This is an optimization exercise on Yosys and OpenROAD, whose aim is small area, not a production implementation.
Function was checked by simulation only, so behaviour that the tests miss may differ from the original.
The series may have gaps, and a smaller design here may also do less where the tests do not look.
Power is estimated from default activity; no workload was simulated.

## design/flow/run.sh

```bash
#!/bin/bash
# synth_recipe.tcl (not shown) runs the flow's synth.tcl, then flattens the netlist and writes it again
# the make line also repeats each setting of config.mk as NAME=value (left out here)
make -C /OpenROAD-flow-scripts/flow DESIGN_CONFIG=/design/flow/config.mk WORK_HOME=/design/flow/orfs CLKGATE_MAP_FILE= SYNTH_SCRIPT=/design/flow/synth_recipe.tcl finish
```

## design/flow/config.mk

```make
export PLATFORM = sky130hd
export DESIGN_NAME = binaryDisplay
export DESIGN_NICKNAME = binaryDisplay
export VERILOG_FILES = /design/flow/design.v
export SDC_FILE = /design/flow/constraint.sdc
export NUM_CORES = 4
export LEC_CHECK = 0
export ABC_AREA = 1
export ABC_CLOCK_PERIOD_IN_PS = 50000
export CAP_MARGIN = 20
export CORE_MARGIN = 2
export CORE_UTILIZATION = 40
export SLEW_MARGIN = 20
```

## design/flow/constraint.sdc

```tcl
create_clock -name core_clock -period 50.0 [get_ports {clk}]
set_input_delay 10.0000 -clock core_clock [delete_from_list [all_inputs] [get_ports {clk}]]
set_output_delay 10.0000 -clock core_clock [all_outputs]
set_load 0.01 [all_outputs]
```

## design/flow/design.v

```verilog
module prescaler(
        input wire clk,
        input wire rst,
        output wire clk_out
    );
    reg [4:0] cnt;
    assign clk_out = &cnt;
    always @(posedge clk, posedge rst) begin
        if (rst)
            cnt <= 5'd2;
        else if (clk_out)
            cnt <= 5'd12;
        else
            cnt <= cnt + 5'd1;
    end
endmodule
module binaryDisplay(
        input [12:0] SW,
        input wire clk,
        input reset,
        output [6:0] segmentDisplay,
        output reg [3:0] an,
        output dp
    );
    wire en;
    prescaler PRESCALER (.clk(clk), .rst(reset), .clk_out(en));
    reg [3:0] digit;
    wire [1:0] sel = (an == 4'b1110) ? 2'd1 :
                     (an == 4'b1101) ? 2'd2 :
                     (an == 4'b1011) ? 2'd3 : 2'd0;
    wire [3:0] nd;
    bcd_digit EXT (.SW(SW), .sel(sel), .d(nd));
    always @(posedge clk, posedge reset) begin
        if (reset) begin
            an <= 4'b0000;
            digit <= 4'd8;
        end else if (en) begin
            an <= {an[2] | ~an[3], an[1] | ~an[2], an[0] | ~an[1], an[3]};
            digit <= nd;
        end
    end
    assign dp = an[0] | an[1];
    reg [6:0] seg;
    always @(*) begin
        case (digit)
            4'd0: seg = 7'b100_0000;
            4'd1: seg = 7'b111_1001;
            4'd2: seg = 7'b010_0100;
            4'd3: seg = 7'b011_0000;
            4'd4: seg = 7'b001_1001;
            4'd5: seg = 7'b001_0010;
            4'd6: seg = 7'b000_0010;
            4'd7: seg = 7'b111_1000;
            4'd9: seg = 7'b001_0000;
            default: seg = 7'b000_0000;
        endcase
    end
    assign segmentDisplay = seg;
endmodule
module bcd_digit(input wire [12:0] SW, input wire [1:0] sel, output wire [3:0] d);
  wire new_n20, new_n21, new_n22, new_n23, new_n24, new_n25, new_n26, new_n27, new_n28, new_n29, new_n30, new_n31, new_n32, new_n33, new_n34, new_n35, new_n36, new_n37, new_n38, new_n39, new_n40, new_n41, new_n42, new_n43, new_n44, new_n45, new_n46, new_n47, new_n48, new_n49, new_n50, new_n51, new_n52, new_n53, new_n54, new_n55, new_n56, new_n57, new_n58, new_n59, new_n60, new_n61, new_n62, new_n63, new_n64, new_n65, new_n66, new_n67, new_n68, new_n69, new_n70, new_n71, new_n72, new_n73, new_n74, new_n75, new_n76, new_n77, new_n78, new_n79, new_n80, new_n81, new_n82, new_n83, new_n84, new_n85, new_n86, new_n87, new_n88, new_n89, new_n90, new_n91, new_n92, new_n93, new_n94, new_n95, new_n96, new_n97, new_n98, new_n99, new_n100, new_n101, new_n102, new_n103, new_n104, new_n105, new_n106, new_n107, new_n108, new_n109, new_n110, new_n111, new_n112, new_n113, new_n114, new_n115, new_n116, new_n117, new_n118, new_n119, new_n120, new_n121, new_n122, new_n123, new_n124, new_n125, new_n126, new_n127, new_n128, new_n129, new_n130, new_n131, new_n132, new_n133, new_n134, new_n135, new_n136, new_n137, new_n138, new_n139, new_n140, new_n141, new_n142, new_n143, new_n144, new_n145, new_n146, new_n147, new_n148, new_n149, new_n150, new_n151, new_n152, new_n153, new_n154, new_n155, new_n156, new_n157, new_n158, new_n159, new_n160, new_n161, new_n162, new_n163, new_n164, new_n165, new_n166, new_n167, new_n168, new_n169, new_n170, new_n171, new_n172, new_n173, new_n174, new_n175, new_n176, new_n177, new_n178, new_n179, new_n180, new_n181, new_n182, new_n183, new_n184, new_n185, new_n186, new_n187, new_n188, new_n189, new_n190, new_n191, new_n192, new_n193, new_n194, new_n195, new_n196, new_n197, new_n198, new_n199, new_n200, new_n201, new_n202, new_n203, new_n204, new_n205, new_n206, new_n207, new_n208, new_n209, new_n210, new_n211, new_n212, new_n213, new_n214, new_n215, new_n216, new_n217, new_n218, new_n219, new_n220, new_n221, new_n222, new_n223, new_n224, new_n225, new_n226, new_n228, new_n229, new_n230, new_n231, new_n232, new_n233, new_n234, new_n235, new_n236, new_n237, new_n238, new_n239, new_n240, new_n242, new_n243, new_n244, new_n245, new_n246, new_n247, new_n248, new_n250, new_n251, new_n252, new_n253, new_n254, new_n255, new_n256;
  assign new_n20 = ~SW[2];
  assign new_n21 = ~SW[3];
  assign new_n22 = ~SW[4];
  assign new_n23 = ~SW[10];
  assign new_n24 = ~SW[11];
  assign new_n25 = ~new_n24 & (~new_n23 | ~SW[12]);
  assign new_n26 = ~SW[12]& ~new_n23;
  assign new_n27 = ~new_n25 | (~SW[9]& ~new_n26);
  assign new_n28 = ~new_n27;
  assign new_n29 = ~SW[12];
  assign new_n30 = ~new_n29 & ~SW[10]& ~SW[11];
  assign new_n31 = ~new_n25 & (~new_n30 | ~SW[9]);
  assign new_n32 = ~new_n31 & ~new_n28;
  assign new_n33 = ~SW[8];
  assign new_n34 = ~new_n30 & ~new_n28;
  assign new_n35 = ~SW[9]& ~new_n34;
  assign new_n36 = ~SW[9];
  assign new_n37 = ~new_n28 & ~new_n36 & ~new_n30;
  assign new_n38 = ~new_n37 & ~new_n35;
  assign new_n39 = ~new_n38 | ~new_n33;
  assign new_n40 = ~new_n30 | ~new_n36;
  assign new_n41 = ~new_n29 & (~new_n23 | ~new_n24);
  assign new_n42 = ~new_n26 & (~new_n41 | ~new_n23);
  assign new_n43 = ~new_n40 | (~new_n42 & ~new_n35);
  assign new_n44 = ~new_n39 | ~new_n43;
  assign new_n45 = ~new_n44;
  assign new_n46 = ~new_n32 & ~new_n45;
  assign new_n47 = ~SW[8]& ~new_n46;
  assign new_n48 = ~new_n46;
  assign new_n49 = ~new_n33 & ~new_n48;
  assign new_n50 = ~new_n47 & ~new_n49;
  assign new_n51 = ~new_n50;
  assign new_n52 = ~SW[7]& ~new_n51;
  assign new_n53 = ~new_n52;
  assign new_n54 = ~new_n32;
  assign new_n55 = (~new_n54 & ~new_n39) | (~new_n38 & ~new_n47);
  assign new_n56 = ~new_n53 | ~new_n55;
  assign new_n57 = ~new_n56;
  assign new_n58 = ~new_n54 & (~new_n38 | ~new_n33);
  assign new_n59 = ~new_n44 | (~new_n43 & ~new_n58);
  assign new_n60 = ~new_n59;
  assign new_n61 = ~new_n60 & ~new_n57;
  assign new_n62 = SW[7]| new_n61;
  assign new_n63 = ~new_n61 | ~SW[7];
  assign new_n64 = ~new_n62 | ~new_n63;
  assign new_n65 = ~SW[6]& ~new_n64;
  assign new_n66 = ~new_n65;
  assign new_n67 = ~new_n62 | ~new_n51;
  assign new_n68 = ~new_n67 | (~new_n53 & ~new_n59);
  assign new_n69 = ~new_n66 | ~new_n68;
  assign new_n70 = ~new_n59 & ~new_n52;
  assign new_n71 = ~new_n56 | (~new_n55 & ~new_n70);
  assign new_n72 = ~new_n69 | ~new_n71;
  assign new_n73 = ~new_n72;
  assign new_n74 = SW[6]| new_n73;
  assign new_n75 = ~new_n73 | ~SW[6];
  assign new_n76 = ~new_n74 | ~new_n75;
  assign new_n77 = ~SW[5]& ~new_n76;
  assign new_n78 = ~new_n77;
  assign new_n79 = ~new_n74 | ~new_n64;
  assign new_n80 = ~new_n79 | (~new_n66 & ~new_n71);
  assign new_n81 = ~new_n78 | ~new_n80;
  assign new_n82 = ~new_n71 & ~new_n65;
  assign new_n83 = ~new_n69 | (~new_n68 & ~new_n82);
  assign new_n84 = ~new_n81 | ~new_n83;
  assign new_n85 = ~SW[5]^ new_n84;
  assign new_n86 = ~new_n85 | ~new_n22;
  assign new_n87 = ~new_n84;
  assign new_n88 = ~new_n76 | (~SW[5]& ~new_n87);
  assign new_n89 = ~new_n88 | (~new_n78 & ~new_n83);
  assign new_n90 = ~new_n86 | ~new_n89;
  assign new_n91 = ~new_n83 & ~new_n77;
  assign new_n92 = ~new_n81 | (~new_n80 & ~new_n91);
  assign new_n93 = ~new_n90 | ~new_n92;
  assign new_n94 = ~new_n93;
  assign new_n95 = ~SW[4]& ~new_n94;
  assign new_n96 = ~new_n22 & ~new_n93;
  assign new_n97 = ~new_n96 & ~new_n95;
  assign new_n98 = ~new_n97 | ~new_n21;
  assign new_n99 = (~new_n86 & ~new_n92) | (~new_n85 & ~new_n95);
  assign new_n100 = ~new_n98 | ~new_n99;
  assign new_n101 = ~new_n92 & (~new_n85 | ~new_n22);
  assign new_n102 = ~new_n90 | (~new_n89 & ~new_n101);
  assign new_n103 = ~new_n100 | ~new_n102;
  assign new_n104 = ~new_n103;
  assign new_n105 = ~SW[3]& ~new_n104;
  assign new_n106 = ~new_n21 & ~new_n103;
  assign new_n107 = ~new_n106 & ~new_n105;
  assign new_n108 = ~new_n107 | ~new_n20;
  assign new_n109 = (~new_n98 & ~new_n102) | (~new_n97 & ~new_n105);
  assign new_n110 = ~new_n108 | ~new_n109;
  assign new_n111 = ~new_n102 & (~new_n97 | ~new_n21);
  assign new_n112 = ~new_n100 | (~new_n99 & ~new_n111);
  assign new_n113 = ~new_n110 | ~new_n112;
  assign new_n114 = ~new_n113;
  assign new_n115 = ~SW[2]& ~new_n114;
  assign new_n116 = ~new_n20 & ~new_n113;
  assign new_n117 = ~new_n116 & ~new_n115;
  assign new_n118 = ~new_n117;
  assign new_n119 = ~SW[1]& ~new_n118;
  assign new_n120 = ~new_n119;
  assign new_n121 = (~new_n108 & ~new_n112) | (~new_n107 & ~new_n115);
  assign new_n122 = ~new_n120 | ~new_n121;
  assign new_n123 = ~new_n112 & (~new_n107 | ~new_n20);
  assign new_n124 = ~new_n110 | (~new_n109 & ~new_n123);
  assign new_n125 = ~new_n122 | ~new_n124;
  assign new_n126 = ~sel[0];
  assign new_n127 = ~sel[1]& ~new_n126;
  assign new_n128 = ~new_n125 | ~new_n127;
  assign new_n129 = ~new_n61;
  assign new_n130 = ~new_n41;
  assign new_n131 = ~new_n46 | ~new_n130;
  assign new_n132 = ~new_n131 | (~new_n130 & ~new_n28);
  assign new_n133 = ~new_n61 | ~new_n132;
  assign new_n134 = ~new_n133;
  assign new_n135 = ~new_n41 & ~new_n134;
  assign new_n136 = ~new_n135;
  assign new_n137 = ~new_n31 | ~new_n44 | ~new_n41;
  assign new_n138 = ~new_n137 | (~new_n34 & ~new_n136);
  assign new_n139 = ~new_n138;
  assign new_n140 = ~new_n129 & ~new_n139;
  assign new_n141 = ~new_n61 & ~new_n138;
  assign new_n142 = ~new_n141 & ~new_n140;
  assign new_n143 = ~new_n142 | ~new_n73;
  assign new_n144 = (~new_n129 & ~new_n137) | (~new_n132 & ~new_n140);
  assign new_n145 = ~new_n143 | ~new_n144;
  assign new_n146 = ~new_n145;
  assign new_n147 = ~new_n134 | ~new_n34;
  assign new_n148 = ~new_n130 & (~new_n44 | ~new_n31);
  assign new_n149 = ~new_n148;
  assign new_n150 = ~new_n149 | ~new_n136 | ~new_n147;
  assign new_n151 = ~new_n150;
  assign new_n152 = ~new_n151 & ~new_n146;
  assign new_n153 = ~new_n72 & ~new_n152;
  assign new_n154 = ~new_n146 & ~new_n73 & ~new_n151;
  assign new_n155 = ~new_n154 & ~new_n153;
  assign new_n156 = ~new_n87 | ~new_n155;
  assign new_n157 = (~new_n143 & ~new_n150) | (~new_n142 & ~new_n153);
  assign new_n158 = ~new_n156 | ~new_n157;
  assign new_n159 = ~new_n144 & (~new_n143 | ~new_n151);
  assign new_n160 = ~new_n159 & ~new_n146;
  assign new_n161 = ~new_n160;
  assign new_n162 = ~new_n158 | ~new_n161;
  assign new_n163 = ~new_n162;
  assign new_n164 = ~new_n84 & ~new_n163;
  assign new_n165 = ~new_n87 & ~new_n162;
  assign new_n166 = ~new_n165 & ~new_n164;
  assign new_n167 = ~new_n166 | ~new_n94;
  assign new_n168 = ~new_n157 & (~new_n156 | ~new_n160);
  assign new_n169 = ~new_n168 & (~new_n156 | ~new_n157);
  assign new_n170 = ~new_n169;
  assign new_n171 = (~new_n156 & ~new_n161) | (~new_n155 & ~new_n164);
  assign new_n172 = ~new_n167 | ~new_n171;
  assign new_n173 = ~new_n172 | ~new_n170;
  assign new_n174 = ~new_n173;
  assign new_n175 = ~new_n93 & ~new_n174;
  assign new_n176 = (~new_n167 & ~new_n170) | (~new_n166 & ~new_n175);
  assign new_n177 = ~new_n94 & ~new_n173;
  assign new_n178 = ~new_n177 & ~new_n175;
  assign new_n179 = ~new_n178;
  assign new_n180 = ~new_n103 & ~new_n179;
  assign new_n181 = ~new_n180;
  assign new_n182 = ~new_n181 | ~new_n176;
  assign new_n183 = ~new_n170 & (~new_n166 | ~new_n94);
  assign new_n184 = ~new_n172 | (~new_n171 & ~new_n183);
  assign new_n185 = ~new_n184 & ~new_n180;
  assign new_n186 = ~new_n182 | (~new_n176 & ~new_n185);
  assign new_n187 = ~new_n182 | ~new_n184;
  assign new_n188 = ~new_n187;
  assign new_n189 = ~new_n103 & ~new_n188;
  assign new_n190 = ~new_n104 & ~new_n187;
  assign new_n191 = ~new_n190 & ~new_n189;
  assign new_n192 = ~new_n191 | ~new_n114;
  assign new_n193 = (~new_n181 & ~new_n184) | (~new_n178 & ~new_n189);
  assign new_n194 = ~new_n192 | ~new_n193;
  assign new_n195 = ~new_n194 | ~new_n186;
  assign new_n196 = ~sel[1];
  assign new_n197 = ~sel[0]& ~new_n196;
  assign new_n198 = ~new_n195 | ~new_n197;
  assign new_n199 = ~new_n148 & ~new_n152;
  assign new_n200 = ~new_n138 | (~new_n199 & ~new_n162);
  assign new_n201 = ~new_n149 & ~new_n146;
  assign new_n202 = ~new_n201;
  assign new_n203 = ~new_n202 & ~new_n163;
  assign new_n204 = ~new_n200 | (~new_n138 & ~new_n203);
  assign new_n205 = ~new_n200 | ~new_n202;
  assign new_n206 = new_n163 ^ new_n205;
  assign new_n207 = ~new_n174 | ~new_n206;
  assign new_n208 = ~new_n204;
  assign new_n209 = ~new_n205;
  assign new_n210 = ~new_n199 | (~new_n162 & ~new_n209);
  assign new_n211 = ~new_n210 | (~new_n162 & ~new_n202);
  assign new_n212 = ~new_n207 | ~new_n211;
  assign new_n213 = ~new_n212;
  assign new_n214 = ~new_n208 & ~new_n213;
  assign new_n215 = ~new_n173 & ~new_n214;
  assign new_n216 = (~new_n204 & ~new_n207) | (~new_n206 & ~new_n215);
  assign new_n217 = new_n174 ^ new_n214;
  assign new_n218 = new_n217 | new_n187;
  assign new_n219 = ~new_n218 | ~new_n216;
  assign new_n220 = ~new_n211 & (~new_n207 | ~new_n208);
  assign new_n221 = ~new_n220 & ~new_n213;
  assign new_n222 = ~new_n221;
  assign new_n223 = ~new_n219 | ~new_n222;
  assign new_n224 = ~new_n126 & ~new_n196;
  assign new_n225 = ~sel[0]& ~sel[1];
  assign new_n226 = (~SW[0]| ~new_n225) & (~new_n223 | ~new_n224);
  assign d[0]= ~new_n226 | ~new_n128 | ~new_n198;
  assign new_n228 = ~new_n224;
  assign new_n229 = ~SW[1];
  assign new_n230 = ~new_n125 | ~new_n229;
  assign new_n231 = ~new_n230;
  assign new_n232 = ~new_n229 & ~new_n125;
  assign new_n233 = ~new_n225 | (~new_n232 & ~new_n231);
  assign new_n234 = ~new_n113 & (~new_n194 | ~new_n186);
  assign new_n235 = ~new_n114 & ~new_n195;
  assign new_n236 = ~new_n127 | (~new_n234 & ~new_n235);
  assign new_n237 = ~new_n223 | ~new_n188;
  assign new_n238 = ~new_n222 | ~new_n219 | ~new_n187;
  assign new_n239 = ~new_n237 | ~new_n238;
  assign new_n240 = ~new_n239 | ~new_n197;
  assign d[1]= ~new_n236 | ~new_n240 | ~new_n233 | (~new_n214 & ~new_n228);
  assign new_n242 = (~new_n120 & ~new_n124) | (~new_n117 & ~new_n231);
  assign new_n243 = ~new_n242 | ~new_n225;
  assign new_n244 = (~new_n186 & ~new_n192) | (~new_n191 & ~new_n234);
  assign new_n245 = ~new_n244 | ~new_n127;
  assign new_n246 = ~new_n237 | ~new_n217;
  assign new_n247 = ~new_n246 | (~new_n218 & ~new_n222);
  assign new_n248 = (~new_n205 | ~new_n224) & (~new_n247 | ~new_n197);
  assign d[2]= ~new_n248 | ~new_n243 | ~new_n245;
  assign new_n250 = ~new_n124 & ~new_n119;
  assign new_n251 = ~new_n225 | ~new_n122 | (~new_n121 & ~new_n250);
  assign new_n252 = ~new_n186 & (~new_n191 | ~new_n114);
  assign new_n253 = ~new_n127 | ~new_n194 | (~new_n193 & ~new_n252);
  assign new_n254 = ~new_n216 & (~new_n218 | ~new_n221);
  assign new_n255 = ~new_n219 | ~new_n197;
  assign new_n256 = ~new_n224 | ~new_n146 | ~new_n148;
  assign d[3]= ~new_n253 | ~new_n256 | ~new_n251 | (~new_n254 & ~new_n255);
endmodule
```

==> impl_metrics.py, run 1 <==
metrics = {
    "outcome": {
        "status": "finished clean",
    },
    "drt": {
        "routed_wl_um": 4320,
        "drt_iter0_drc": 45,
        "vias": 2103,
        "vias_per_cell": 4.67,
        "antenna_left": 0,
        "drt-wirelength-per-cell_um": 9.60,
        "first_pass_iters": 4,
        "drc": 0,
    },
    "final_layout": {
        "final_nets": 417,
        "area_growth_pct": 17.4,
        "layout_commonest_cell": "nand2_1",
        "layout_common_cells": "84 x nand2_1, 61 x inv_1, 29 x nand2_2",
        "stdcell_count": 450,
        "drive_above_1_share": 0.241,
        "diodes": 0,
    },
    "timing": {
        "fin_worst_skew_ns": 0.00328,
        "max_freq_mhz": 60.5,
        "period_needed_ns": 16.52,
        "post-route-period-util": 0.330,
        "rsz0062_at_grt": "false",
        "setup_viol": 0,
        "slew-limit-headroom": 0.672,
        "worst_slack_ns": 33.48,
        "finalSetupTns_ns": 0,
        "drv_slew": 0,
        "tightestPinTransition_ns": 0.492,
        "hold_violations": 0,
    },
    "placement": {
        "io_buffers": 26,
        "place_hpwl_um": 3670,
        "placed_cell_area_um2": 2600,
        "dp.cells": 446,
        "pre_cts_ws_ns": 33.18,
        "globalplace.congestion": 0.813,
    },
    "floorplan": {
        "die_h_um": 79.1,
        "io_pins": 27,
        "die_area_um2": 6250,
        "start_util": 0.412,
        "coreArea_um2": 5470,
        "die_w_um": 79.1,
    },
    "global_routing": {
        "grt_pass1_wl_um": 8190,
        "grt_overflow": 0,
        "antenna_found_initial": 0,
        "grt_max_degree": 15,
        "grt_pass1_vias": 2090,
        "track_usage": 0.154,
    },
    "yosys": {
        "yosysSeqAreaShare": 0.145,
        "netlist_top_cells_area": "nand2_1 14%, ha_1 13%, dfrtp_1 12%, inv_1 10%, nand2_2 8.1%",
        "async_reset_ff_frac": 1.00,
        "synth_cell_types": 36,
        "yosys.area.top_type": "nand2_1",
        "synthCells": 349,
        "syn-cell-area_um2": 2250,
        "ys_ff_latch": 13,
        "synth_ff_type": "dfrtp_1",
        "synth_edf_count": 0,
        "avgSynthCellArea_um2": 6.46,
        "synth_nets": 387,
        "ys_warn_count": 2,
        "synth_top_area_share": 0.140,
    },
    "critical_path": {
        "worstSetupEndpointType": "flop",
        "r2r_setup_slack_ns": 48.13,
        "critical_path.max_stage_delay_ns": 0.54,
        "crit_fanout": 5,
        "worstSetupPathType": "primary input to flop",
        "arrival_ns": 16.66,
        "slowest_stage": "clkdlybuf4s50_1",
        "cp-start-kind": "primary input",
        "cp.required_ns": 50.14,
    },
    "clocking": {
        "insertion_delay_ns": 0.24,
        "path_clk_slew_ns": 0.05,
        "cts-root-buf": "clkbuf_8",
        "cts_made_buffers": 3,
        "cts-resized-gates": 0,
        "cts_tree": "built",
        "cts_sinks": 13,
        "cts.path.max_buffers": 2,
        "post_cts_buffers": 0,
        "postCtsHoldBufs": 0,
        "htree_levels": 1,
    },
    "pwr": {
        "p_leak_nw": 1.45,
        "vdd_drop_max_uv": 26.7,
        "power_density_nw_per_um2": 57.6,
        "p_total_w": 0.000152,
    },
    "min_path": {
        "hold_path_class": "flop to flop",
    },
    "job": {
        "drv_cap": 0,
    },
}
## run 1: report_power, final
part	switching (W)	internal (W)	total, W
combinational	0.0000755	0.0000540	0.000130
sequential	0.00000166	0.0000121	0.0000138
clock	0.00000356	0.00000562	0.00000918
## run 1: layer usage
| layer | wire, um | part of all wire | vias up | track usage |
|---|---|---|---|---|
| li1 | - | - | 1157 | - |
| met1 | 2070 | 0.48 | 924 | 0.187 |
| met2 | 2120 | 0.49 | 20 | 0.294 |
| met3 | 117 | 0.027 | 2 | 0.0216 |
| met4 | 9 | 0.0021 | 0 | 0.0172 |
| met5 | 0 | 0 | - | 0 |
## run 1: registers in the layout, summed over array words and instances, names as in the netlist
signal	count
an	4
PRESCALER.cnt	5
digit	4
## run 1: Yosys cell counts (2+ instances only)
library cell,n
nor2_1,15
inv_1,61
nand2_4,12
nand3_1,25
a21oi_1,13
dfrtp_1,11
or2_2,10
ha_1,23
inv_2,12
o21ai_2,5
dfstp_2,2
o21ai_0,10
nor3_1,4
nand2_2,29
nand2_1,84
nand4_1,4
o21ai_1,2
nand3_4,2
nand3_2,8
## run 1: cell type report
cell class	count	area [um^2]
clock buffer	4	45.0
multi-input combinational	262	1650
tap	72	90.1
timing repair buffer	26	260
fill	576	2830
sequential	13	328
inverter	73	274
## run 1: stage by stage
step | hold slack [ns] | util
after floorplan | 0.424 | -
after global placement | 0.445 | 0.475
after detailed placement | 0.443 | 0.475
after CTS | 0.452 | 0.483
after global routing | 0.475 | 0.483
final | 0.448 | 0.483
## run 1: critical path, delay by kind of cell
| kind | cells | cell delay [ns] |
|---|---|---|
| buffers and inverters | 10 | 1.08 |
| AND/OR/NAND/NOR | 33 | 3.43 |
| AO/OA/AOI/OAI | 3 | 0.36 |
| adder cells (fa/ha/maj) | 8 | 1.81 |
## run 1: cells by family (layout without fill, tap and decap cells)
logic type / after synthesis / in the layout / share of synthesized area
AND/OR/NAND/NOR: 198 / 198 / 0.479
buffers and inverters: 74 / 103 / 0.123
adder cells (fa/ha/maj): 23 / 23 / 0.128
XOR/XNOR: 1 / 1 / 0.00389
AO/OA/AOI/OAI: 40 / 40 / 0.120
flip-flops: 13 / 13 / 0.145
## run 1: worst paths after layout
| path | cells after the start | start | endpoint |
|---|---|---|---|
| max in group asynchronous | 2 | reset | PRESCALER.cnt[1] |
| hold / removal | 1 | PRESCALER.cnt[0] | PRESCALER.cnt[0] |
| hold reg to reg | 1 | PRESCALER.cnt[0] | PRESCALER.cnt[0] |
| setup reg to reg | 8 | PRESCALER.cnt[1] | digit[3] |
| min in group asynchronous | 2 | reset | PRESCALER.cnt[4] |
| setup / recovery | 54 | SW[12] | digit[2] |
Fig. 1: run 1, cell sizes after repair
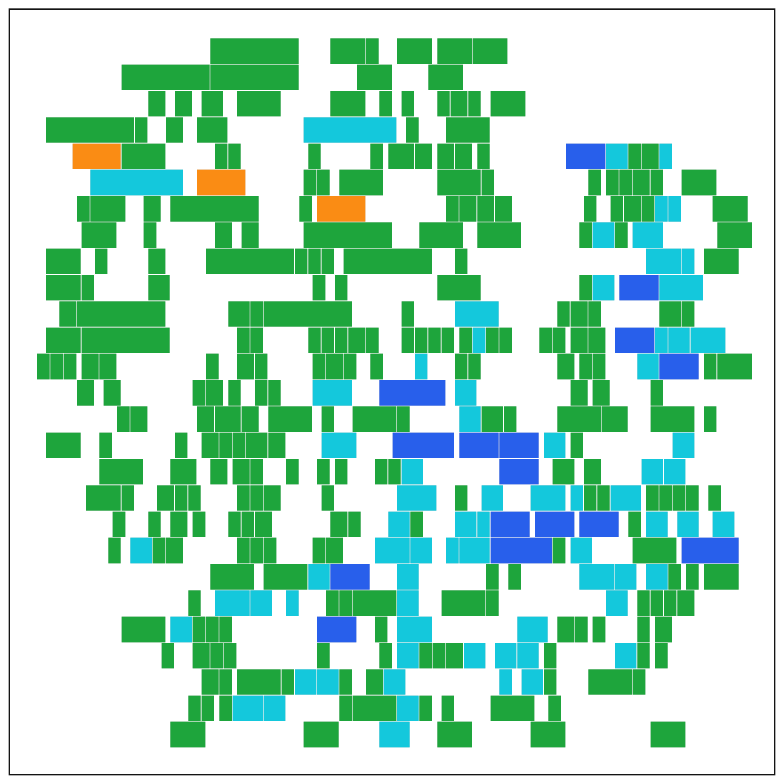
legend:
  green:
    size: x1 and smaller
    cells: 287
    most_used: nand2_1
  blue:
    size: x3 and x4
    cells: 16
    most_used: nand2_4
  cyan:
    size: x2
    cells: 72
    most_used: nand2_2
  orange:
    size: x6 and larger
    cells: 3
    most_used: clkbuf_8

Fig. 2: run 1, wire density map
16 x 16 tiles, from white (low) to dark blue (high), scaled to the fullest tile. Values are wire area over tile area, all layers added.
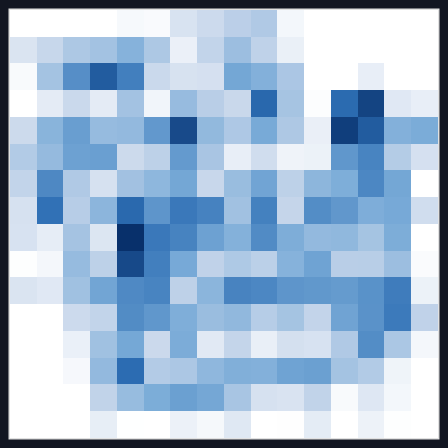
nearly empty tiles: 17%
fullest tile: 0.34
densest ninth of the die: center

Fig. 3: run 1, cells colored by class
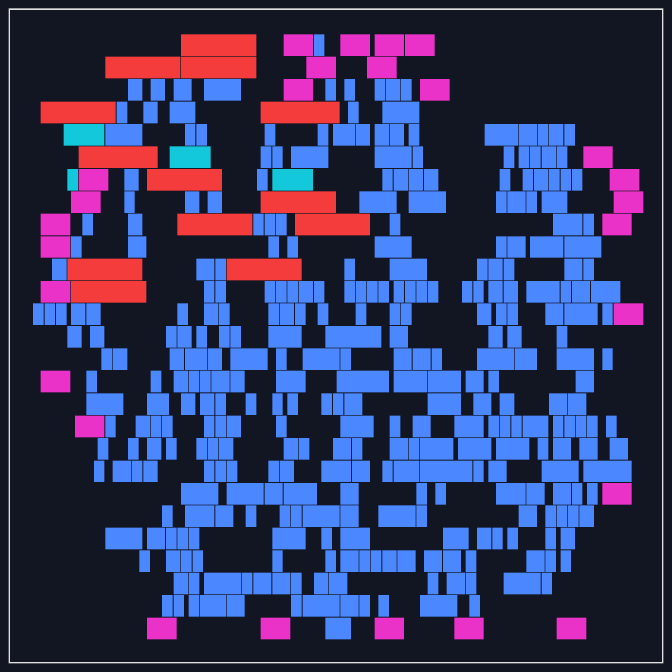
legend:
  cyan:
    class: clock drivers and dummy loads
    cells: 4
    share_of_their_area: 1.8%
  red:
    class: registers
    cells: 13
    share_of_their_area: 13%
  magenta:
    class: remaining buffers and delay cells
    cells: 26
    share_of_their_area: 10%
  blue:
    class: remaining logic cells
    cells: 335
    share_of_their_area: 75%
Seq area share: 0.124
utilization after layout: 0.483
final instance area: 2650 um^2
row count: 27

Fig. 4: run 1, ports around the boundary
Pins as bars across the die edge, other pins in gray.
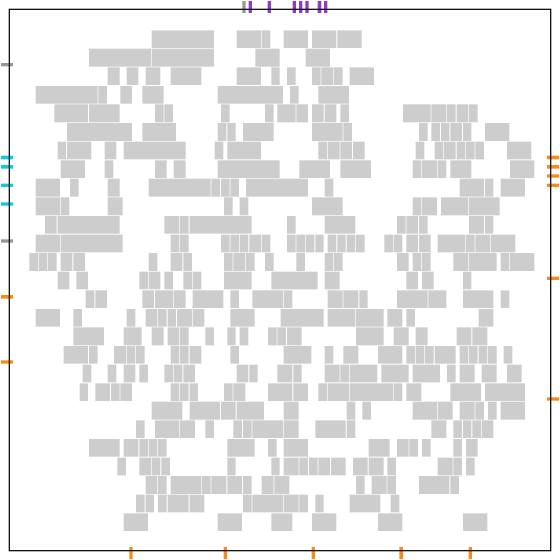
legend:
  orange:
    port: `SW`
    pins: 13
    direction: input
    edge: 6 right, 5 bottom, 2 left
  cyan:
    port: `an`
    pins: 4
    direction: output
    edge: left
  purple:
    port: `segmentDisplay`
    pins: 7
    direction: output
    edge: top
all pins by edge: 8 left, 8 top, 6 right, 5 bottom

==> run 1 -> run 2 <==
==> design/flow/flow/run.sh (new file) <==
#!/bin/bash
# Own layout flow: the standard ORFS flow, with two synthesis changes and
# smaller port buffers.
#  - synthesis is ORFS's synth.tcl (through synth_recipe.tcl, so the registers,
#    their names and cells are the standard synthesis's), but the final ABC
#    mapping uses flow/area.abc (area-oriented restructuring and mapping,
#    no gate upsizing), and the full-adder extraction is off;
#  - the ports are buffered with sky130_fd_sc_hd__buf_1.
set -euo pipefail
W=$PWD
sed "s#\$::env(SCRIPTS_DIR)/synth.tcl#$W/my_synth.tcl#" synth_recipe.tcl > my_synth_recipe.tcl
awk -v s="$W/flow/area.abc" '{print} /synth_preamble.tcl/ {print "set abc_args [lreplace $abc_args 1 1 " s "]"}' \
    "$FLOW_HOME/scripts/synth.tcl" > my_synth.tcl
grep -q "lreplace \$abc_args 1 1" my_synth.tcl
bash standard.sh SYNTH_SCRIPT=$W/my_synth_recipe.tcl ADDER_MAP_FILE= \
    "BUFFER_PORTS_ARGS=-buffer_cell sky130_fd_sc_hd__buf_1" finish > standard.log 2>&1
==> design/flow/flow/area.abc (new file) <==
strash
dc2
balance
rewrite
refactor
balance
rewrite
rewrite -z
balance
refactor -z
rewrite -z
balance
dc2
dch
map -a
topo
==> design/flow/standard.sh (new file) <==
#!/bin/bash
# synth_recipe.tcl (not shown) runs the flow's synth.tcl, then flattens the netlist and writes it again
# the make line also repeats each setting of config.mk as NAME=value (left out here)
make -C /OpenROAD-flow-scripts/flow DESIGN_CONFIG=/design/flow/config.mk WORK_HOME=/design/flow/orfs CLKGATE_MAP_FILE= SYNTH_SCRIPT=/design/flow/synth_recipe.tcl "${@:-finish}"
--- a/design/flow/config.mk
+++ b/design/flow/config.mk
@@ -12,2 +12,3 @@
 export CORE_UTILIZATION = 40
+export CTS_BUF_LIST = sky130_fd_sc_hd__clkbuf_2
 export SLEW_MARGIN = 20
removed: design/flow/run.sh
Fig. 5: run 2, wire density map
13 x 13 tiles, from white (low) to dark blue (high), scaled to the fullest tile. Values are wire area over tile area, all layers added.
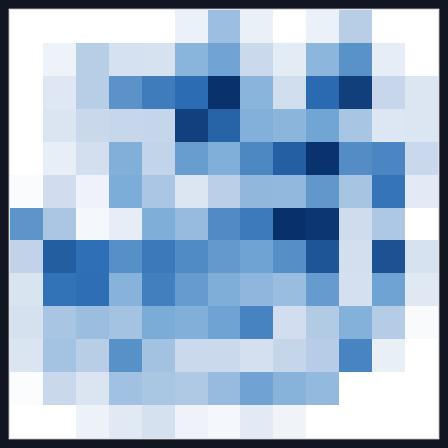
fullest tile: 0.35
densest ninth of the die: center
mean over tiles: 0.12
emptiest ninth of the die: upper left
total routed wirelength: 3490 um
Tot GR Track Use: 0.171
vias: 1865
wire per inst: 9.25 um

Fig. 6: run 2, cell sizes after repair
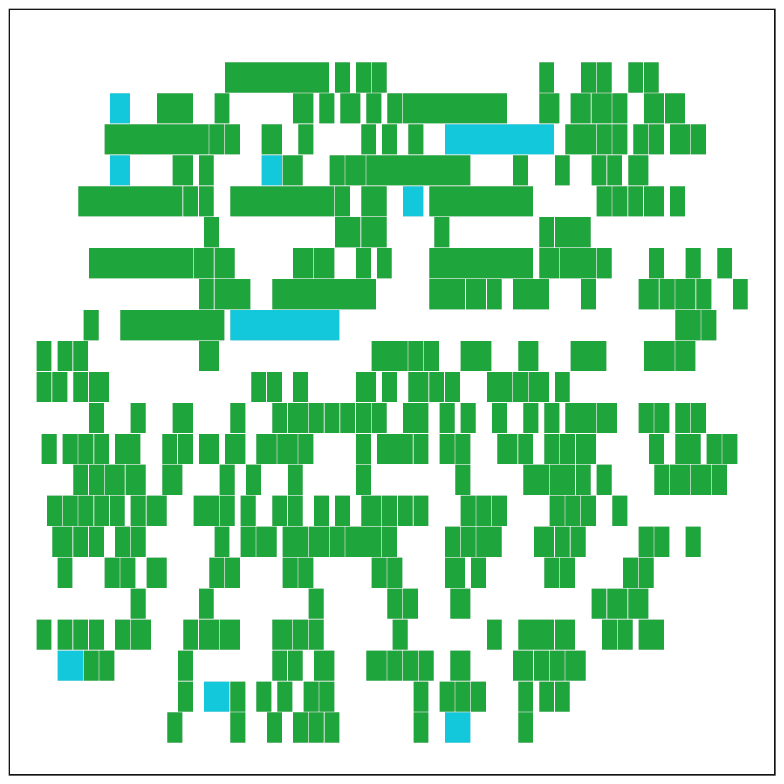
legend:
  green:
    size: x1 and smaller
    cells: 320
    most_used: nor2_1
  cyan:
    size: x2
    cells: 9
    most_used: clkbuf_2
area growth from synthesis to layout: 11.1%
setup slack after layout: 33.69 ns
final instance area: 1770 um^2

==> run 2 against run 1 <==
  * Synthesized cell count down 14%
  * Power down 42%
  * Maximum frequency up 1.3%
  * Non-clock buffer count unchanged
  * Critical path type unchanged
  * Highest routed layer unchanged
==> impl_metrics.py, run 2 <==
metrics = {
    "critical_path": {
        "slowest_stage": "o21ai_0",
        "worst-path-stages": 58,
        "reg2reg_depth": 7,
        "worstSetupPathType": "primary input to flop",
        "startpoint": "SW[12]",
        "r2r_setup_slack_ns": 47.60,
        "cpMostUsedCell": "nor2_1",
        "cp-endpoint": "digit[2]",
        "r2r_start": "PRESCALER.cnt[1]",
        "worstSetupEndpointType": "flop",
        "cp-start-kind": "primary input",
        "crit_fanout": 6,
        "arrival_ns": 16.51,
        "cpLargestDelayFamily": "simple AND/OR/NAND/NOR gates",
        "worst-path-buf-inv": 14,
        "critical_path.max_stage_delay_ns": 0.31,
        "cp.required_ns": 50.19,
        "r2r_end": "digit[3]",
    },
    "yosys": {
        "synth.cells.most_frequent": "69 x nor2_1, 63 x nand2_1, 58 x clkinv_1",
        "synthCells": 299,
        "syn-cell-area_um2": 1590,
        "avgSynthCellArea_um2": 5.33,
        "netlist_top_cells_area": "dfrtp_1 17%, nor2_1 16%, nand2_1 15%, clkinv_1 14%, o21ai_0 9.4%",
        "yosysSeqAreaShare": 0.206,
        "synth_edf_count": 0,
        "synth_cell_types": 21,
        "async_reset_ff_frac": 1.00,
        "synth_nets": 314,
        "synth_most_common_cell": "nor2_1",
        "ys_ff_latch": 13,
        "synth_ff_type": "dfrtp_1",
        "yosys.area.top_type": "dfrtp_1",
        "synth_top_area_share": 0.173,
        "ys_warn_count": 2,
    },
    "floorplan": {
        "io_pins": 27,
        "num_rows": 22,
        "die_h_um": 67.1,
        "coreArea_um2": 3740,
        "start_util": 0.426,
        "die_w_um": 67.1,
        "die_area_um2": 4510,
    },
    "placement": {
        "globalplace.congestion": 0.826,
        "io_buffers": 26,
        "place_hpwl_um": 2950,
    },
    "timing": {
        "setup_viol": 0,
        "post-route-period-util": 0.326,
        "finalSetupTns_ns": 0,
        "tightestPinTransition_ns": 0.803,
        "drv_slew": 0,
        "hold_violations": 0,
        "rsz0062_at_grt": "false",
        "period_needed_ns": 16.31,
        "max_freq_mhz": 61.3,
        "fin_worst_skew_ns": 0.00442,
        "whs_ns": 0.483,
        "slew-limit-headroom": 0.460,
    },
    "final_layout": {
        "diodes": 0,
        "layout_commonest_cell": "nor2_1",
        "largest_registers": "PRESCALER.cnt x5, an x4, digit x4",
        "largest_reg_flops": 5,
        "top_register": "PRESCALER.cnt",
        "layout_common_cells": "69 x nor2_1, 63 x nand2_1, 58 x clkinv_1",
        "final_nets": 345,
        "drive_above_1_share": 0.0274,
    },
    "pwr": {
        "switchingPower_w": 0.0000516,
        "p_leak_nw": 0.712,
        "power_density_nw_per_um2": 50.1,
        "vdd_drop_max_uv": 16.7,
        "intPower_w": 0.0000371,
        "swShare": 0.581,
        "pwr-share-clk": 0.061,
        "seq_power_share": 0.156,
        "pwr-share-comb": 0.783,
    },
    "clocking": {
        "cts_made_buffers": 3,
        "htree_levels": 1,
        "cts_tree": "built",
        "postCtsHoldBufs": 0,
        "cts.path.max_buffers": 2,
        "cts-resized-gates": 0,
        "path_clk_slew_ns": 0.12,
        "post_cts_buffers": 0,
        "cts_sinks": 13,
        "insertion_delay_ns": 0.27,
        "cts-root-buf": "clkbuf_2",
    },
    "drt": {
        "antenna_left": 0,
        "drc": 0,
        "vias_per_cell": 4.95,
        "drt_iter0_drc": 75,
        "first_pass_iters": 4,
    },
    "global_routing": {
        "grt_max_degree": 14,
        "antenna_found_initial": 0,
        "met1_usage": 0.215,
        "grt_use_met2": 0.304,
        "grt_overflow": 0,
        "grt_use_met3": 0.0338,
        "grt_pass1_wl_um": 6220,
        "grt_pass1_vias": 1648,
        "grt.busiest_layer": "met2",
    },
    "job": {
        "drv_cap": 0,
    },
    "outcome": {
        "status": "finished clean",
    },
    "min_path": {
        "hold_path_class": "flop to flop",
    },
}
-- run 2: changes by cell type after synthesis, sizes merged, moves of 9 or more --
cell    change
clkinv     +58
ha         -23
o22ai       +9
nand2      -62
o21ai      +13
nor2       +53
nand3      -31
inv        -73
-- run 2: per-stage QoR --
stage / setup WS [ns] / utilization / power (W) / cell area, um^2 / cells
after floorplan: 34.45 / - / 0.0000700 / 1590 / 299
after global placement: 33.46 / 0.468 / 0.0000830 / 1750 / 373
after detailed placement: 33.41 / 0.468 / 0.0000830 / 1750 / 373
after CTS: 33.68 / 0.473 / 0.0000888 / 1770 / 377
after global routing: 32.40 / 0.473 / 0.000101 / 1770 / 377
final: 33.69 / 0.473 / 0.0000887 / 1770 / 377
-- run 2: final cells by class --
type / instances / area (um^2)
multi-input combinational: 228 / 1050
inverter: 58 / 218
timing repair buffer: 26 / 97.6
clock buffer: 4 / 20.0
tap: 48 / 60.1
fill: 449 / 1970
sequential: 13 / 328
-- run 2: power groups by stage --
stage / Sequential, W / Clock, W / Combinational (W)
after floorplan: 0.0000136 / 0 / 0.0000564
after global placement: 0.0000140 / 0 / 0.0000690
after detailed placement: 0.0000140 / 0 / 0.0000691
after CTS: 0.0000137 / 0.00000567 / 0.0000694
after global routing: 0.0000140 / 0.00000612 / 0.0000812
final: 0.0000138 / 0.00000539 / 0.0000695
-- run 2: cell families after synthesis --
| group | Yosys count | share of synthesized area |
|---|---|---|
| compound gates | 75 | 0.267 |
| xor+xnor | 4 | 0.0220 |
| buf+inv | 58 | 0.137 |
| flops | 13 | 0.206 |
| simple gates | 149 | 0.369 |
-- run 2: layer usage --
metal  wire (um)  vias up
li1            -     1051
met1        1810      793
met2        1590       19
met3          78        2
met4          14        0
met5           0        -
-- run 2: worst reg2reg max path, cell delays in order (launching register included) --
cell	delay (ns)
dfstp_2	0.57
nand3_1	0.09
nor2_1	0.21
clkinv_1	0.09
nor2_1	0.42
clkinv_1	0.37
a311oi_1	0.40
a32oi_1	0.17
-- run 2: worst min path at each step --
stage / cells past startpoint / end / start
after floorplan: 1 / PRESCALER.cnt[4] / PRESCALER.cnt[4]
after global placement: 1 / PRESCALER.cnt[4] / PRESCALER.cnt[4]
after detailed placement: 1 / PRESCALER.cnt[4] / PRESCALER.cnt[4]
after CTS: 1 / PRESCALER.cnt[4] / PRESCALER.cnt[4]
after global routing: 1 / PRESCALER.cnt[4] / PRESCALER.cnt[4]
final: 1 / PRESCALER.cnt[4] / PRESCALER.cnt[4]
Fig. 7: run 2, ports around the boundary
Pins as bars across the die edge, other pins in gray.
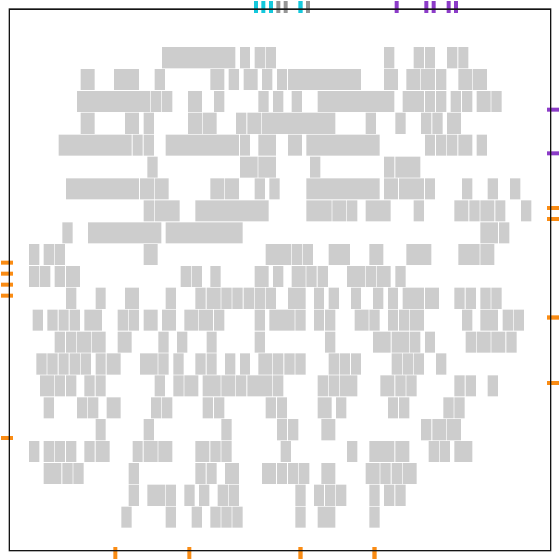

==> run 2 -> run 3 <==
--- a/design/flow/config.mk
+++ b/design/flow/config.mk
@@ -12,3 +12,2 @@
 export CORE_UTILIZATION = 40
-export CTS_BUF_LIST = sky130_fd_sc_hd__clkbuf_2
 export SLEW_MARGIN = 20
Fig. 8: run 3, ports around the boundary
Pins as bars across the die edge, other pins in gray.
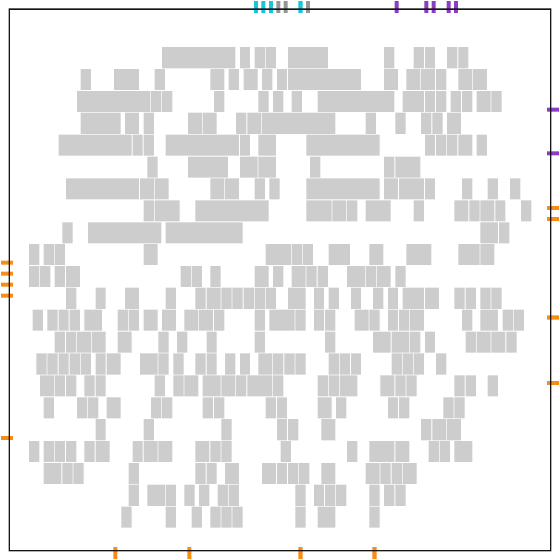
legend:
  cyan:
    port: `an`
    pins: 4
    direction: output
    edge: top
  purple:
    port: `segmentDisplay`
    pins: 7
    direction: output
    edge: 5 top, 2 right
  orange:
    port: `SW`
    pins: 13
    direction: input
    edge: 5 left, 4 right, 4 bottom
height of the die: 67.1 um
IO buf count: 26
chip width: 67.1 um

==> run 3 against run 2 <==
  * Still clean on timing, DRC and antenna
  * Synthesized cell count did not move
  * Sequential cell count did not move
  * Via count increased by 0.54%
  * Die area stayed put
  * Critical path depth unchanged
  * Register-to-register slack is essentially flat
  * Largest power group unchanged
==> impl_metrics.py, run 3 <==
metrics = {
    "timing": {
        "period_needed_ns": 16.34,
        "post-route-period-util": 0.327,
        "max_freq_mhz": 61.2,
        "hold_violations": 0,
        "whs_ns": 0.473,
        "finalSetupTns_ns": 0,
        "drv_slew": 0,
        "slew-limit-headroom": 0.461,
        "setup_viol": 0,
        "tightestPinTransition_ns": 0.801,
        "fin_worst_skew_ns": 0.00404,
        "rsz0062_at_grt": "false",
    },
    "critical_path": {
        "worstSetupPathType": "primary input to flop",
        "cp.required_ns": 50.16,
        "slowest_stage": "o21ai_0",
        "cpMostUsedCell": "nor2_1",
        "cp-start-kind": "primary input",
        "worstSetupEndpointType": "flop",
    },
    "clocking": {
        "cts.path.max_buffers": 2,
        "insertion_delay_ns": 0.25,
        "cts-resized-gates": 0,
        "path_clk_slew_ns": 0.05,
        "postCtsHoldBufs": 0,
        "cts_made_buffers": 3,
        "cts_tree": "built",
        "cts_sinks": 13,
        "post_cts_buffers": 0,
        "htree_levels": 1,
    },
    "floorplan": {
        "start_util": 0.426,
        "die_area_um2": 4510,
        "num_rows": 22,
        "io_pins": 27,
        "coreArea_um2": 3740,
    },
    "drt": {
        "vias_per_cell": 4.97,
        "first_pass_iters": 4,
        "drc": 0,
        "routed_wl_um": 3510,
        "drt-wirelength-per-cell_um": 9.31,
        "vias": 1875,
        "drt_iter0_drc": 74,
    },
    "yosys": {
        "synth_edf_count": 0,
        "synth_nets": 314,
        "async_reset_ff_frac": 1.00,
        "yosysSeqAreaShare": 0.206,
        "ys_ff_latch": 13,
        "netlist_top_cells_area": "dfrtp_1 17%, nor2_1 16%, nand2_1 15%, clkinv_1 14%, o21ai_0 9.4%",
        "ys_warn_count": 2,
        "synth_top_area_share": 0.173,
        "syn-cell-area_um2": 1590,
        "synth_cell_types": 21,
        "synth_most_common_cell": "nor2_1",
    },
    "final_layout": {
        "layout_commonest_cell": "nor2_1",
        "final_nets": 345,
        "top_register": "PRESCALER.cnt",
        "largest_reg_flops": 5,
        "drive_above_1_share": 0.0243,
        "diodes": 0,
        "largest_registers": "PRESCALER.cnt x5, an x4, digit x4",
    },
    "pwr": {
        "power_density_nw_per_um2": 51.6,
        "p_total_w": 0.0000927,
        "vdd_drop_max_uv": 16.7,
    },
    "job": {
        "drv_cap": 0,
    },
    "global_routing": {
        "grt_pass1_vias": 1635,
        "grt_pass1_wl_um": 6200,
        "track_usage": 0.172,
    },
    "outcome": {
        "status": "finished clean",
    },
    "min_path": {
        "hold_path_class": "flop to flop",
    },
}
Fig. 9: run 3, cell sizes after repair
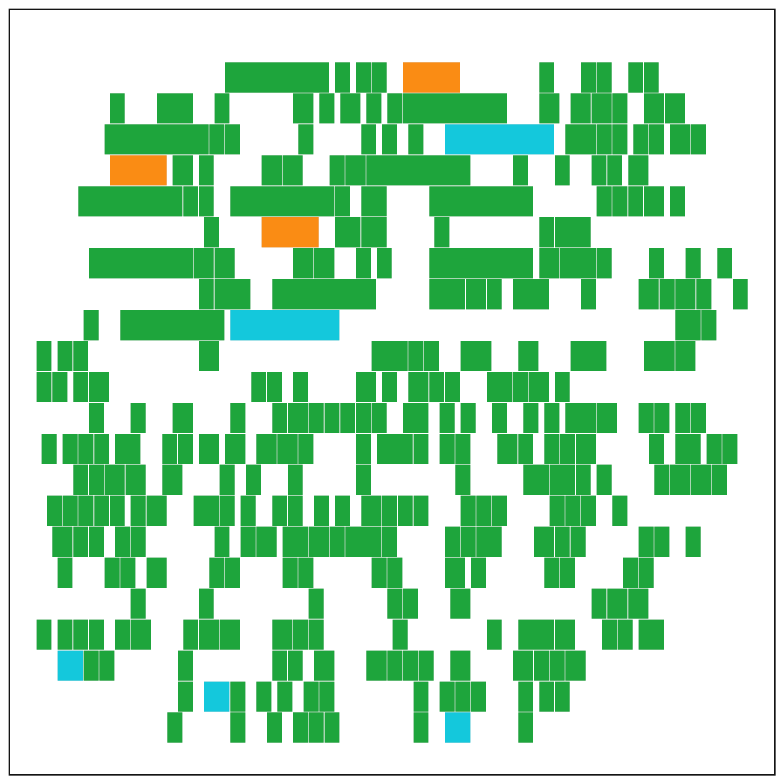
legend:
  green:
    size: x1 and smaller
    cells: 321
    most_used: nor2_1
  orange:
    size: x6 and larger
    cells: 3
    most_used: clkbuf_8
  cyan:
    size: x2
    cells: 5
    most_used: or2_2
Non-clk bufs: 26
setup slack after layout: 33.66 ns
final instance area: 1800 um^2

[run 3: worst paths after layout]
kind	startpoint	to	slack, ns	cells past startpoint
max	SW[12]	digit[2]	33.66	58
min	PRESCALER.cnt[4]	PRESCALER.cnt[4]	0.47	1
max reg2reg	PRESCALER.cnt[1]	digit[3]	47.61	7
min reg2reg	PRESCALER.cnt[4]	PRESCALER.cnt[4]	0.47	1
max in group asynchronous	reset	PRESCALER.cnt[1]	40.04	2
min in group asynchronous	reset	an[3]	9.67	2
[run 3: layer usage]
metal	vias up	GRT usage	part of all wire
met4	0	0.0408	0.014
met1	797	0.214	0.51
met3	7	0.0338	0.026
met5	-	0	0
li1	1051	-	-
met2	20	0.302	0.45
[run 3: final cells by class]
class	count	area, um^2
Clock buffer	4	45.0
Sequential cell	13	328
Fill cell	445	1950
Timing Repair Buffer	26	97.6
Multi-Input combinational cell	228	1050
Inverter	58	218
Tap cell	48	60.1
[run 3: report_power, final]
part,leakage [nW],internal [W],switching [W]
clock network,0.0228,0.00000563,0.00000369
logic,0.562,0.0000230,0.0000465
registers,0.133,0.0000121,0.00000177
total,0.718,0.0000407,0.0000520
[run 3: cell families (layout without fill, tap and decap cells)]
kind of cell,Yosys count,after routing,share of synthesized area
compound gates,75,75,0.267
xor+xnor,4,4,0.0220
buf+inv,58,88,0.137
flops,13,13,0.206
simple gates,149,149,0.369
[run 3: per-stage QoR]
stage | instances | util | area [um^2] | setup slack (ns)
5_1_grt | 377 | 0.480 | 1800 | 32.34
6_report | 377 | 0.480 | 1800 | 33.66
3_5_place_dp | 373 | 0.468 | 1750 | 33.41
3_3_place_gp | 373 | 0.468 | 1750 | 33.46
4_1_cts | 377 | 0.480 | 1800 | 33.64
2_1_floorplan | 299 | - | 1590 | 34.45
[run 3: critical path: cells and delay by family]
kind | cells | cell delay [ns]
buffers and inverters | 14 | 1.43
AOI/OAI and AO/OA | 6 | 0.95
and+or+nand+nor | 38 | 4.12
Fig. 10: run 3, cells colored by class
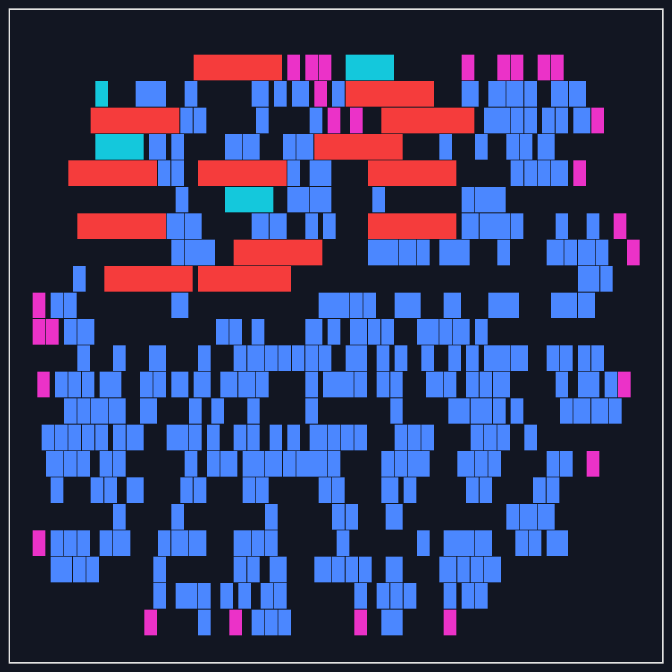

==> run 3 -> run 4 <==
--- a/design/flow/config.mk
+++ b/design/flow/config.mk
@@ -12,2 +12,3 @@
 export CORE_UTILIZATION = 40
+export CTS_BUF_LIST = sky130_fd_sc_hd__clkbuf_4
 export SLEW_MARGIN = 20
Fig. 11: run 4, cells colored by class
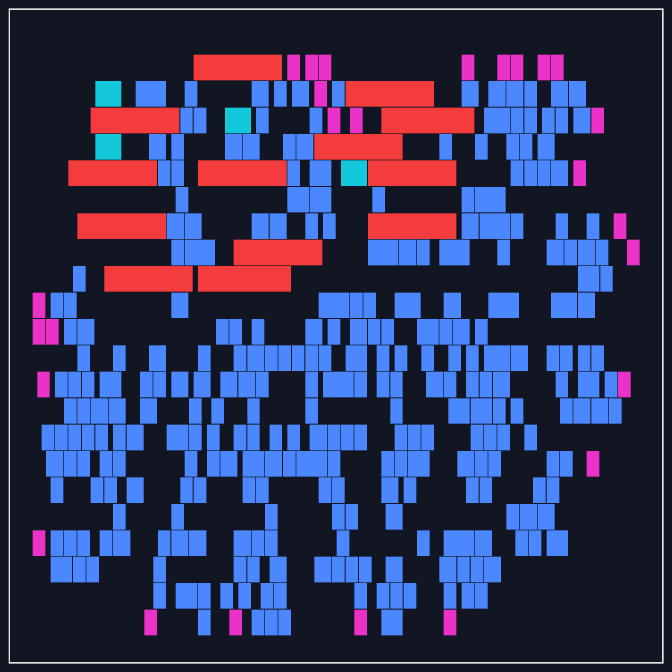
legend:
  blue:
    class: remaining logic cells
    cells: 286
    share_of_their_area: 74%
  cyan:
    class: clock drivers and dummy loads
    cells: 4
    share_of_their_area: 1.7%
  magenta:
    class: remaining buffers and delay cells
    cells: 26
    share_of_their_area: 5.7%
  red:
    class: registers
    cells: 13
    share_of_their_area: 19%

==> run 4 against run 3 <==
  * Die area unchanged
  * First-iteration DRC count decreased by 8.1%
  * Final cell count stayed put
  * Maximum frequency is 0.19% higher
  * Setup slack gained 0.031 ns
  * Clock-buffer cell count unchanged
  * Worst hold slack better by 0.0032 ns
  * Via count unchanged
  * Utilization decreased by 0.40 points
  * Critical path type unchanged
  * Largest cell class unchanged
==> impl_metrics.py, run 4 <==
metrics = {
    "global_routing": {
        "track_usage": 0.168,
        "grt_pass1_wl_um": 6160,
        "grt_pass1_vias": 1636,
        "grt_max_degree": 14,
    },
    "yosys": {
        "yosysSeqAreaShare": 0.206,
        "synthCells": 299,
        "synth_ff_type": "dfrtp_1",
        "synth.cells.most_frequent": "69 x nor2_1, 63 x nand2_1, 58 x clkinv_1",
        "synth_most_common_cell": "nor2_1",
        "ys_warn_count": 2,
        "synth_nets": 314,
        "async_reset_ff_frac": 1.00,
        "netlist_top_cells_area": "dfrtp_1 17%, nor2_1 16%, nand2_1 15%, clkinv_1 14%, o21ai_0 9.4%",
        "synth_top_area_share": 0.173,
        "synth_edf_count": 0,
        "synth_cell_types": 21,
        "syn-cell-area_um2": 1590,
        "ys_ff_latch": 13,
    },
    "critical_path": {
        "cp.required_ns": 50.19,
        "worstSetupPathType": "primary input to flop",
        "slowest_stage": "o21ai_0",
        "worstSetupEndpointType": "flop",
        "cp-start-kind": "primary input",
        "critical_path.max_stage_delay_ns": 0.31,
        "cpMostUsedCell": "nor2_1",
        "crit_fanout": 6,
    },
    "drt": {
        "vias": 1875,
        "drt_iter0_drc": 68,
        "routed_wl_um": 3480,
        "drc": 0,
        "first_pass_iters": 4,
        "vias_per_cell": 4.97,
        "drt-wirelength-per-cell_um": 9.23,
    },
    "pwr": {
        "power_density_nw_per_um2": 50.7,
        "vdd_drop_max_uv": 16.7,
        "pwr-share-clk": 0.077,
        "p_total_w": 0.0000903,
        "switchingPower_w": 0.0000516,
        "swShare": 0.572,
        "intPower_w": 0.0000387,
        "pwr-share-comb": 0.770,
        "seq_power_share": 0.153,
    },
    "placement": {
        "globalplace.congestion": 0.826,
        "io_buffers": 26,
        "dp.cells": 373,
    },
    "outcome": {
        "status": "finished clean",
    },
    "clocking": {
        "htree_levels": 1,
        "postCtsHoldBufs": 0,
        "path_clk_slew_ns": 0.08,
        "cts_tree": "built",
        "cts.path.max_buffers": 2,
        "cts_made_buffers": 3,
        "post_cts_buffers": 0,
        "cts_sinks": 13,
        "insertion_delay_ns": 0.27,
        "cts-resized-gates": 0,
    },
    "timing": {
        "slew-limit-headroom": 0.460,
        "period_needed_ns": 16.31,
        "fin_worst_skew_ns": 0.00347,
        "max_freq_mhz": 61.3,
        "post-route-period-util": 0.326,
        "drv_slew": 0,
        "rsz0062_at_grt": "false",
        "tightestPinTransition_ns": 0.802,
        "finalSetupTns_ns": 0,
        "hold_violations": 0,
        "setup_viol": 0,
    },
    "floorplan": {
        "die_area_um2": 4510,
        "io_pins": 27,
        "die_w_um": 67.1,
        "die_h_um": 67.1,
        "coreArea_um2": 3740,
        "start_util": 0.426,
        "num_rows": 22,
    },
    "final_layout": {
        "drive_above_1_share": 0.0274,
        "stdcell_count": 377,
        "largest_registers": "PRESCALER.cnt x5, an x4, digit x4",
        "diodes": 0,
        "largest_reg_flops": 5,
        "top_register": "PRESCALER.cnt",
        "layout_commonest_cell": "nor2_1",
        "final_nets": 345,
    },
    "job": {
        "drv_cap": 0,
    },
    "min_path": {
        "hold_path_class": "flop to flop",
    },
}
Fig. 12: run 4, ports around the boundary
Pins as bars across the die edge, other pins in gray.
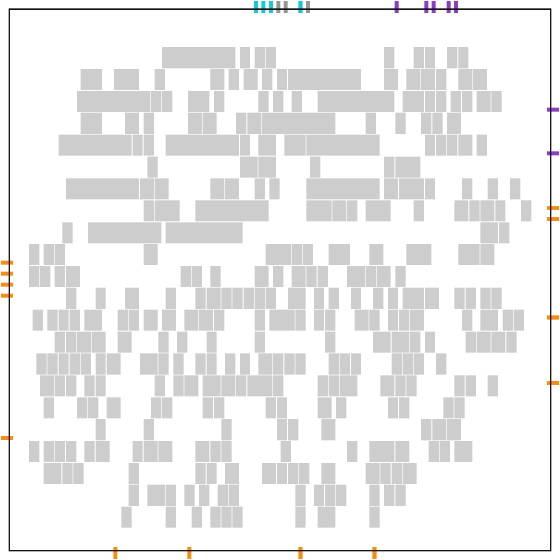
legend:
  purple:
    port: `segmentDisplay`
    pins: 7
    direction: output
    edge: 5 top, 2 right
  orange:
    port: `SW`
    pins: 13
    direction: input
    edge: 5 left, 4 right, 4 bottom
  cyan:
    port: `an`
    pins: 4
    direction: output
    edge: top

==> run 4: worst paths after layout <==
kind | slack (ns) | start | end | depth (start not counted)
worst max-delay path | 33.69 | SW[12] | digit[2] | 58
worst min-delay path | 0.48 | PRESCALER.cnt[4] | PRESCALER.cnt[4] | 1
worst max register to register | 47.62 | PRESCALER.cnt[1] | digit[3] | 7
worst min register to register | 0.48 | PRESCALER.cnt[4] | PRESCALER.cnt[4] | 1
max in group asynchronous | 40.07 | reset | PRESCALER.cnt[1] | 2
min in group asynchronous | 9.64 | reset | digit[0] | 2
==> run 4: logic make-up (layout without fill, tap and decap cells) <==
logic type             after synthesis  after routing  share of synthesized area
AND/OR/NAND/NOR                    149            149                      0.369
AO/OA/AOI/OAI                       75             75                      0.267
buffers and inverters               58             88                      0.137
flip-flops                          13             13                      0.206
XOR/XNOR                             4              4                     0.0220
==> run 4: critical path: cells and delay by family <==
kind                   cells  cell delay (ns)
AOI/OAI and AO/OA          6             0.95
and+or+nand+nor           38             4.12
buffers and inverters     14             1.43
==> run 4: cell type report <==
class | instances | area (um^2)
Fill cell | 447 | 1960
Multi-Input combinational cell | 228 | 1050
Timing Repair Buffer | 26 | 97.6
Clock buffer | 4 | 30.0
Inverter | 58 | 218
Sequential cell | 13 | 328
Tap cell | 48 | 60.1
==> run 4: power groups by stage <==
stage                     registers [W]  logic (W)  clock network [W]
after floorplan               0.0000136  0.0000564                  0
after CTS                     0.0000138  0.0000694         0.00000717
after detailed placement      0.0000140  0.0000691                  0
final                         0.0000138  0.0000695         0.00000692
after global routing          0.0000140  0.0000812         0.00000768
after global placement        0.0000140  0.0000690                  0
==> run 4: metrics by stage <==
step	hold slack, ns	setup WS [ns]	instance area [um^2]	util
floorplan	0.449	34.45	1590	-
global placement	0.463	33.46	1750	0.468
detailed placement	0.464	33.41	1750	0.468
CTS	0.479	33.67	1780	0.476
global route	0.500	32.38	1780	0.476
finish	0.476	33.69	1780	0.476
==> run 4: per-layer routing <==
layer / up-vias / share of wire / GRT usage
li1: 1052 / - / -
met1: 799 / 0.51 / 0.214
met2: 22 / 0.46 / 0.302
met3: 2 / 0.024 / 0.0338
met4: 0 / 0.0040 / 0.0179
met5: - / 0 / 0
Fig. 13: run 4, wire density map
13 x 13 tiles, from white (low) to dark blue (high), scaled to the fullest tile. Values are wire area over tile area, all layers added.
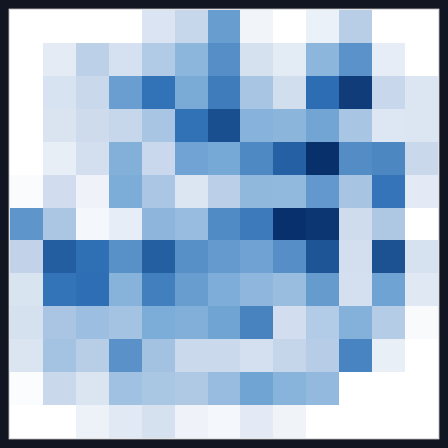

==> run 4 -> run 5 <==
--- a/design/flow/design.v
+++ b/design/flow/design.v
@@ -5,11 +5,10 @@
     );
-    reg [4:0] cnt;
-    assign clk_out = &cnt;
+    reg [4:0] sr;
+    wire fb = sr[4] ? ~sr[2] : (sr[2] & ~sr[3]);
+    assign clk_out = ~|sr[3:0];
     always @(posedge clk, posedge rst) begin
         if (rst)
-            cnt <= 5'd2;
-        else if (clk_out)
-            cnt <= 5'd12;
+            sr <= 5'b10001;
         else
-            cnt <= cnt + 5'd1;
+            sr <= {sr[3:0], fb};
     end
@@ -21,3 +20,3 @@
         output [6:0] segmentDisplay,
-        output reg [3:0] an,
+        output [3:0] an,
         output dp
@@ -26,6 +25,5 @@
     prescaler PRESCALER (.clk(clk), .rst(reset), .clk_out(en));
+    reg [1:0] sel;
+    reg on;
     reg [3:0] digit;
-    wire [1:0] sel = (an == 4'b1110) ? 2'd1 :
-                     (an == 4'b1101) ? 2'd2 :
-                     (an == 4'b1011) ? 2'd3 : 2'd0;
     wire [3:0] nd;
@@ -34,26 +32,24 @@
         if (reset) begin
-            an <= 4'b0000;
-            digit <= 4'd8;
+            sel <= 2'd3;
+            on <= 1'b0;
         end else if (en) begin
-            an <= {an[2] | ~an[3], an[1] | ~an[2], an[0] | ~an[1], an[3]};
-            digit <= nd;
+            sel <= sel + 2'd1;
+            if (sel == 2'd0)
+                on <= 1'b1;
         end
     end
-    assign dp = an[0] | an[1];
-    reg [6:0] seg;
-    always @(*) begin
-        case (digit)
-            4'd0: seg = 7'b100_0000;
-            4'd1: seg = 7'b111_1001;
-            4'd2: seg = 7'b010_0100;
-            4'd3: seg = 7'b011_0000;
-            4'd4: seg = 7'b001_1001;
-            4'd5: seg = 7'b001_0010;
-            4'd6: seg = 7'b000_0010;
-            4'd7: seg = 7'b111_1000;
-            4'd9: seg = 7'b001_0000;
-            default: seg = 7'b000_0000;
-        endcase
+    always @(posedge clk) begin
+        if (en)
+            digit <= nd;
     end
-    assign segmentDisplay = seg;
+    assign dp = on;
+    assign an = {on & (sel != 2'd0), on & (sel != 2'd3),
+                 on & (sel != 2'd2), on & (sel != 2'd1)};
+    assign segmentDisplay[0] = on & ((digit == 4'd1) | (digit == 4'd4) | (digit == 4'd12));
+    assign segmentDisplay[1] = on & ((digit == 4'd5) | (digit == 4'd6) | (digit == 4'd13) | (digit == 4'd14));
+    assign segmentDisplay[2] = on & ((digit == 4'd2) | (digit == 4'd10));
+    assign segmentDisplay[3] = on & ((digit == 4'd1) | (digit == 4'd4) | (digit == 4'd7) | (digit == 4'd12) | (digit == 4'd15));
+    assign segmentDisplay[4] = on & ((digit == 4'd1) | (digit == 4'd3) | (digit == 4'd4) | (digit == 4'd5) | (digit == 4'd7) | (digit == 4'd9) | (digit == 4'd11) | (digit == 4'd12) | (digit == 4'd13) | (digit == 4'd15));
+    assign segmentDisplay[5] = on & ((digit == 4'd1) | (digit == 4'd2) | (digit == 4'd3) | (digit == 4'd7) | (digit == 4'd11) | (digit == 4'd15));
+    assign segmentDisplay[6] = on & ((digit == 4'd0) | (digit == 4'd1) | (digit == 4'd7) | (digit == 4'd10) | (digit == 4'd11) | (digit == 4'd15));
 endmodule
Fig. 14: run 5, wire density map
13 x 13 tiles, from white (low) to dark blue (high), scaled to the fullest tile. Values are wire area over tile area, all layers added.
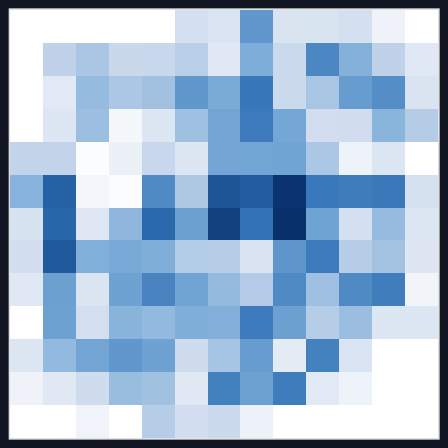
densest ninth of the die: center
nearly empty tiles: 14%
emptiest ninth of the die: upper left
tiles over half the peak: 29%
fullest tile: 0.36

==> run 5 against run 4 <==
  * Non-clock buffer count rose by 1
  * Register-to-register slack better by 0.86 ns
  * Worst hold slack lost 0.10 ns
  * Maximum frequency is 1.9% lower
  * Combinational power increased by 5.0%
  * Clock-buffer cell count shrank 1
  * Power increased by 3.2%
  * Sequential share of layout area up 0.61 points
  * Still clean
==> impl_metrics.py, run 5 <==
metrics = {
    "pwr": {
        "swShare": 0.550,
        "intPower_w": 0.0000419,
        "pwr-share-clk": 0.063,
        "seq_power_share": 0.153,
        "switchingPower_w": 0.0000513,
        "power_density_nw_per_um2": 54.4,
        "p_leak_nw": 0.705,
        "vdd_drop_max_uv": 16.1,
        "pwr-share-comb": 0.783,
    },
    "timing": {
        "max_freq_mhz": 60.1,
        "setup_viol": 0,
        "period_needed_ns": 16.63,
        "post-route-period-util": 0.333,
        "fin_worst_skew_ns": 0.00507,
        "slew-limit-headroom": 0.719,
        "rsz0062_at_grt": "false",
        "tightestPinTransition_ns": 0.417,
        "drv_slew": 0,
        "finalSetupTns_ns": 0,
        "hold_violations": 0,
    },
    "drt": {
        "antenna_left": 0,
        "vias_per_cell": 4.82,
        "routed_wl_um": 3310,
        "vias": 1759,
        "drt_iter0_drc": 71,
        "first_pass_iters": 4,
        "drt-wirelength-per-cell_um": 9.06,
        "drc": 0,
    },
    "floorplan": {
        "die_w_um": 65.7,
        "start_util": 0.415,
        "coreArea_um2": 3660,
        "io_pins": 27,
        "die_area_um2": 4310,
        "die_h_um": 65.7,
        "num_rows": 22,
    },
    "final_layout": {
        "layout_commonest_cell": "nor2_1",
        "area_growth_pct": 12.6,
        "n_fill_cell": 428,
        "final_nets": 333,
        "stdcell_count": 365,
        "seq_area_um2": 325,
        "drive_above_1_share": 0.0410,
        "largest_reg_flops": 5,
        "multi_input_area_um2": 988,
        "diodes": 0,
        "layout_common_cells": "76 x nor2_1, 62 x nand2_1, 56 x clkinv_1",
        "top_register": "PRESCALER.sr",
        "largest_registers": "PRESCALER.sr x5, digit x4, sel x2",
    },
    "critical_path": {
        "worst-path-stages": 61,
        "arrival_ns": 16.65,
        "cp.required_ns": 50.01,
        "slowest_stage": "o21ai_0",
        "r2r_setup_slack_ns": 48.48,
        "reg2reg_depth": 4,
        "worstSetupPathType": "primary input to flop",
        "crit_fanout": 6,
        "worstSetupEndpointType": "flop",
        "cpLargestDelayFamily": "simple AND/OR/NAND/NOR gates",
        "critical_path.max_stage_delay_ns": 0.35,
        "cpMostUsedCell": "nor2_1",
        "worst-path-buf-inv": 16,
        "cp-start-kind": "primary input",
    },
    "yosys": {
        "synth_nets": 301,
        "synth_edf_count": 4,
        "synth.cells.most_frequent": "76 x nor2_1, 62 x nand2_1, 55 x clkinv_1",
        "syn-cell-area_um2": 1520,
        "synth_ff_type": "edfxtp_1",
        "avgSynthCellArea_um2": 5.32,
        "async_reset_ff_frac": 0.667,
        "ys_warn_count": 2,
        "synthCells": 286,
        "netlist_top_cells_area": "nor2_1 19%, nand2_1 15%, clkinv_1 14%, o21ai_0 8.6%, edfxtp_1 7.9%",
        "synth_top_area_share": 0.188,
        "yosysSeqAreaShare": 0.214,
        "synth_cell_types": 23,
        "synth_most_common_cell": "nor2_1",
        "ys_ff_latch": 12,
        "yosys.area.top_type": "nor2_1",
    },
    "clocking": {
        "cts_tree": "built",
        "post_cts_buffers": 0,
        "cts-resized-gates": 0,
        "path_clk_slew_ns": 0.07,
        "cts-root-buf": "clkbuf_4",
        "postCtsHoldBufs": 0,
        "insertion_delay_ns": 0.27,
        "cts.path.max_buffers": 2,
        "cts_made_buffers": 3,
        "cts_sinks": 12,
        "htree_levels": 1,
    },
    "placement": {
        "place_hpwl_um": 2850,
        "io_buffers": 26,
        "dp.cells": 361,
        "globalplace.congestion": 0.752,
    },
    "global_routing": {
        "antenna_found_initial": 0,
        "grt_pass1_wl_um": 5880,
        "grt_overflow": 0,
        "grt_pass1_vias": 1511,
        "grt_max_degree": 9,
        "track_usage": 0.166,
    },
    "outcome": {
        "status": "finished clean",
    },
    "min_path": {
        "hold_path_class": "flop to flop",
        "holdPathStages": 0,
    },
    "job": {
        "drv_cap": 0,
    },
}
Fig. 15: run 5, cell sizes after repair
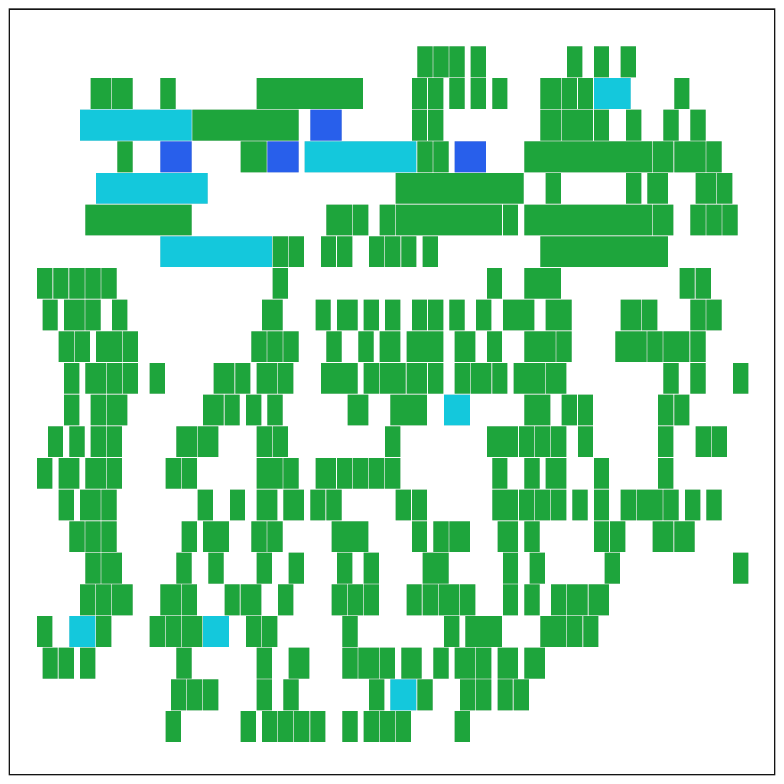
legend:
  blue:
    size: x3 and x4
    cells: 4
    most_used: clkbuf_4
  green:
    size: x1 and smaller
    cells: 304
    most_used: nor2_1
  cyan:
    size: x2
    cells: 9

[run 5: cell type report]
cell class	count	share of cell area
Multi-Input combinational cell	219	0.577
Sequential cell	12	0.190
Inverter	55	0.121
Timing Repair Buffer	27	0.0614
Tap cell	48	0.0351
Clock buffer	3	0.0132
Clock inverter	1	0.00219
[run 5: worst paths after layout]
check	to	startpoint
worst max register to register	digit[0]	sel[0]
worst max-delay path	digit[2]	SW[12]
min in group asynchronous	on	reset
worst min-delay path	PRESCALER.sr[2]	PRESCALER.sr[1]
max in group asynchronous	sel[0]	reset
worst min register to register	PRESCALER.sr[2]	PRESCALER.sr[1]
[run 5: power groups by stage]
stage | sequential [W] | combinational (W) | clock (W)
2_1_floorplan | 0.0000142 | 0.0000599 | 0
3_3_place_gp | 0.0000145 | 0.0000728 | 0
3_5_place_dp | 0.0000145 | 0.0000731 | 0
4_1_cts | 0.0000143 | 0.0000734 | 0.00000609
5_1_grt | 0.0000146 | 0.0000857 | 0.00000682
6_report | 0.0000143 | 0.0000730 | 0.00000589
[run 5: per-layer routing]
layer / GRT usage / routed length, um
met1: 0.211 / 1650
met2: 0.299 / 1530
met3: 0.0394 / 119
met4: 0.00521 / 12
met5: 0 / 0
[run 5: cells by family after synthesis]
| kind of cell | count (synthesis) | synth area share |
|---|---|---|
| DFF | 12 | 0.214 |
| AOI/OAI and AO/OA | 62 | 0.235 |
| buffers and inverters | 55 | 0.136 |
| xor gates and xnor gates | 3 | 0.0173 |
| and+or+nand+nor | 154 | 0.398 |
[run 5: stage by stage]
step / area (um^2) / hold WS, ns / setup slack (ns) / total power [W] / util
floorplan: 1520 / 0.354 / 34.17 / 0.0000742 / -
global placement: 1690 / 0.366 / 33.25 / 0.0000873 / 0.460
detailed placement: 1690 / 0.372 / 33.07 / 0.0000876 / 0.460
CTS: 1710 / 0.376 / 33.35 / 0.0000938 / 0.468
global route: 1710 / 0.398 / 32.18 / 0.000107 / 0.468
finish: 1710 / 0.374 / 33.37 / 0.0000932 / 0.468
Fig. 16: run 5, ports around the boundary
Pins as bars across the die edge, other pins in gray.
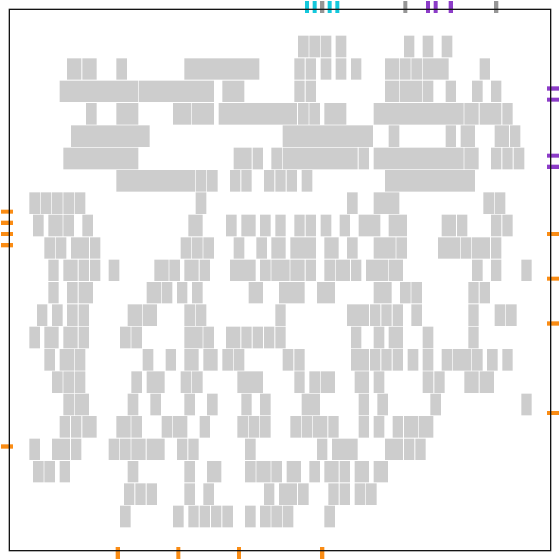

==> run 5 -> run 6 <==
--- a/design/flow/flow/area.abc
+++ b/design/flow/flow/area.abc
@@ -14,3 +14,3 @@
 dch
-map -a
+amap
 topo
--- a/design/flow/config.mk
+++ b/design/flow/config.mk
@@ -13,2 +13,4 @@
 export CTS_BUF_LIST = sky130_fd_sc_hd__clkbuf_4
+export CTS_CLUSTER_DIAMETER = 200
+export CTS_CLUSTER_SIZE = 30
 export SLEW_MARGIN = 20
Fig. 17: run 6, ports around the boundary
Pins as bars across the die edge, other pins in gray.
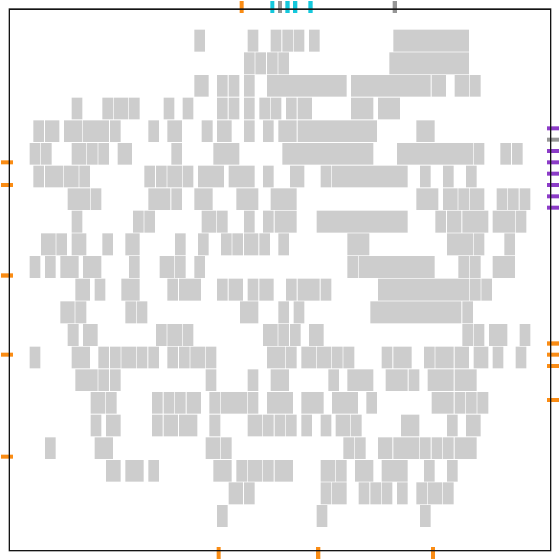
legend:
  orange:
    port: `SW`
    pins: 13
    direction: input
    edge: 5 left, 4 right, 3 bottom, 1 top
  cyan:
    port: `an`
    pins: 4
    direction: output
    edge: top
  purple:
    port: `segmentDisplay`
    pins: 7
    direction: output
    edge: right

==> run 6 against run 5 <==
  * Non-clock buffer count fell by 1
  * Sequential cell count did not move
  * Largest power group unchanged
  * Register-to-register slack got worse by 0.37 ns
  * Via count fell by 6.1%
  * Highest routed layer unchanged
  * Still clean on timing, DRC and antenna
  * Setup slack got worse by 0.62 ns
  * Sequential power barely moved
  * Area after synthesis fell by 2.5%
==> impl_metrics.py, run 6 <==
metrics = {
    "pwr": {
        "intPower_w": 0.0000419,
        "switchingPower_w": 0.0000500,
        "pwr-share-clk": 0.063,
        "power_density_nw_per_um2": 55.2,
        "vdd_drop_max_uv": 29.0,
        "pwr-share-comb": 0.781,
        "seq_power_share": 0.156,
        "p_leak_nw": 0.611,
        "p_total_w": 0.0000919,
        "swShare": 0.544,
    },
    "final_layout": {
        "layout_common_cells": "97 x nor2_1, 39 x a21oi_1, 34 x clkinv_1",
        "drive_above_1_share": 0.0246,
        "final_nets": 301,
        "layout_commonest_cell": "nor2_1",
        "n_fill_cell": 415,
        "largest_registers": "PRESCALER.sr x5, digit x4, sel x2",
        "largest_reg_flops": 5,
        "top_register": "PRESCALER.sr",
        "diodes": 0,
    },
    "clocking": {
        "htree_levels": 1,
        "path_clk_slew_ns": 0.07,
        "cts_tree": "built",
        "cts.path.max_buffers": 2,
        "cts_made_buffers": 3,
        "cts_sinks": 12,
        "cts-root-buf": "clkbuf_4",
        "postCtsHoldBufs": 0,
        "insertion_delay_ns": 0.27,
        "cts-resized-gates": 0,
        "post_cts_buffers": 0,
    },
    "yosys": {
        "yosysSeqAreaShare": 0.219,
        "async_reset_ff_frac": 0.667,
        "ys_ff_latch": 12,
        "synthCells": 255,
        "syn-cell-area_um2": 1480,
        "synth_ff_type": "edfxtp_1",
        "synth_cell_types": 29,
        "synth_nets": 270,
        "ys_warn_count": 2,
        "synth_edf_count": 4,
        "netlist_top_cells_area": "nor2_1 25%, a21oi_1 13%, clkinv_1 8.4%, edfxtp_1 8.1%, dfstp_2 7.1%",
        "avgSynthCellArea_um2": 5.81,
        "synth_most_common_cell": "nor2_1",
        "synth_top_area_share": 0.246,
        "synth.cells.most_frequent": "97 x nor2_1, 39 x a21oi_1, 33 x clkinv_1",
        "yosys.area.top_type": "nor2_1",
    },
    "timing": {
        "period_needed_ns": 17.25,
        "rsz0062_at_grt": "false",
        "slew-limit-headroom": 0.360,
        "post-route-period-util": 0.345,
        "setup_viol": 0,
        "max_freq_mhz": 58.0,
        "hold_violations": 0,
        "drv_slew": 0,
        "tightestPinTransition_ns": 0.952,
        "finalSetupTns_ns": 0,
        "fin_worst_skew_ns": 0.00612,
    },
    "job": {
        "drv_cap": 0,
    },
    "critical_path": {
        "worstSetupEndpointType": "flop",
        "worstSetupPathType": "primary input to flop",
        "cp.required_ns": 50.07,
        "slowest_stage": "nor2_1",
        "arrival_ns": 17.32,
        "crit_fanout": 5,
        "cp-start-kind": "primary input",
        "cpMostUsedCell": "nor2_1",
        "critical_path.max_stage_delay_ns": 0.26,
    },
    "placement": {
        "place_hpwl_um": 2780,
        "io_buffers": 26,
        "globalplace.congestion": 0.822,
    },
    "drt": {
        "drt_iter0_drc": 66,
        "antenna_left": 0,
        "vias": 1651,
        "drc": 0,
        "vias_per_cell": 4.96,
        "drt-wirelength-per-cell_um": 9.81,
        "first_pass_iters": 4,
        "routed_wl_um": 3270,
    },
    "floorplan": {
        "num_rows": 22,
        "coreArea_um2": 3610,
        "start_util": 0.411,
        "io_pins": 27,
        "die_area_um2": 4210,
        "die_w_um": 64.9,
        "die_h_um": 64.9,
    },
    "outcome": {
        "status": "finished clean",
    },
    "global_routing": {
        "grt_max_degree": 9,
        "antenna_found_initial": 0,
        "grt_pass1_vias": 1360,
        "track_usage": 0.156,
        "grt_pass1_wl_um": 5550,
        "grt_overflow": 0,
    },
    "min_path": {
        "hold_path_class": "flop to flop",
    },
}
Fig. 18: run 6, cell sizes after repair
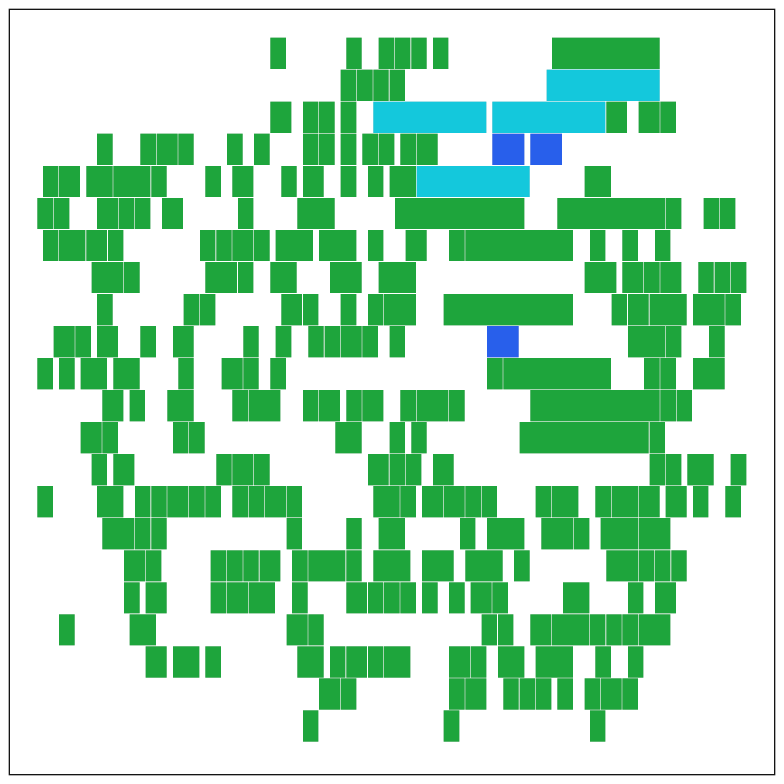
legend:
  cyan:
    size: x2
    cells: 4
    most_used: dfstp_2
  blue:
    size: x3 and x4
    cells: 3
    most_used: clkbuf_4
  green:
    size: x1 and smaller
    cells: 278
    most_used: nor2_1
final instance area: 1670 um^2
area growth from synthesis to layout: 12.4%
setup slack after layout: 32.75 ns

==> run 6: final cells by class <==
cell class	instances	area, um^2	area share
timing repair buffer	26	97.6	0.0586
sequential	12	325	0.195
clock buffer	3	22.5	0.0135
inverter	33	124	0.0743
clock inverter	1	3.75	0.00225
multi-input combinational	210	1030	0.620
tap	48	60.1	0.0360
==> run 6: final timing paths <==
kind                       slack (ns)             from         endpoint  depth (start not counted)
setup / recovery                32.75           SW[11]         digit[2]                         48
hold / removal                   0.39  PRESCALER.sr[1]  PRESCALER.sr[2]                          0
setup reg to reg                48.11  PRESCALER.sr[3]           sel[1]                          4
hold reg to reg                  0.39  PRESCALER.sr[1]  PRESCALER.sr[2]                          0
max in group asynchronous       40.16            reset           sel[1]                          2
min in group asynchronous        9.60            reset  PRESCALER.sr[3]                          2
==> run 6: metal layers <==
layer | global-route usage | up-vias | routed length (um) | part of all wire
li1 | - | 935 | - | -
met1 | 0.235 | 683 | 1770 | 0.54
met2 | 0.253 | 31 | 1370 | 0.42
met3 | 0.00521 | 2 | 106 | 0.032
met4 | 0.0239 | 0 | 14 | 0.0043
met5 | 0 | - | 0 | 0
==> run 6: power by group through the flow <==
stage                     logic [W]  registers (W)  clock network [W]
after detailed placement  0.0000715      0.0000145                  0
final                     0.0000718      0.0000143         0.00000581
after floorplan           0.0000580      0.0000142                  0
after CTS                 0.0000719      0.0000143         0.00000592
after global routing      0.0000828      0.0000146         0.00000654
after global placement    0.0000713      0.0000145                  0
==> run 6: cells by family (layout without fill, tap and decap cells) <==
| logic type | Yosys count | count (layout) | share of synthesized area |
|---|---|---|---|
| simple gates | 134 | 134 | 0.377 |
| compound gates | 76 | 76 | 0.320 |
| buf+inv | 33 | 63 | 0.0835 |
| flops | 12 | 12 | 0.219 |
==> run 6: stage by stage <==
step	util	cell area [um^2]	cells	setup WS, ns	hold WS (ns)
floorplan	-	1480	255	33.76	0.355
global placement	0.455	1640	329	32.56	0.359
detailed placement	0.455	1640	329	32.49	0.381
CTS	0.462	1670	333	32.70	0.386
global route	0.462	1670	333	31.57	0.411
finish	0.462	1670	333	32.75	0.386
==> run 6: critical path, delay by kind of cell <==
kind,cells,cell delay (ns)
AND/OR/NAND/NOR,34,5.19
buffers and inverters,2,0.27
AO/OA/AOI/OAI,12,1.89
Fig. 19: run 6, wire density map
13 x 13 tiles, from white (low) to dark blue (high), scaled to the fullest tile. Values are wire area over tile area, all layers added.
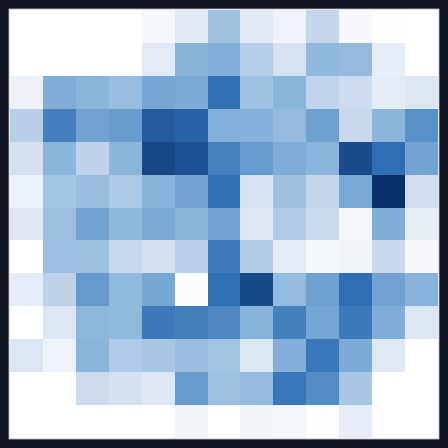

==> run 6 -> run 7 <==
--- a/design/flow/config.mk
+++ b/design/flow/config.mk
@@ -12,3 +12,3 @@
 export CORE_UTILIZATION = 40
-export CTS_BUF_LIST = sky130_fd_sc_hd__clkbuf_4
+export CTS_BUF_LIST = sky130_fd_sc_hd__clkbuf_8
 export CTS_CLUSTER_DIAMETER = 200
Fig. 20: run 7, wire density map
13 x 13 tiles, from white (low) to dark blue (high), scaled to the fullest tile. Values are wire area over tile area, all layers added.
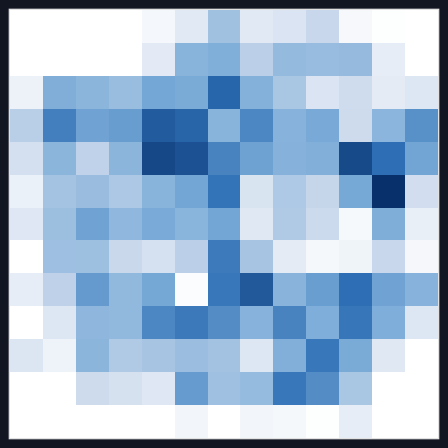
mean over tiles: 0.12
nearly empty tiles: 16%
emptiest ninth of the die: lower left
tiles over half the peak: 23%
fullest tile: 0.37
wire per inst: 9.85 um
vias: 1653
Tot GR Track Use: 0.158
total routed wirelength: 3280 um

==> run 7 against run 6 <==
  * Clock-buffer cell count rose by 1
  * Maximum frequency shrank 0.19%
  * Largest cell class unchanged
  * Register-to-register slack is essentially flat
  * Critical path depth unchanged
  * Sequential power about the same
  * Clock skew decreased by 0.00055 ns
  * Area after synthesis unchanged
  * Sequential share of layout area is 0.33 points lower
  * Still clean on timing, DRC and antenna
  * Sequential cell count stayed put
  * Non-clock buffer count unchanged
  * Design area increased by 1.7%
  * Final cell count unchanged
==> impl_metrics.py, run 7 <==
metrics = {
    "yosys": {
        "ys_ff_latch": 12,
        "async_reset_ff_frac": 0.667,
        "synthCells": 255,
        "synth_ff_type": "edfxtp_1",
        "synth.cells.most_frequent": "97 x nor2_1, 39 x a21oi_1, 33 x clkinv_1",
        "ys_warn_count": 2,
        "synth_cell_types": 29,
        "synth_top_area_share": 0.246,
        "yosysSeqAreaShare": 0.219,
        "syn-cell-area_um2": 1480,
        "avgSynthCellArea_um2": 5.81,
        "synth_most_common_cell": "nor2_1",
    },
    "clocking": {
        "path_clk_slew_ns": 0.05,
        "cts-root-buf": "clkbuf_8",
        "cts_made_buffers": 3,
        "postCtsHoldBufs": 0,
        "post_cts_buffers": 0,
        "cts_sinks": 12,
        "insertion_delay_ns": 0.24,
        "cts_tree": "built",
        "htree_levels": 1,
        "cts-resized-gates": 0,
    },
    "global_routing": {
        "grt_pass1_wl_um": 5560,
        "grt_pass1_vias": 1357,
        "antenna_found_initial": 0,
        "grt_overflow": 0,
        "grt_max_degree": 9,
    },
    "critical_path": {
        "critical_path.max_stage_delay_ns": 0.26,
        "r2r_setup_slack_ns": 48.12,
        "crit_fanout": 5,
        "cp-endpoint": "digit[2]",
        "cpMostUsedCell": "nor2_1",
        "r2r_end": "sel[1]",
        "startpoint": "SW[11]",
        "worstSetupPathType": "primary input to flop",
        "cpLargestDelayFamily": "simple AND/OR/NAND/NOR gates",
        "reg2reg_depth": 4,
        "cp-start-kind": "primary input",
        "worst-path-stages": 48,
        "worst-path-buf-inv": 2,
        "cp.required_ns": 50.04,
        "slowest_stage": "nor2_1",
        "worstSetupEndpointType": "flop",
    },
    "floorplan": {
        "coreArea_um2": 3610,
        "io_pins": 27,
        "die_h_um": 64.9,
        "num_rows": 22,
        "die_area_um2": 4210,
    },
    "pwr": {
        "power_density_nw_per_um2": 56.8,
        "switchingPower_w": 0.0000504,
        "swShare": 0.523,
        "intPower_w": 0.0000460,
        "p_leak_nw": 0.624,
        "pwr-share-comb": 0.745,
        "pwr-share-clk": 0.106,
        "vdd_drop_max_uv": 29.1,
        "seq_power_share": 0.149,
    },
    "final_layout": {
        "largest_registers": "PRESCALER.sr x5, digit x4, sel x2",
        "layout_commonest_cell": "nor2_1",
        "diodes": 0,
        "top_register": "PRESCALER.sr",
        "layout_common_cells": "97 x nor2_1, 39 x a21oi_1, 33 x clkinv_1",
        "final_nets": 301,
        "fin_util": 0.470,
    },
    "drt": {
        "first_pass_iters": 4,
        "antenna_left": 0,
        "vias_per_cell": 4.96,
        "drc": 0,
    },
    "min_path": {
        "holdPathStages": 0,
    },
    "timing": {
        "hold_violations": 0,
        "slew-limit-headroom": 0.362,
        "drv_slew": 0,
        "post-route-period-util": 0.346,
        "tightestPinTransition_ns": 0.948,
        "rsz0062_at_grt": "false",
        "period_needed_ns": 17.29,
        "setup_viol": 0,
        "finalSetupTns_ns": 0,
    },
    "job": {
        "drv_cap": 0,
    },
    "placement": {
        "io_buffers": 26,
        "globalplace.congestion": 0.822,
        "place_hpwl_um": 2780,
        "placed_cell_area_um2": 1640,
    },
    "outcome": {
        "status": "finished clean",
    },
}
Fig. 21: run 7, cells colored by class
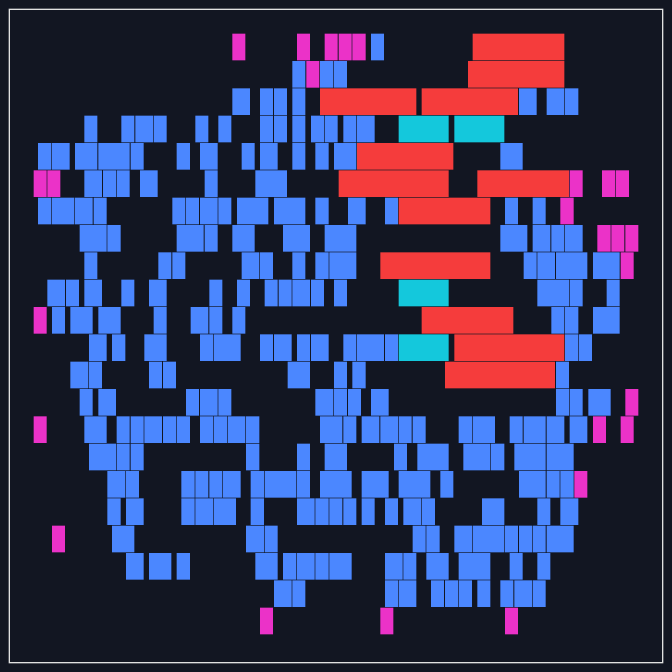
legend:
  magenta:
    class: remaining buffers and delay cells
    cells: 26
    share_of_their_area: 6.0%
  blue:
    class: remaining logic cells
    cells: 243
    share_of_their_area: 71%
  cyan:
    class: clock drivers and dummy loads
    cells: 4
    share_of_their_area: 3.4%
  red:
    class: registers
    cells: 12
    share_of_their_area: 20%

## run 7: area by class of cell
class / instances / area, um^2
Sequential cell: 12 / 325
Fill cell: 410 / 1910
Tap cell: 48 / 60.1
Inverter: 33 / 124
Timing Repair Buffer: 26 / 97.6
Multi-Input combinational cell: 210 / 1030
Clock buffer: 4 / 55.1
## run 7: kinds of logic (layout without fill, tap and decap cells)
| logic type | after synthesis | after routing | share of synthesized area |
|---|---|---|---|
| buf+inv | 33 | 63 | 0.0835 |
| compound gates | 76 | 76 | 0.320 |
| simple gates | 134 | 134 | 0.377 |
| flops | 12 | 12 | 0.219 |
## run 7: how the worst min path moves through the flow
stage	startpoint	endpoint
after global routing	PRESCALER.sr[1]	PRESCALER.sr[2]
after CTS	PRESCALER.sr[1]	PRESCALER.sr[2]
after global placement	PRESCALER.sr[1]	PRESCALER.sr[2]
after detailed placement	PRESCALER.sr[1]	PRESCALER.sr[2]
after floorplan	PRESCALER.sr[1]	PRESCALER.sr[2]
final	PRESCALER.sr[1]	PRESCALER.sr[2]
## run 7: power by group through the flow
stage          registers, W   logic, W  clock network [W]
6_report          0.0000144  0.0000718          0.0000102
5_1_grt           0.0000146  0.0000828          0.0000109
2_1_floorplan     0.0000142  0.0000580                  0
3_3_place_gp      0.0000145  0.0000713                  0
4_1_cts           0.0000143  0.0000719          0.0000102
3_5_place_dp      0.0000145  0.0000715                  0
## run 7: routing by layer
layer,vias to the layer above,GRT usage,wire length [um]
li1,935,-,-
met1,683,0.235,1780
met2,33,0.253,1380
met3,2,0.0104,109
met4,0,0.0239,12
met5,-,0,0
## run 7: stage by stage
stage               power (W)  cells  setup WS (ns)
floorplan           0.0000722    255          33.76
global placement    0.0000858    329          32.56
detailed placement  0.0000860    329          32.49
CTS                 0.0000965    333          32.67
global route         0.000108    333          31.52
finish              0.0000964    333          32.71
==> run 7 -> run 8 <==
--- a/design/flow/config.mk
+++ b/design/flow/config.mk
@@ -12,5 +12,3 @@
 export CORE_UTILIZATION = 40
-export CTS_BUF_LIST = sky130_fd_sc_hd__clkbuf_8
-export CTS_CLUSTER_DIAMETER = 200
-export CTS_CLUSTER_SIZE = 30
+export CTS_BUF_LIST = sky130_fd_sc_hd__clkbuf_4
 export SLEW_MARGIN = 20
Fig. 22: run 8, cells colored by class
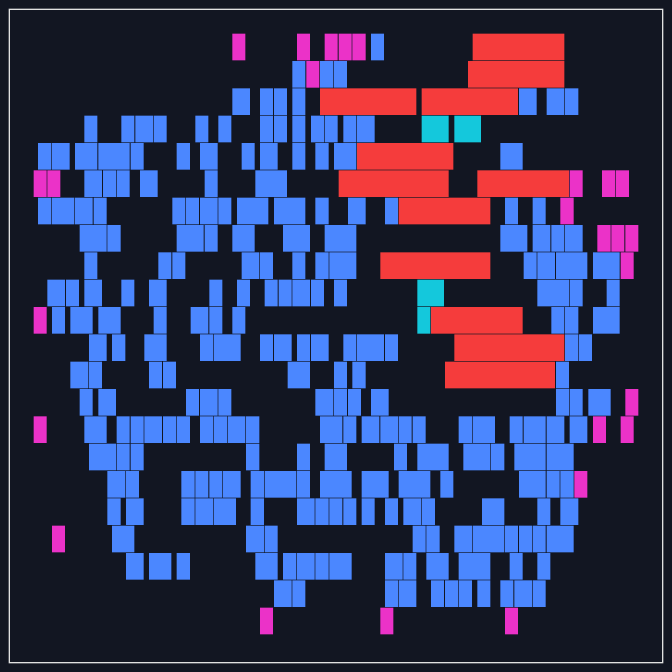
legend:
  cyan:
    class: clock drivers and dummy loads
    cells: 4
    share_of_their_area: 1.6%
  magenta:
    class: remaining buffers and delay cells
    cells: 26
    share_of_their_area: 6.1%
  blue:
    class: remaining logic cells
    cells: 243
    share_of_their_area: 72%
  red:
    class: registers
    cells: 12
    share_of_their_area: 20%
utilization after layout: 0.462
Seq area share: 0.195
Core Area: 3610 um^2
row count: 22

==> run 8 against run 7 <==
  * Still clean
  * Wire length down 0.37%
  * Non-clock buffer count unchanged
  * Worst hold slack better by 0.0045 ns
  * Die area unchanged
  * Power down 4.6%
  * Clock skew up 0.00055 ns
  * Maximum frequency up 0.19%
  * Global-route usage down 0.11 points
  * Sequential power about the same
  * Sequential cell count unchanged
==> impl_metrics.py, run 8 <==
metrics = {
    "min_path": {
        "hold_path_end": "PRESCALER.sr[2]",
        "holdPathStages": 0,
        "hold_path_class": "flop to flop",
        "hp-start": "PRESCALER.sr[1]",
    },
    "placement": {
        "globalplace.congestion": 0.822,
        "io_buffers": 26,
        "dp.cells": 329,
        "placed_cell_area_um2": 1640,
        "place_hpwl_um": 2780,
    },
    "final_layout": {
        "stdcell_area_um2": 1670,
        "top_register": "PRESCALER.sr",
        "largest_reg_flops": 5,
        "largest_registers": "PRESCALER.sr x5, digit x4, sel x2",
        "final_nets": 301,
        "layout_commonest_cell": "nor2_1",
        "layout_common_cells": "97 x nor2_1, 39 x a21oi_1, 34 x clkinv_1",
        "area_growth_pct": 12.4,
        "drive_above_1_share": 0.0246,
        "stdcell_count": 333,
        "diodes": 0,
    },
    "floorplan": {
        "die_w_um": 64.9,
        "die_h_um": 64.9,
        "io_pins": 27,
        "die_area_um2": 4210,
        "start_util": 0.411,
    },
    "clocking": {
        "post_cts_buffers": 0,
        "cts_tree": "built",
        "insertion_delay_ns": 0.27,
        "cts_made_buffers": 3,
        "cts-root-buf": "clkbuf_4",
        "cts_sinks": 12,
        "htree_levels": 1,
        "cts-resized-gates": 0,
        "cts.path.max_buffers": 2,
        "path_clk_slew_ns": 0.07,
        "postCtsHoldBufs": 0,
    },
    "timing": {
        "max_freq_mhz": 58.0,
        "setup_viol": 0,
        "fin_worst_skew_ns": 0.00612,
        "tightestPinTransition_ns": 0.952,
        "period_needed_ns": 17.25,
        "drv_slew": 0,
        "finalSetupTns_ns": 0,
        "slew-limit-headroom": 0.360,
        "rsz0062_at_grt": "false",
        "post-route-period-util": 0.345,
        "hold_violations": 0,
    },
    "yosys": {
        "synth_top_area_share": 0.246,
        "synth_cell_types": 29,
        "synthCells": 255,
        "synth.cells.most_frequent": "97 x nor2_1, 39 x a21oi_1, 33 x clkinv_1",
        "synth_most_common_cell": "nor2_1",
        "synth_ff_type": "edfxtp_1",
        "ys_ff_latch": 12,
        "async_reset_ff_frac": 0.667,
        "synth_nets": 270,
        "syn-cell-area_um2": 1480,
        "netlist_top_cells_area": "nor2_1 25%, a21oi_1 13%, clkinv_1 8.4%, edfxtp_1 8.1%, dfstp_2 7.1%",
        "yosys.area.top_type": "nor2_1",
        "ys_warn_count": 2,
        "avgSynthCellArea_um2": 5.81,
        "synth_edf_count": 4,
        "yosysSeqAreaShare": 0.219,
    },
    "drt": {
        "vias_per_cell": 4.96,
        "routed_wl_um": 3270,
        "antenna_left": 0,
        "drt_iter0_drc": 66,
        "drc": 0,
        "first_pass_iters": 4,
        "vias": 1651,
        "drt-wirelength-per-cell_um": 9.81,
    },
    "critical_path": {
        "crit_fanout": 5,
        "slowest_stage": "nor2_1",
        "cp-start-kind": "primary input",
        "cpMostUsedCell": "nor2_1",
        "arrival_ns": 17.32,
        "reg2reg_depth": 4,
        "r2r_end": "sel[1]",
        "worstSetupPathType": "primary input to flop",
        "critical_path.max_stage_delay_ns": 0.26,
        "worstSetupEndpointType": "flop",
        "r2r_setup_slack_ns": 48.11,
        "cp.required_ns": 50.07,
        "r2r_start": "PRESCALER.sr[3]",
    },
    "outcome": {
        "status": "finished clean",
    },
    "global_routing": {
        "track_usage": 0.156,
        "grt_pass1_vias": 1360,
        "grt_pass1_wl_um": 5550,
        "grt_overflow": 0,
        "grt_max_degree": 9,
        "antenna_found_initial": 0,
    },
    "pwr": {
        "power_density_nw_per_um2": 55.2,
        "vdd_drop_max_uv": 29.0,
        "seq_power_share": 0.156,
        "intPower_w": 0.0000419,
        "p_total_w": 0.0000919,
        "swShare": 0.544,
        "switchingPower_w": 0.0000500,
        "p_leak_nw": 0.611,
        "pwr-share-clk": 0.063,
        "pwr-share-comb": 0.781,
    },
    "job": {
        "drv_cap": 0,
    },
}
-- run 8: cells by family after synthesis --
group / share of synthesized area
AOI/OAI and AO/OA: 0.320
buffers and inverters: 0.0835
DFF: 0.219
and+or+nand+nor: 0.377
-- run 8: critical path, delay by kind of cell --
kind | cells | cell delay [ns]
AO/OA/AOI/OAI | 12 | 1.89
buffers and inverters | 2 | 0.27
AND/OR/NAND/NOR | 34 | 5.19
-- run 8: metrics by stage --
stage	hold slack, ns	setup WS [ns]
global route	0.411	31.57
finish	0.386	32.75
floorplan	0.355	33.76
CTS	0.386	32.70
global placement	0.359	32.56
detailed placement	0.381	32.49
-- run 8: worst max-delay path by stage --
stage / startpoint / to / slack, ns
6_report: SW[11] / digit[2] / 32.75
5_1_grt: SW[11] / digit[1] / 31.57
4_1_cts: SW[11] / digit[2] / 32.70
3_5_place_dp: SW[11] / digit[2] / 32.49
3_3_place_gp: SW[11] / digit[1] / 32.56
2_1_floorplan: SW[11] / digit[1] / 33.76
-- run 8: power by group through the flow --
stage / combinational (W) / sequential (W) / clock, W
3_3_place_gp: 0.0000713 / 0.0000145 / 0
2_1_floorplan: 0.0000580 / 0.0000142 / 0
5_1_grt: 0.0000828 / 0.0000146 / 0.00000654
6_report: 0.0000718 / 0.0000143 / 0.00000581
3_5_place_dp: 0.0000715 / 0.0000145 / 0
4_1_cts: 0.0000719 / 0.0000143 / 0.00000592
-- run 8: layer usage --
metal | up-vias | global-route usage | share of wire
met2 | 31 | 0.253 | 0.42
met4 | 0 | 0.0239 | 0.0043
met5 | - | 0 | 0
met1 | 683 | 0.235 | 0.54
li1 | 935 | - | -
met3 | 2 | 0.00521 | 0.032
-- run 8: area by class of cell --
type	count	area, um^2
clock buffers	3	22.5
clock inverters	1	3.75
fillers	415	1940
inverters	33	124
multi-input cells	210	1030
flip-flops and latches	12	325
well taps	48	60.1
repair buffers	26	97.6
==> run 8 -> run 9 <==
--- a/design/flow/flow/run.sh
+++ b/design/flow/flow/run.sh
@@ -15,2 +15,2 @@
 bash standard.sh SYNTH_SCRIPT=$W/my_synth_recipe.tcl ADDER_MAP_FILE= \
-    "BUFFER_PORTS_ARGS=-buffer_cell sky130_fd_sc_hd__buf_1" finish > standard.log 2>&1
+    "BUFFER_PORTS_ARGS=-buffer_cell sky130_fd_sc_hd__buf_1" "CTS_ARGS=-buf_list sky130_fd_sc_hd__clkbuf_4 -repair_clock_nets" finish > standard.log 2>&1
==> run 9 against run 8 <==
  * Synthesized cell count is the same
  * Maximum frequency stayed put
  * Die area unchanged
  * Setup slack stayed put
  * Sequential share of layout area did not move
  * Final cell count did not move
  * Non-clock buffer count did not move
  * Critical path depth is the same
  * Worst hold slack unchanged
  * Largest power group unchanged
==> impl_metrics.py, run 9 <==
metrics = {
    "outcome": {
        "status": "finished clean",
    },
    "yosys": {
        "yosysSeqAreaShare": 0.219,
        "netlist_top_cells_area": "nor2_1 25%, a21oi_1 13%, clkinv_1 8.4%, edfxtp_1 8.1%, dfstp_2 7.1%",
        "synth_cell_types": 29,
        "async_reset_ff_frac": 0.667,
        "synth_nets": 270,
        "synth_edf_count": 4,
        "ys_ff_latch": 12,
        "synth_top_area_share": 0.246,
        "synth.cells.most_frequent": "97 x nor2_1, 39 x a21oi_1, 33 x clkinv_1",
        "yosys.area.top_type": "nor2_1",
        "synth_ff_type": "edfxtp_1",
        "syn-cell-area_um2": 1480,
        "avgSynthCellArea_um2": 5.81,
        "synth_most_common_cell": "nor2_1",
        "synthCells": 255,
        "ys_warn_count": 2,
    },
    "clocking": {
        "cts-resized-gates": 0,
        "cts_tree": "built",
        "cts.path.max_buffers": 2,
        "postCtsHoldBufs": 0,
        "cts_made_buffers": 3,
        "insertion_delay_ns": 0.27,
        "post_cts_buffers": 0,
        "htree_levels": 1,
        "path_clk_slew_ns": 0.07,
        "cts_sinks": 12,
        "cts-root-buf": "clkbuf_4",
    },
    "drt": {
        "first_pass_iters": 4,
        "vias_per_cell": 4.96,
        "drc": 0,
        "drt_iter0_drc": 66,
        "antenna_left": 0,
        "drt-wirelength-per-cell_um": 9.81,
        "vias": 1651,
        "routed_wl_um": 3270,
    },
    "critical_path": {
        "slowest_stage": "nor2_1",
        "arrival_ns": 17.32,
        "worstSetupPathType": "primary input to flop",
        "worstSetupEndpointType": "flop",
        "crit_fanout": 5,
        "cpMostUsedCell": "nor2_1",
        "critical_path.max_stage_delay_ns": 0.26,
        "cp-start-kind": "primary input",
        "cp.required_ns": 50.07,
    },
    "floorplan": {
        "coreArea_um2": 3610,
        "die_area_um2": 4210,
        "io_pins": 27,
        "start_util": 0.411,
        "die_w_um": 64.9,
        "num_rows": 22,
        "die_h_um": 64.9,
    },
    "timing": {
        "slew-limit-headroom": 0.360,
        "whs_ns": 0.386,
        "drv_slew": 0,
        "post-route-period-util": 0.345,
        "max_freq_mhz": 58.0,
        "setup_viol": 0,
        "tightestPinTransition_ns": 0.952,
        "rsz0062_at_grt": "false",
        "worst_slack_ns": 32.75,
        "hold_violations": 0,
        "period_needed_ns": 17.25,
        "finalSetupTns_ns": 0,
        "fin_worst_skew_ns": 0.00612,
    },
    "global_routing": {
        "antenna_found_initial": 0,
        "grt_max_degree": 9,
        "track_usage": 0.156,
        "grt_overflow": 0,
        "grt_pass1_wl_um": 5550,
        "grt_pass1_vias": 1360,
    },
    "final_layout": {
        "diodes": 0,
        "layout_commonest_cell": "nor2_1",
        "layout_common_cells": "97 x nor2_1, 39 x a21oi_1, 34 x clkinv_1",
        "area_growth_pct": 12.4,
        "fin_util": 0.462,
        "drive_above_1_share": 0.0246,
        "largest_reg_flops": 5,
        "top_register": "PRESCALER.sr",
        "final_nets": 301,
        "largest_registers": "PRESCALER.sr x5, digit x4, sel x2",
    },
    "placement": {
        "place_hpwl_um": 2780,
        "io_buffers": 26,
        "pre_cts_ws_ns": 32.49,
        "globalplace.congestion": 0.822,
    },
    "job": {
        "drv_cap": 0,
    },
    "min_path": {
        "hold_path_class": "flop to flop",
    },
    "pwr": {
        "vdd_drop_max_uv": 29.0,
        "power_density_nw_per_um2": 55.2,
        "p_leak_nw": 0.611,
    },
}
==> run 9: cell counts in the layout (fill, tap and decap cells not counted) <==
Identical to the previous run, type by type.
==> run 9: final timing paths <==
path	from	cells past startpoint	to	slack [ns]
worst max-delay path	SW[11]	48	digit[2]	32.75
worst max register to register	PRESCALER.sr[3]	4	sel[1]	48.11
max in group asynchronous	reset	2	sel[1]	40.16
worst min-delay path	PRESCALER.sr[1]	0	PRESCALER.sr[2]	0.39
min in group asynchronous	reset	2	PRESCALER.sr[3]	9.60
worst min register to register	PRESCALER.sr[1]	0	PRESCALER.sr[2]	0.39
==> run 9: logic make-up after synthesis <==
logic type,count (synthesis),share of synthesized area
compound gates,76,0.320
buf+inv,33,0.0835
flops,12,0.219
simple gates,134,0.377
==> run 9: layer usage <==
| metal | GRT usage | part of all wire | wire length (um) | up-vias |
|---|---|---|---|---|
| met3 | 0.00521 | 0.032 | 106 | 2 |
| met5 | 0 | 0 | 0 | - |
| met2 | 0.253 | 0.42 | 1370 | 31 |
| met4 | 0.0239 | 0.0043 | 14 | 0 |
| li1 | - | - | - | 935 |
| met1 | 0.235 | 0.54 | 1770 | 683 |
==> run 9: critical path: cells and delay by family <==
family                 cells  cell delay [ns]
buffers and inverters      2             0.27
AOI/OAI and AO/OA         12             1.89
and+or+nand+nor           34             5.19
==> run 9: power breakdown <==
| group | total, W | switching (W) | leakage, nW | internal, W |
|---|---|---|---|---|
| Clock | 0.00000581 | 0.00000293 | 0.0154 | 0.00000288 |
| Combinational | 0.0000718 | 0.0000460 | 0.459 | 0.0000258 |
| Sequential | 0.0000143 | 0.00000106 | 0.136 | 0.0000133 |
| Total | 0.0000919 | 0.0000500 | 0.611 | 0.0000419 |
==> run 9: stage by stage <==
stage / area, um^2 / power [W] / std cells
3_5_place_dp: 1640 / 0.0000860 / 329
6_report: 1670 / 0.0000919 / 333
2_1_floorplan: 1480 / 0.0000722 / 255
5_1_grt: 1670 / 0.000104 / 333
3_3_place_gp: 1640 / 0.0000858 / 329
4_1_cts: 1670 / 0.0000921 / 333
==> run 9: layout make-up <==
cell class / count / area [um^2]
fillers: 415 / 1940
multi-input cells: 210 / 1030
flip-flops and latches: 12 / 325
inverters: 33 / 124
repair buffers: 26 / 97.6
well taps: 48 / 60.1
clock buffers: 3 / 22.5
clock inverters: 1 / 3.75
--- run 10: outline of the changes from run 9 ---
design/flow/design.v: 296 -> 241 lines; modules unchanged: 2
  bcd_digit: edited, 241 -> 186 lines
--- a/design/flow/flow/run.sh
+++ b/design/flow/flow/run.sh
@@ -14,3 +14,3 @@
 grep -q "lreplace \$abc_args 1 1" my_synth.tcl
 bash standard.sh SYNTH_SCRIPT=$W/my_synth_recipe.tcl ADDER_MAP_FILE= \
-    "BUFFER_PORTS_ARGS=-buffer_cell sky130_fd_sc_hd__buf_1" "CTS_ARGS=-buf_list sky130_fd_sc_hd__clkbuf_4 -repair_clock_nets" finish > standard.log 2>&1
+    "BUFFER_PORTS_ARGS=-buffer_cell sky130_fd_sc_hd__buf_1" finish > standard.log 2>&1
--- a/design/flow/flow/area.abc
+++ b/design/flow/flow/area.abc
@@ -12,4 +12,8 @@
 balance
 dc2
+&get -n
+&deepsyn -T 240
+&put
+dc2
 dch
 amap
Fig. 23: run 10, ports around the boundary
Pins as bars across the die edge, other pins in gray.
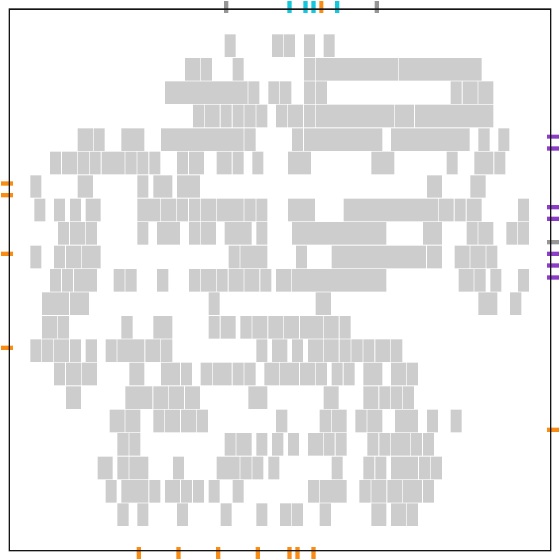
legend:
  cyan:
    port: `an`
    pins: 4
    direction: output
    edge: top
  orange:
    port: `SW`
    pins: 13
    direction: input
    edge: 7 bottom, 4 left, 1 top, 1 right
  purple:
    port: `segmentDisplay`
    pins: 7
    direction: output
    edge: right
all pins by edge: 9 right, 7 top, 7 bottom, 4 left

Fig. 24: run 10, cells colored by class
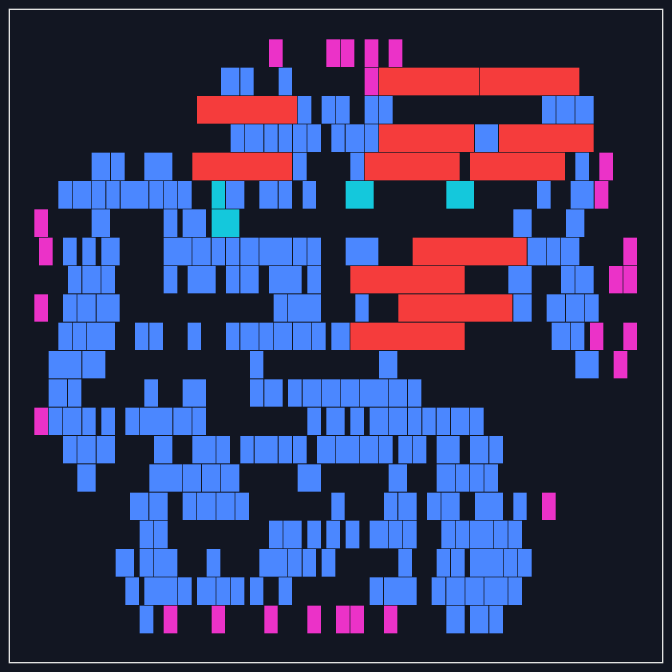
legend:
  cyan:
    class: clock drivers and dummy loads
    cells: 4
    share_of_their_area: 1.8%
  blue:
    class: remaining logic cells
    cells: 225
    share_of_their_area: 70%
  red:
    class: registers
    cells: 12
    share_of_their_area: 22%
  magenta:
    class: remaining buffers and delay cells
    cells: 26
    share_of_their_area: 6.5%

==> run 10 against run 9 <==
  * Sequential power decreased by about 10%
  * Power decreased by 46%
  * Clock-buffer cell count unchanged
  * Setup slack improved by 1.9 ns
  * Critical endpoint is now digit[1]
  * Largest power group unchanged
==> impl_metrics.py, run 10 <==
metrics = {
    "final_layout": {
        "top_register": "PRESCALER.sr",
        "diodes": 0,
        "final_nets": 283,
        "multi_input_area_um2": 892,
        "layout_common_cells": "58 x nor2_1, 43 x clkinv_1, 31 x o21ai_0",
        "largest_registers": "PRESCALER.sr x5, digit x4, sel x2",
        "layout_commonest_cell": "nor2_1",
        "n_fill_cell": 354,
        "stdcell_area_um2": 1560,
        "seq_area_um2": 325,
        "drive_above_1_share": 0.0262,
        "largest_reg_flops": 5,
        "area_growth_pct": 13.2,
    },
    "timing": {
        "period_needed_ns": 15.31,
        "slew-limit-headroom": 0.357,
        "post-route-period-util": 0.306,
        "drv_slew": 0,
        "rsz0062_at_grt": "false",
        "worst_slack_ns": 34.69,
        "max_freq_mhz": 65.3,
        "setup_viol": 0,
        "finalSetupTns_ns": 0,
        "tightestPinTransition_ns": 0.955,
        "hold_violations": 0,
        "fin_worst_skew_ns": 0.00299,
    },
    "critical_path": {
        "cp-start-kind": "primary input",
        "slowest_stage": "a211oi_1",
        "worstSetupEndpointType": "flop",
        "r2r_setup_slack_ns": 48.09,
        "crit_fanout": 7,
        "r2r_start": "PRESCALER.sr[3]",
        "cpMostUsedCell": "nor2_1",
        "cp.required_ns": 50.03,
        "critical_path.max_stage_delay_ns": 0.49,
        "reg2reg_depth": 5,
        "worstSetupPathType": "primary input to flop",
        "r2r_end": "sel[1]",
        "arrival_ns": 15.33,
    },
    "outcome": {
        "status": "finished clean",
    },
    "clocking": {
        "cts.path.max_buffers": 2,
        "postCtsHoldBufs": 0,
        "cts_made_buffers": 3,
        "post_cts_buffers": 0,
        "cts-resized-gates": 0,
        "insertion_delay_ns": 0.27,
        "htree_levels": 1,
        "cts-root-buf": "clkbuf_4",
        "path_clk_slew_ns": 0.07,
        "cts_tree": "built",
        "cts_sinks": 12,
    },
    "global_routing": {
        "grt_overflow": 0,
        "antenna_found_initial": 0,
        "grt_max_degree": 11,
        "grt_pass1_vias": 1354,
        "grt_pass1_wl_um": 5670,
        "track_usage": 0.172,
    },
    "floorplan": {
        "die_area_um2": 3920,
        "io_pins": 27,
        "num_rows": 21,
        "coreArea_um2": 3310,
        "start_util": 0.415,
        "die_h_um": 62.6,
        "die_w_um": 62.6,
    },
    "drt": {
        "drt-wirelength-per-cell_um": 10.6,
        "first_pass_iters": 4,
        "antenna_left": 0,
        "vias_per_cell": 5.31,
        "drc": 0,
        "drt_iter0_drc": 58,
        "vias": 1663,
        "routed_wl_um": 3320,
    },
    "yosys": {
        "synth.cells.most_frequent": "58 x nor2_1, 42 x clkinv_1, 31 x o21ai_0",
        "synth_simple_gate_area_frac": 0.311,
        "synth_compound_gate_area_share": 0.338,
        "synth_nets": 252,
        "yosysSeqAreaShare": 0.237,
        "netlist_top_cells_area": "nor2_1 16%, clkinv_1 11%, o21ai_0 11%, edfxtp_1 8.7%, a21oi_1 7.6%",
        "synth_xor_xnor_area_share": 0,
        "synthAdderAreaFrac": 0,
        "yosys.area.top_type": "nor2_1",
        "synth_ff_type": "edfxtp_1",
        "synthCells": 237,
        "synth_top_area_share": 0.158,
        "ys_warn_count": 2,
        "synthMuxAreaShare": 0,
        "synth_top_family_by_area": "compound AO/OA/AOI/OAI gates",
        "syn-cell-area_um2": 1380,
        "synth_edf_count": 4,
        "ys_ff_latch": 12,
        "avgSynthCellArea_um2": 5.80,
        "synth_cell_types": 24,
        "synth_most_common_cell": "nor2_1",
        "async_reset_ff_frac": 0.667,
    },
    "placement": {
        "placed_cell_area_um2": 1530,
        "io_buffers": 26,
        "globalplace.congestion": 0.872,
        "place_hpwl_um": 2760,
        "pre_cts_ws_ns": 34.50,
    },
    "min_path": {
        "hold_path_end": "PRESCALER.sr[2]",
        "holdPathStages": 0,
        "hold_path_class": "flop to flop",
        "hp-start": "PRESCALER.sr[1]",
    },
    "pwr": {
        "vdd_drop_max_uv": 16.0,
        "p_leak_nw": 0.560,
        "power_density_nw_per_um2": 31.6,
    },
    "job": {
        "drv_cap": 0,
    },
}
[run 10: changes by cell type after synthesis, moves of 6 or more]
cell / previous run / this run
nor2b_1: 11 / 2
nor2_1: 97 / 58
nor3_1: 6 / 14
o21ai_0: 5 / 31
clkinv_1: 33 / 42
o21a_1: 9 / 3
nand2_1: 11 / 23
a21oi_1: 39 / 21
[run 10: metal layers]
| layer | global-route usage | routed length (um) | vias up | part of all wire |
|---|---|---|---|---|
| met2 | 0.258 | 1430 | 46 | 0.43 |
| li1 | - | - | 894 | - |
| met4 | 0.0250 | 28 | 0 | 0.0084 |
| met5 | 0 | 0 | - | 0 |
| met1 | 0.257 | 1700 | 719 | 0.51 |
| met3 | 0.0360 | 166 | 4 | 0.050 |
[run 10: power breakdown]
part	leakage (nW)	internal, W	switching, W
combinational	0.408	0.0000105	0.0000199
clock	0.0154	0.00000288	0.00000310
sequential	0.136	0.0000118	0.00000104
total	0.560	0.0000252	0.0000241
[run 10: area by class of cell]
class	count	area share
clock inverters	1	0.00241
well taps	46	0.0370
inverters	42	0.101
clock buffers	3	0.0145
multi-input cells	183	0.573
repair buffers	26	0.0627
flip-flops and latches	12	0.209
[run 10: logic make-up after synthesis]
group | Yosys count
buf+inv | 42
simple gates | 104
compound gates | 79
flops | 12
[run 10: worst max path at each step]
stage	slack (ns)	to	depth (start not counted)	start
after floorplan	35.67	digit[1]	28	SW[11]
after global placement	34.47	digit[1]	29	SW[10]
after detailed placement	34.50	digit[1]	29	SW[11]
after CTS	34.74	digit[1]	29	SW[11]
after global routing	33.61	digit[1]	29	SW[11]
final	34.69	digit[1]	29	SW[12]
[run 10: stage by stage]
step                utilization  hold WS (ns)  cells  power (W)
floorplan                     -         0.355    237  0.0000359
global placement          0.462         0.369    309  0.0000429
detailed placement        0.462         0.361    309  0.0000430
CTS                       0.470         0.379    313  0.0000492
global route              0.470         0.400    313  0.0000544
finish                    0.470         0.382    313  0.0000492
[run 10: worst max-delay path, delay by kind of cell]
family,cells,cell delay (ns)
AO/OA/AOI/OAI,9,2.31
buffers and inverters,8,1.18
AND/OR/NAND/NOR,12,1.86

==> notes/layouts.md <==
Pictures saved along the way, in no particular order.

Cell sizes after repair.
Plate I
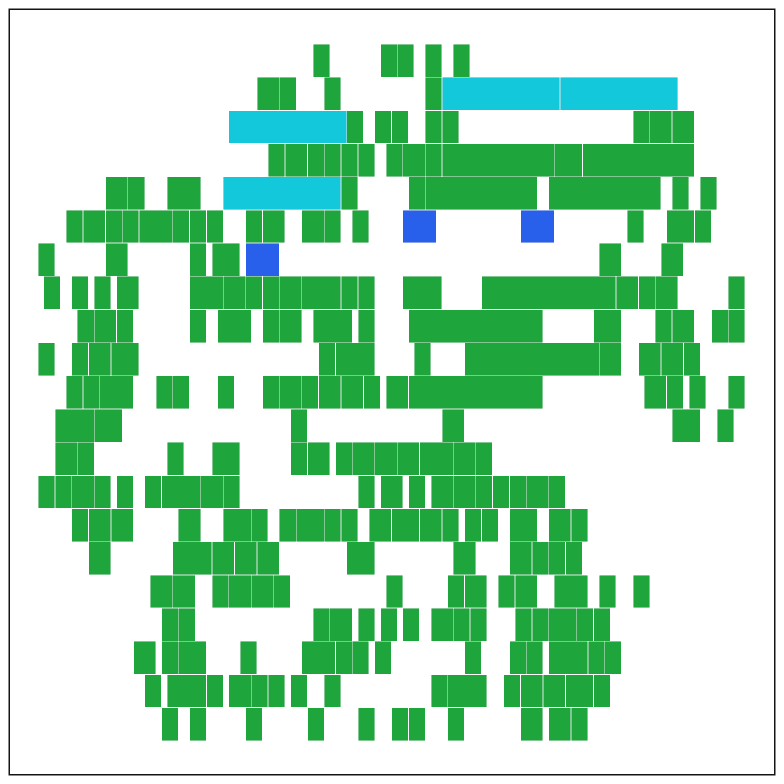
Plate II
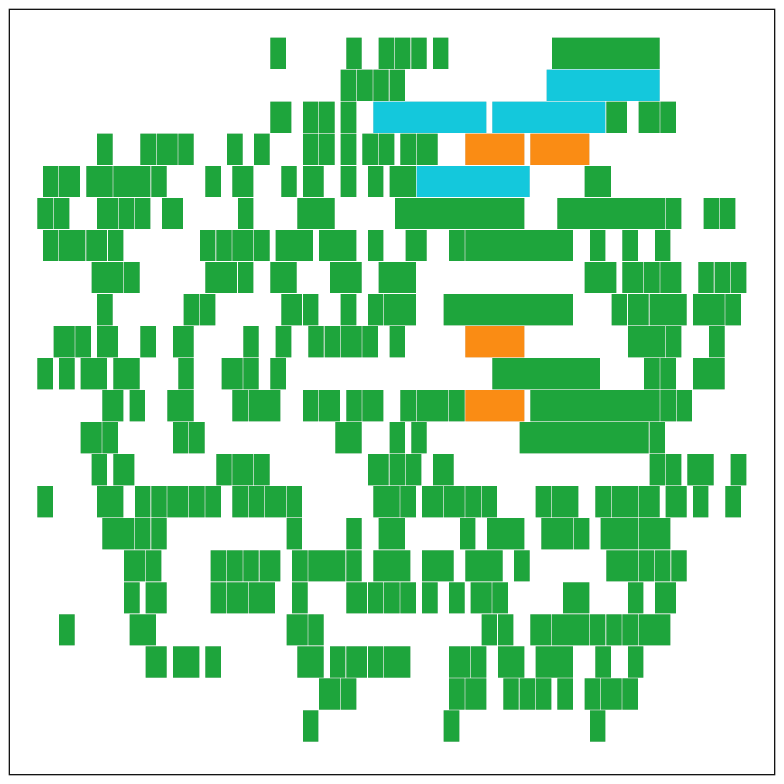
Plate III
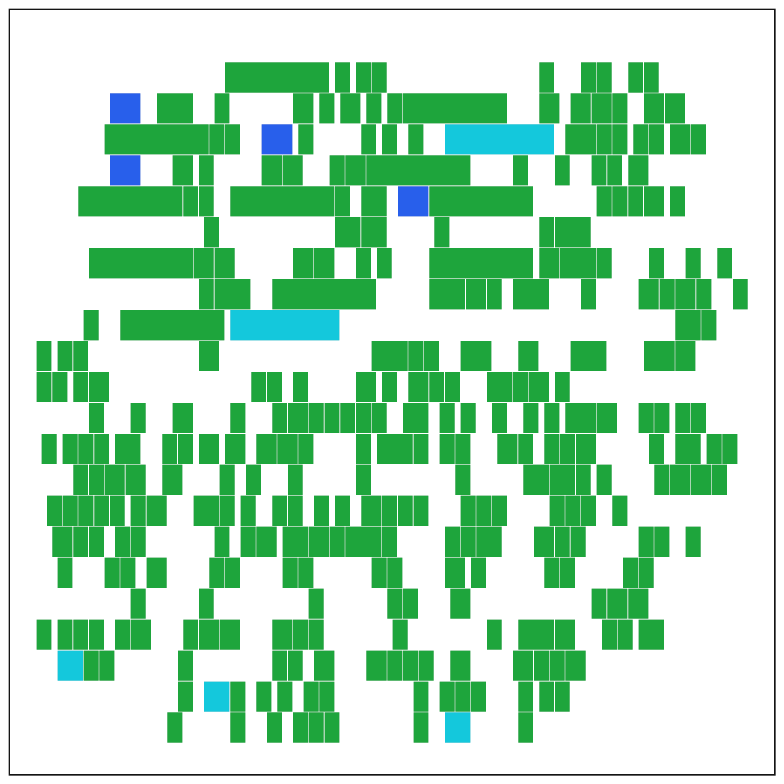
Plate III: run 4
Plate I: run 10
Plate II: run 7

Key to Plate II:
legend:
  cyan:
    size: x2
    cells: 4
    most_used: dfstp_2
  green:
    size: x1 and smaller
    cells: 277
    most_used: nor2_1
  orange:
    size: x6 and larger
    cells: 4
    most_used: clkbuf_8

[port drivers added, routing unchanged]
The flow's constraints put no driver on any port. The routed layouts listed below were extracted and timed again, unchanged, in two steps.
Step 1 assumes that a clkbuf_16 drives the clock port and a buf_2 every other input.
Step 2 times the ports against the registers' clock, not the clock port: input delays grow and output delays shrink by t, the midpoint of the rising clock arrivals with the driver on.
a / b / c = ideal / step 1 / step 2; a / b = the first two.
run	t (ns)	slack for setup (ns)	pins driven straight from the clock port
run 1	0.260	33.479 / 33.475 / 33.215	1
run 2	0.283	33.685 / 33.681 / 33.398	1
run 3	0.265	33.661 / 33.660 / 33.395	1
run 4	0.288	33.692 / 33.686 / 33.398	1
run 5	0.283	33.368 / 33.363 / 33.080	1
run 6	0.278	32.748 / 32.741 / 32.463	1
run 7	0.251	32.714 / 32.711 / 32.460	1
run 8	0.278	32.748 / 32.741 / 32.463	1
run 9	0.278	32.748 / 32.741 / 32.463	1
run 10	0.283	34.694 / 34.691 / 34.408	1
After both steps every run listed still meets setup and hold. The setup slack of run 4, which loses most, moves by -0.006 ns with the drivers and by -0.294 ns with both steps.
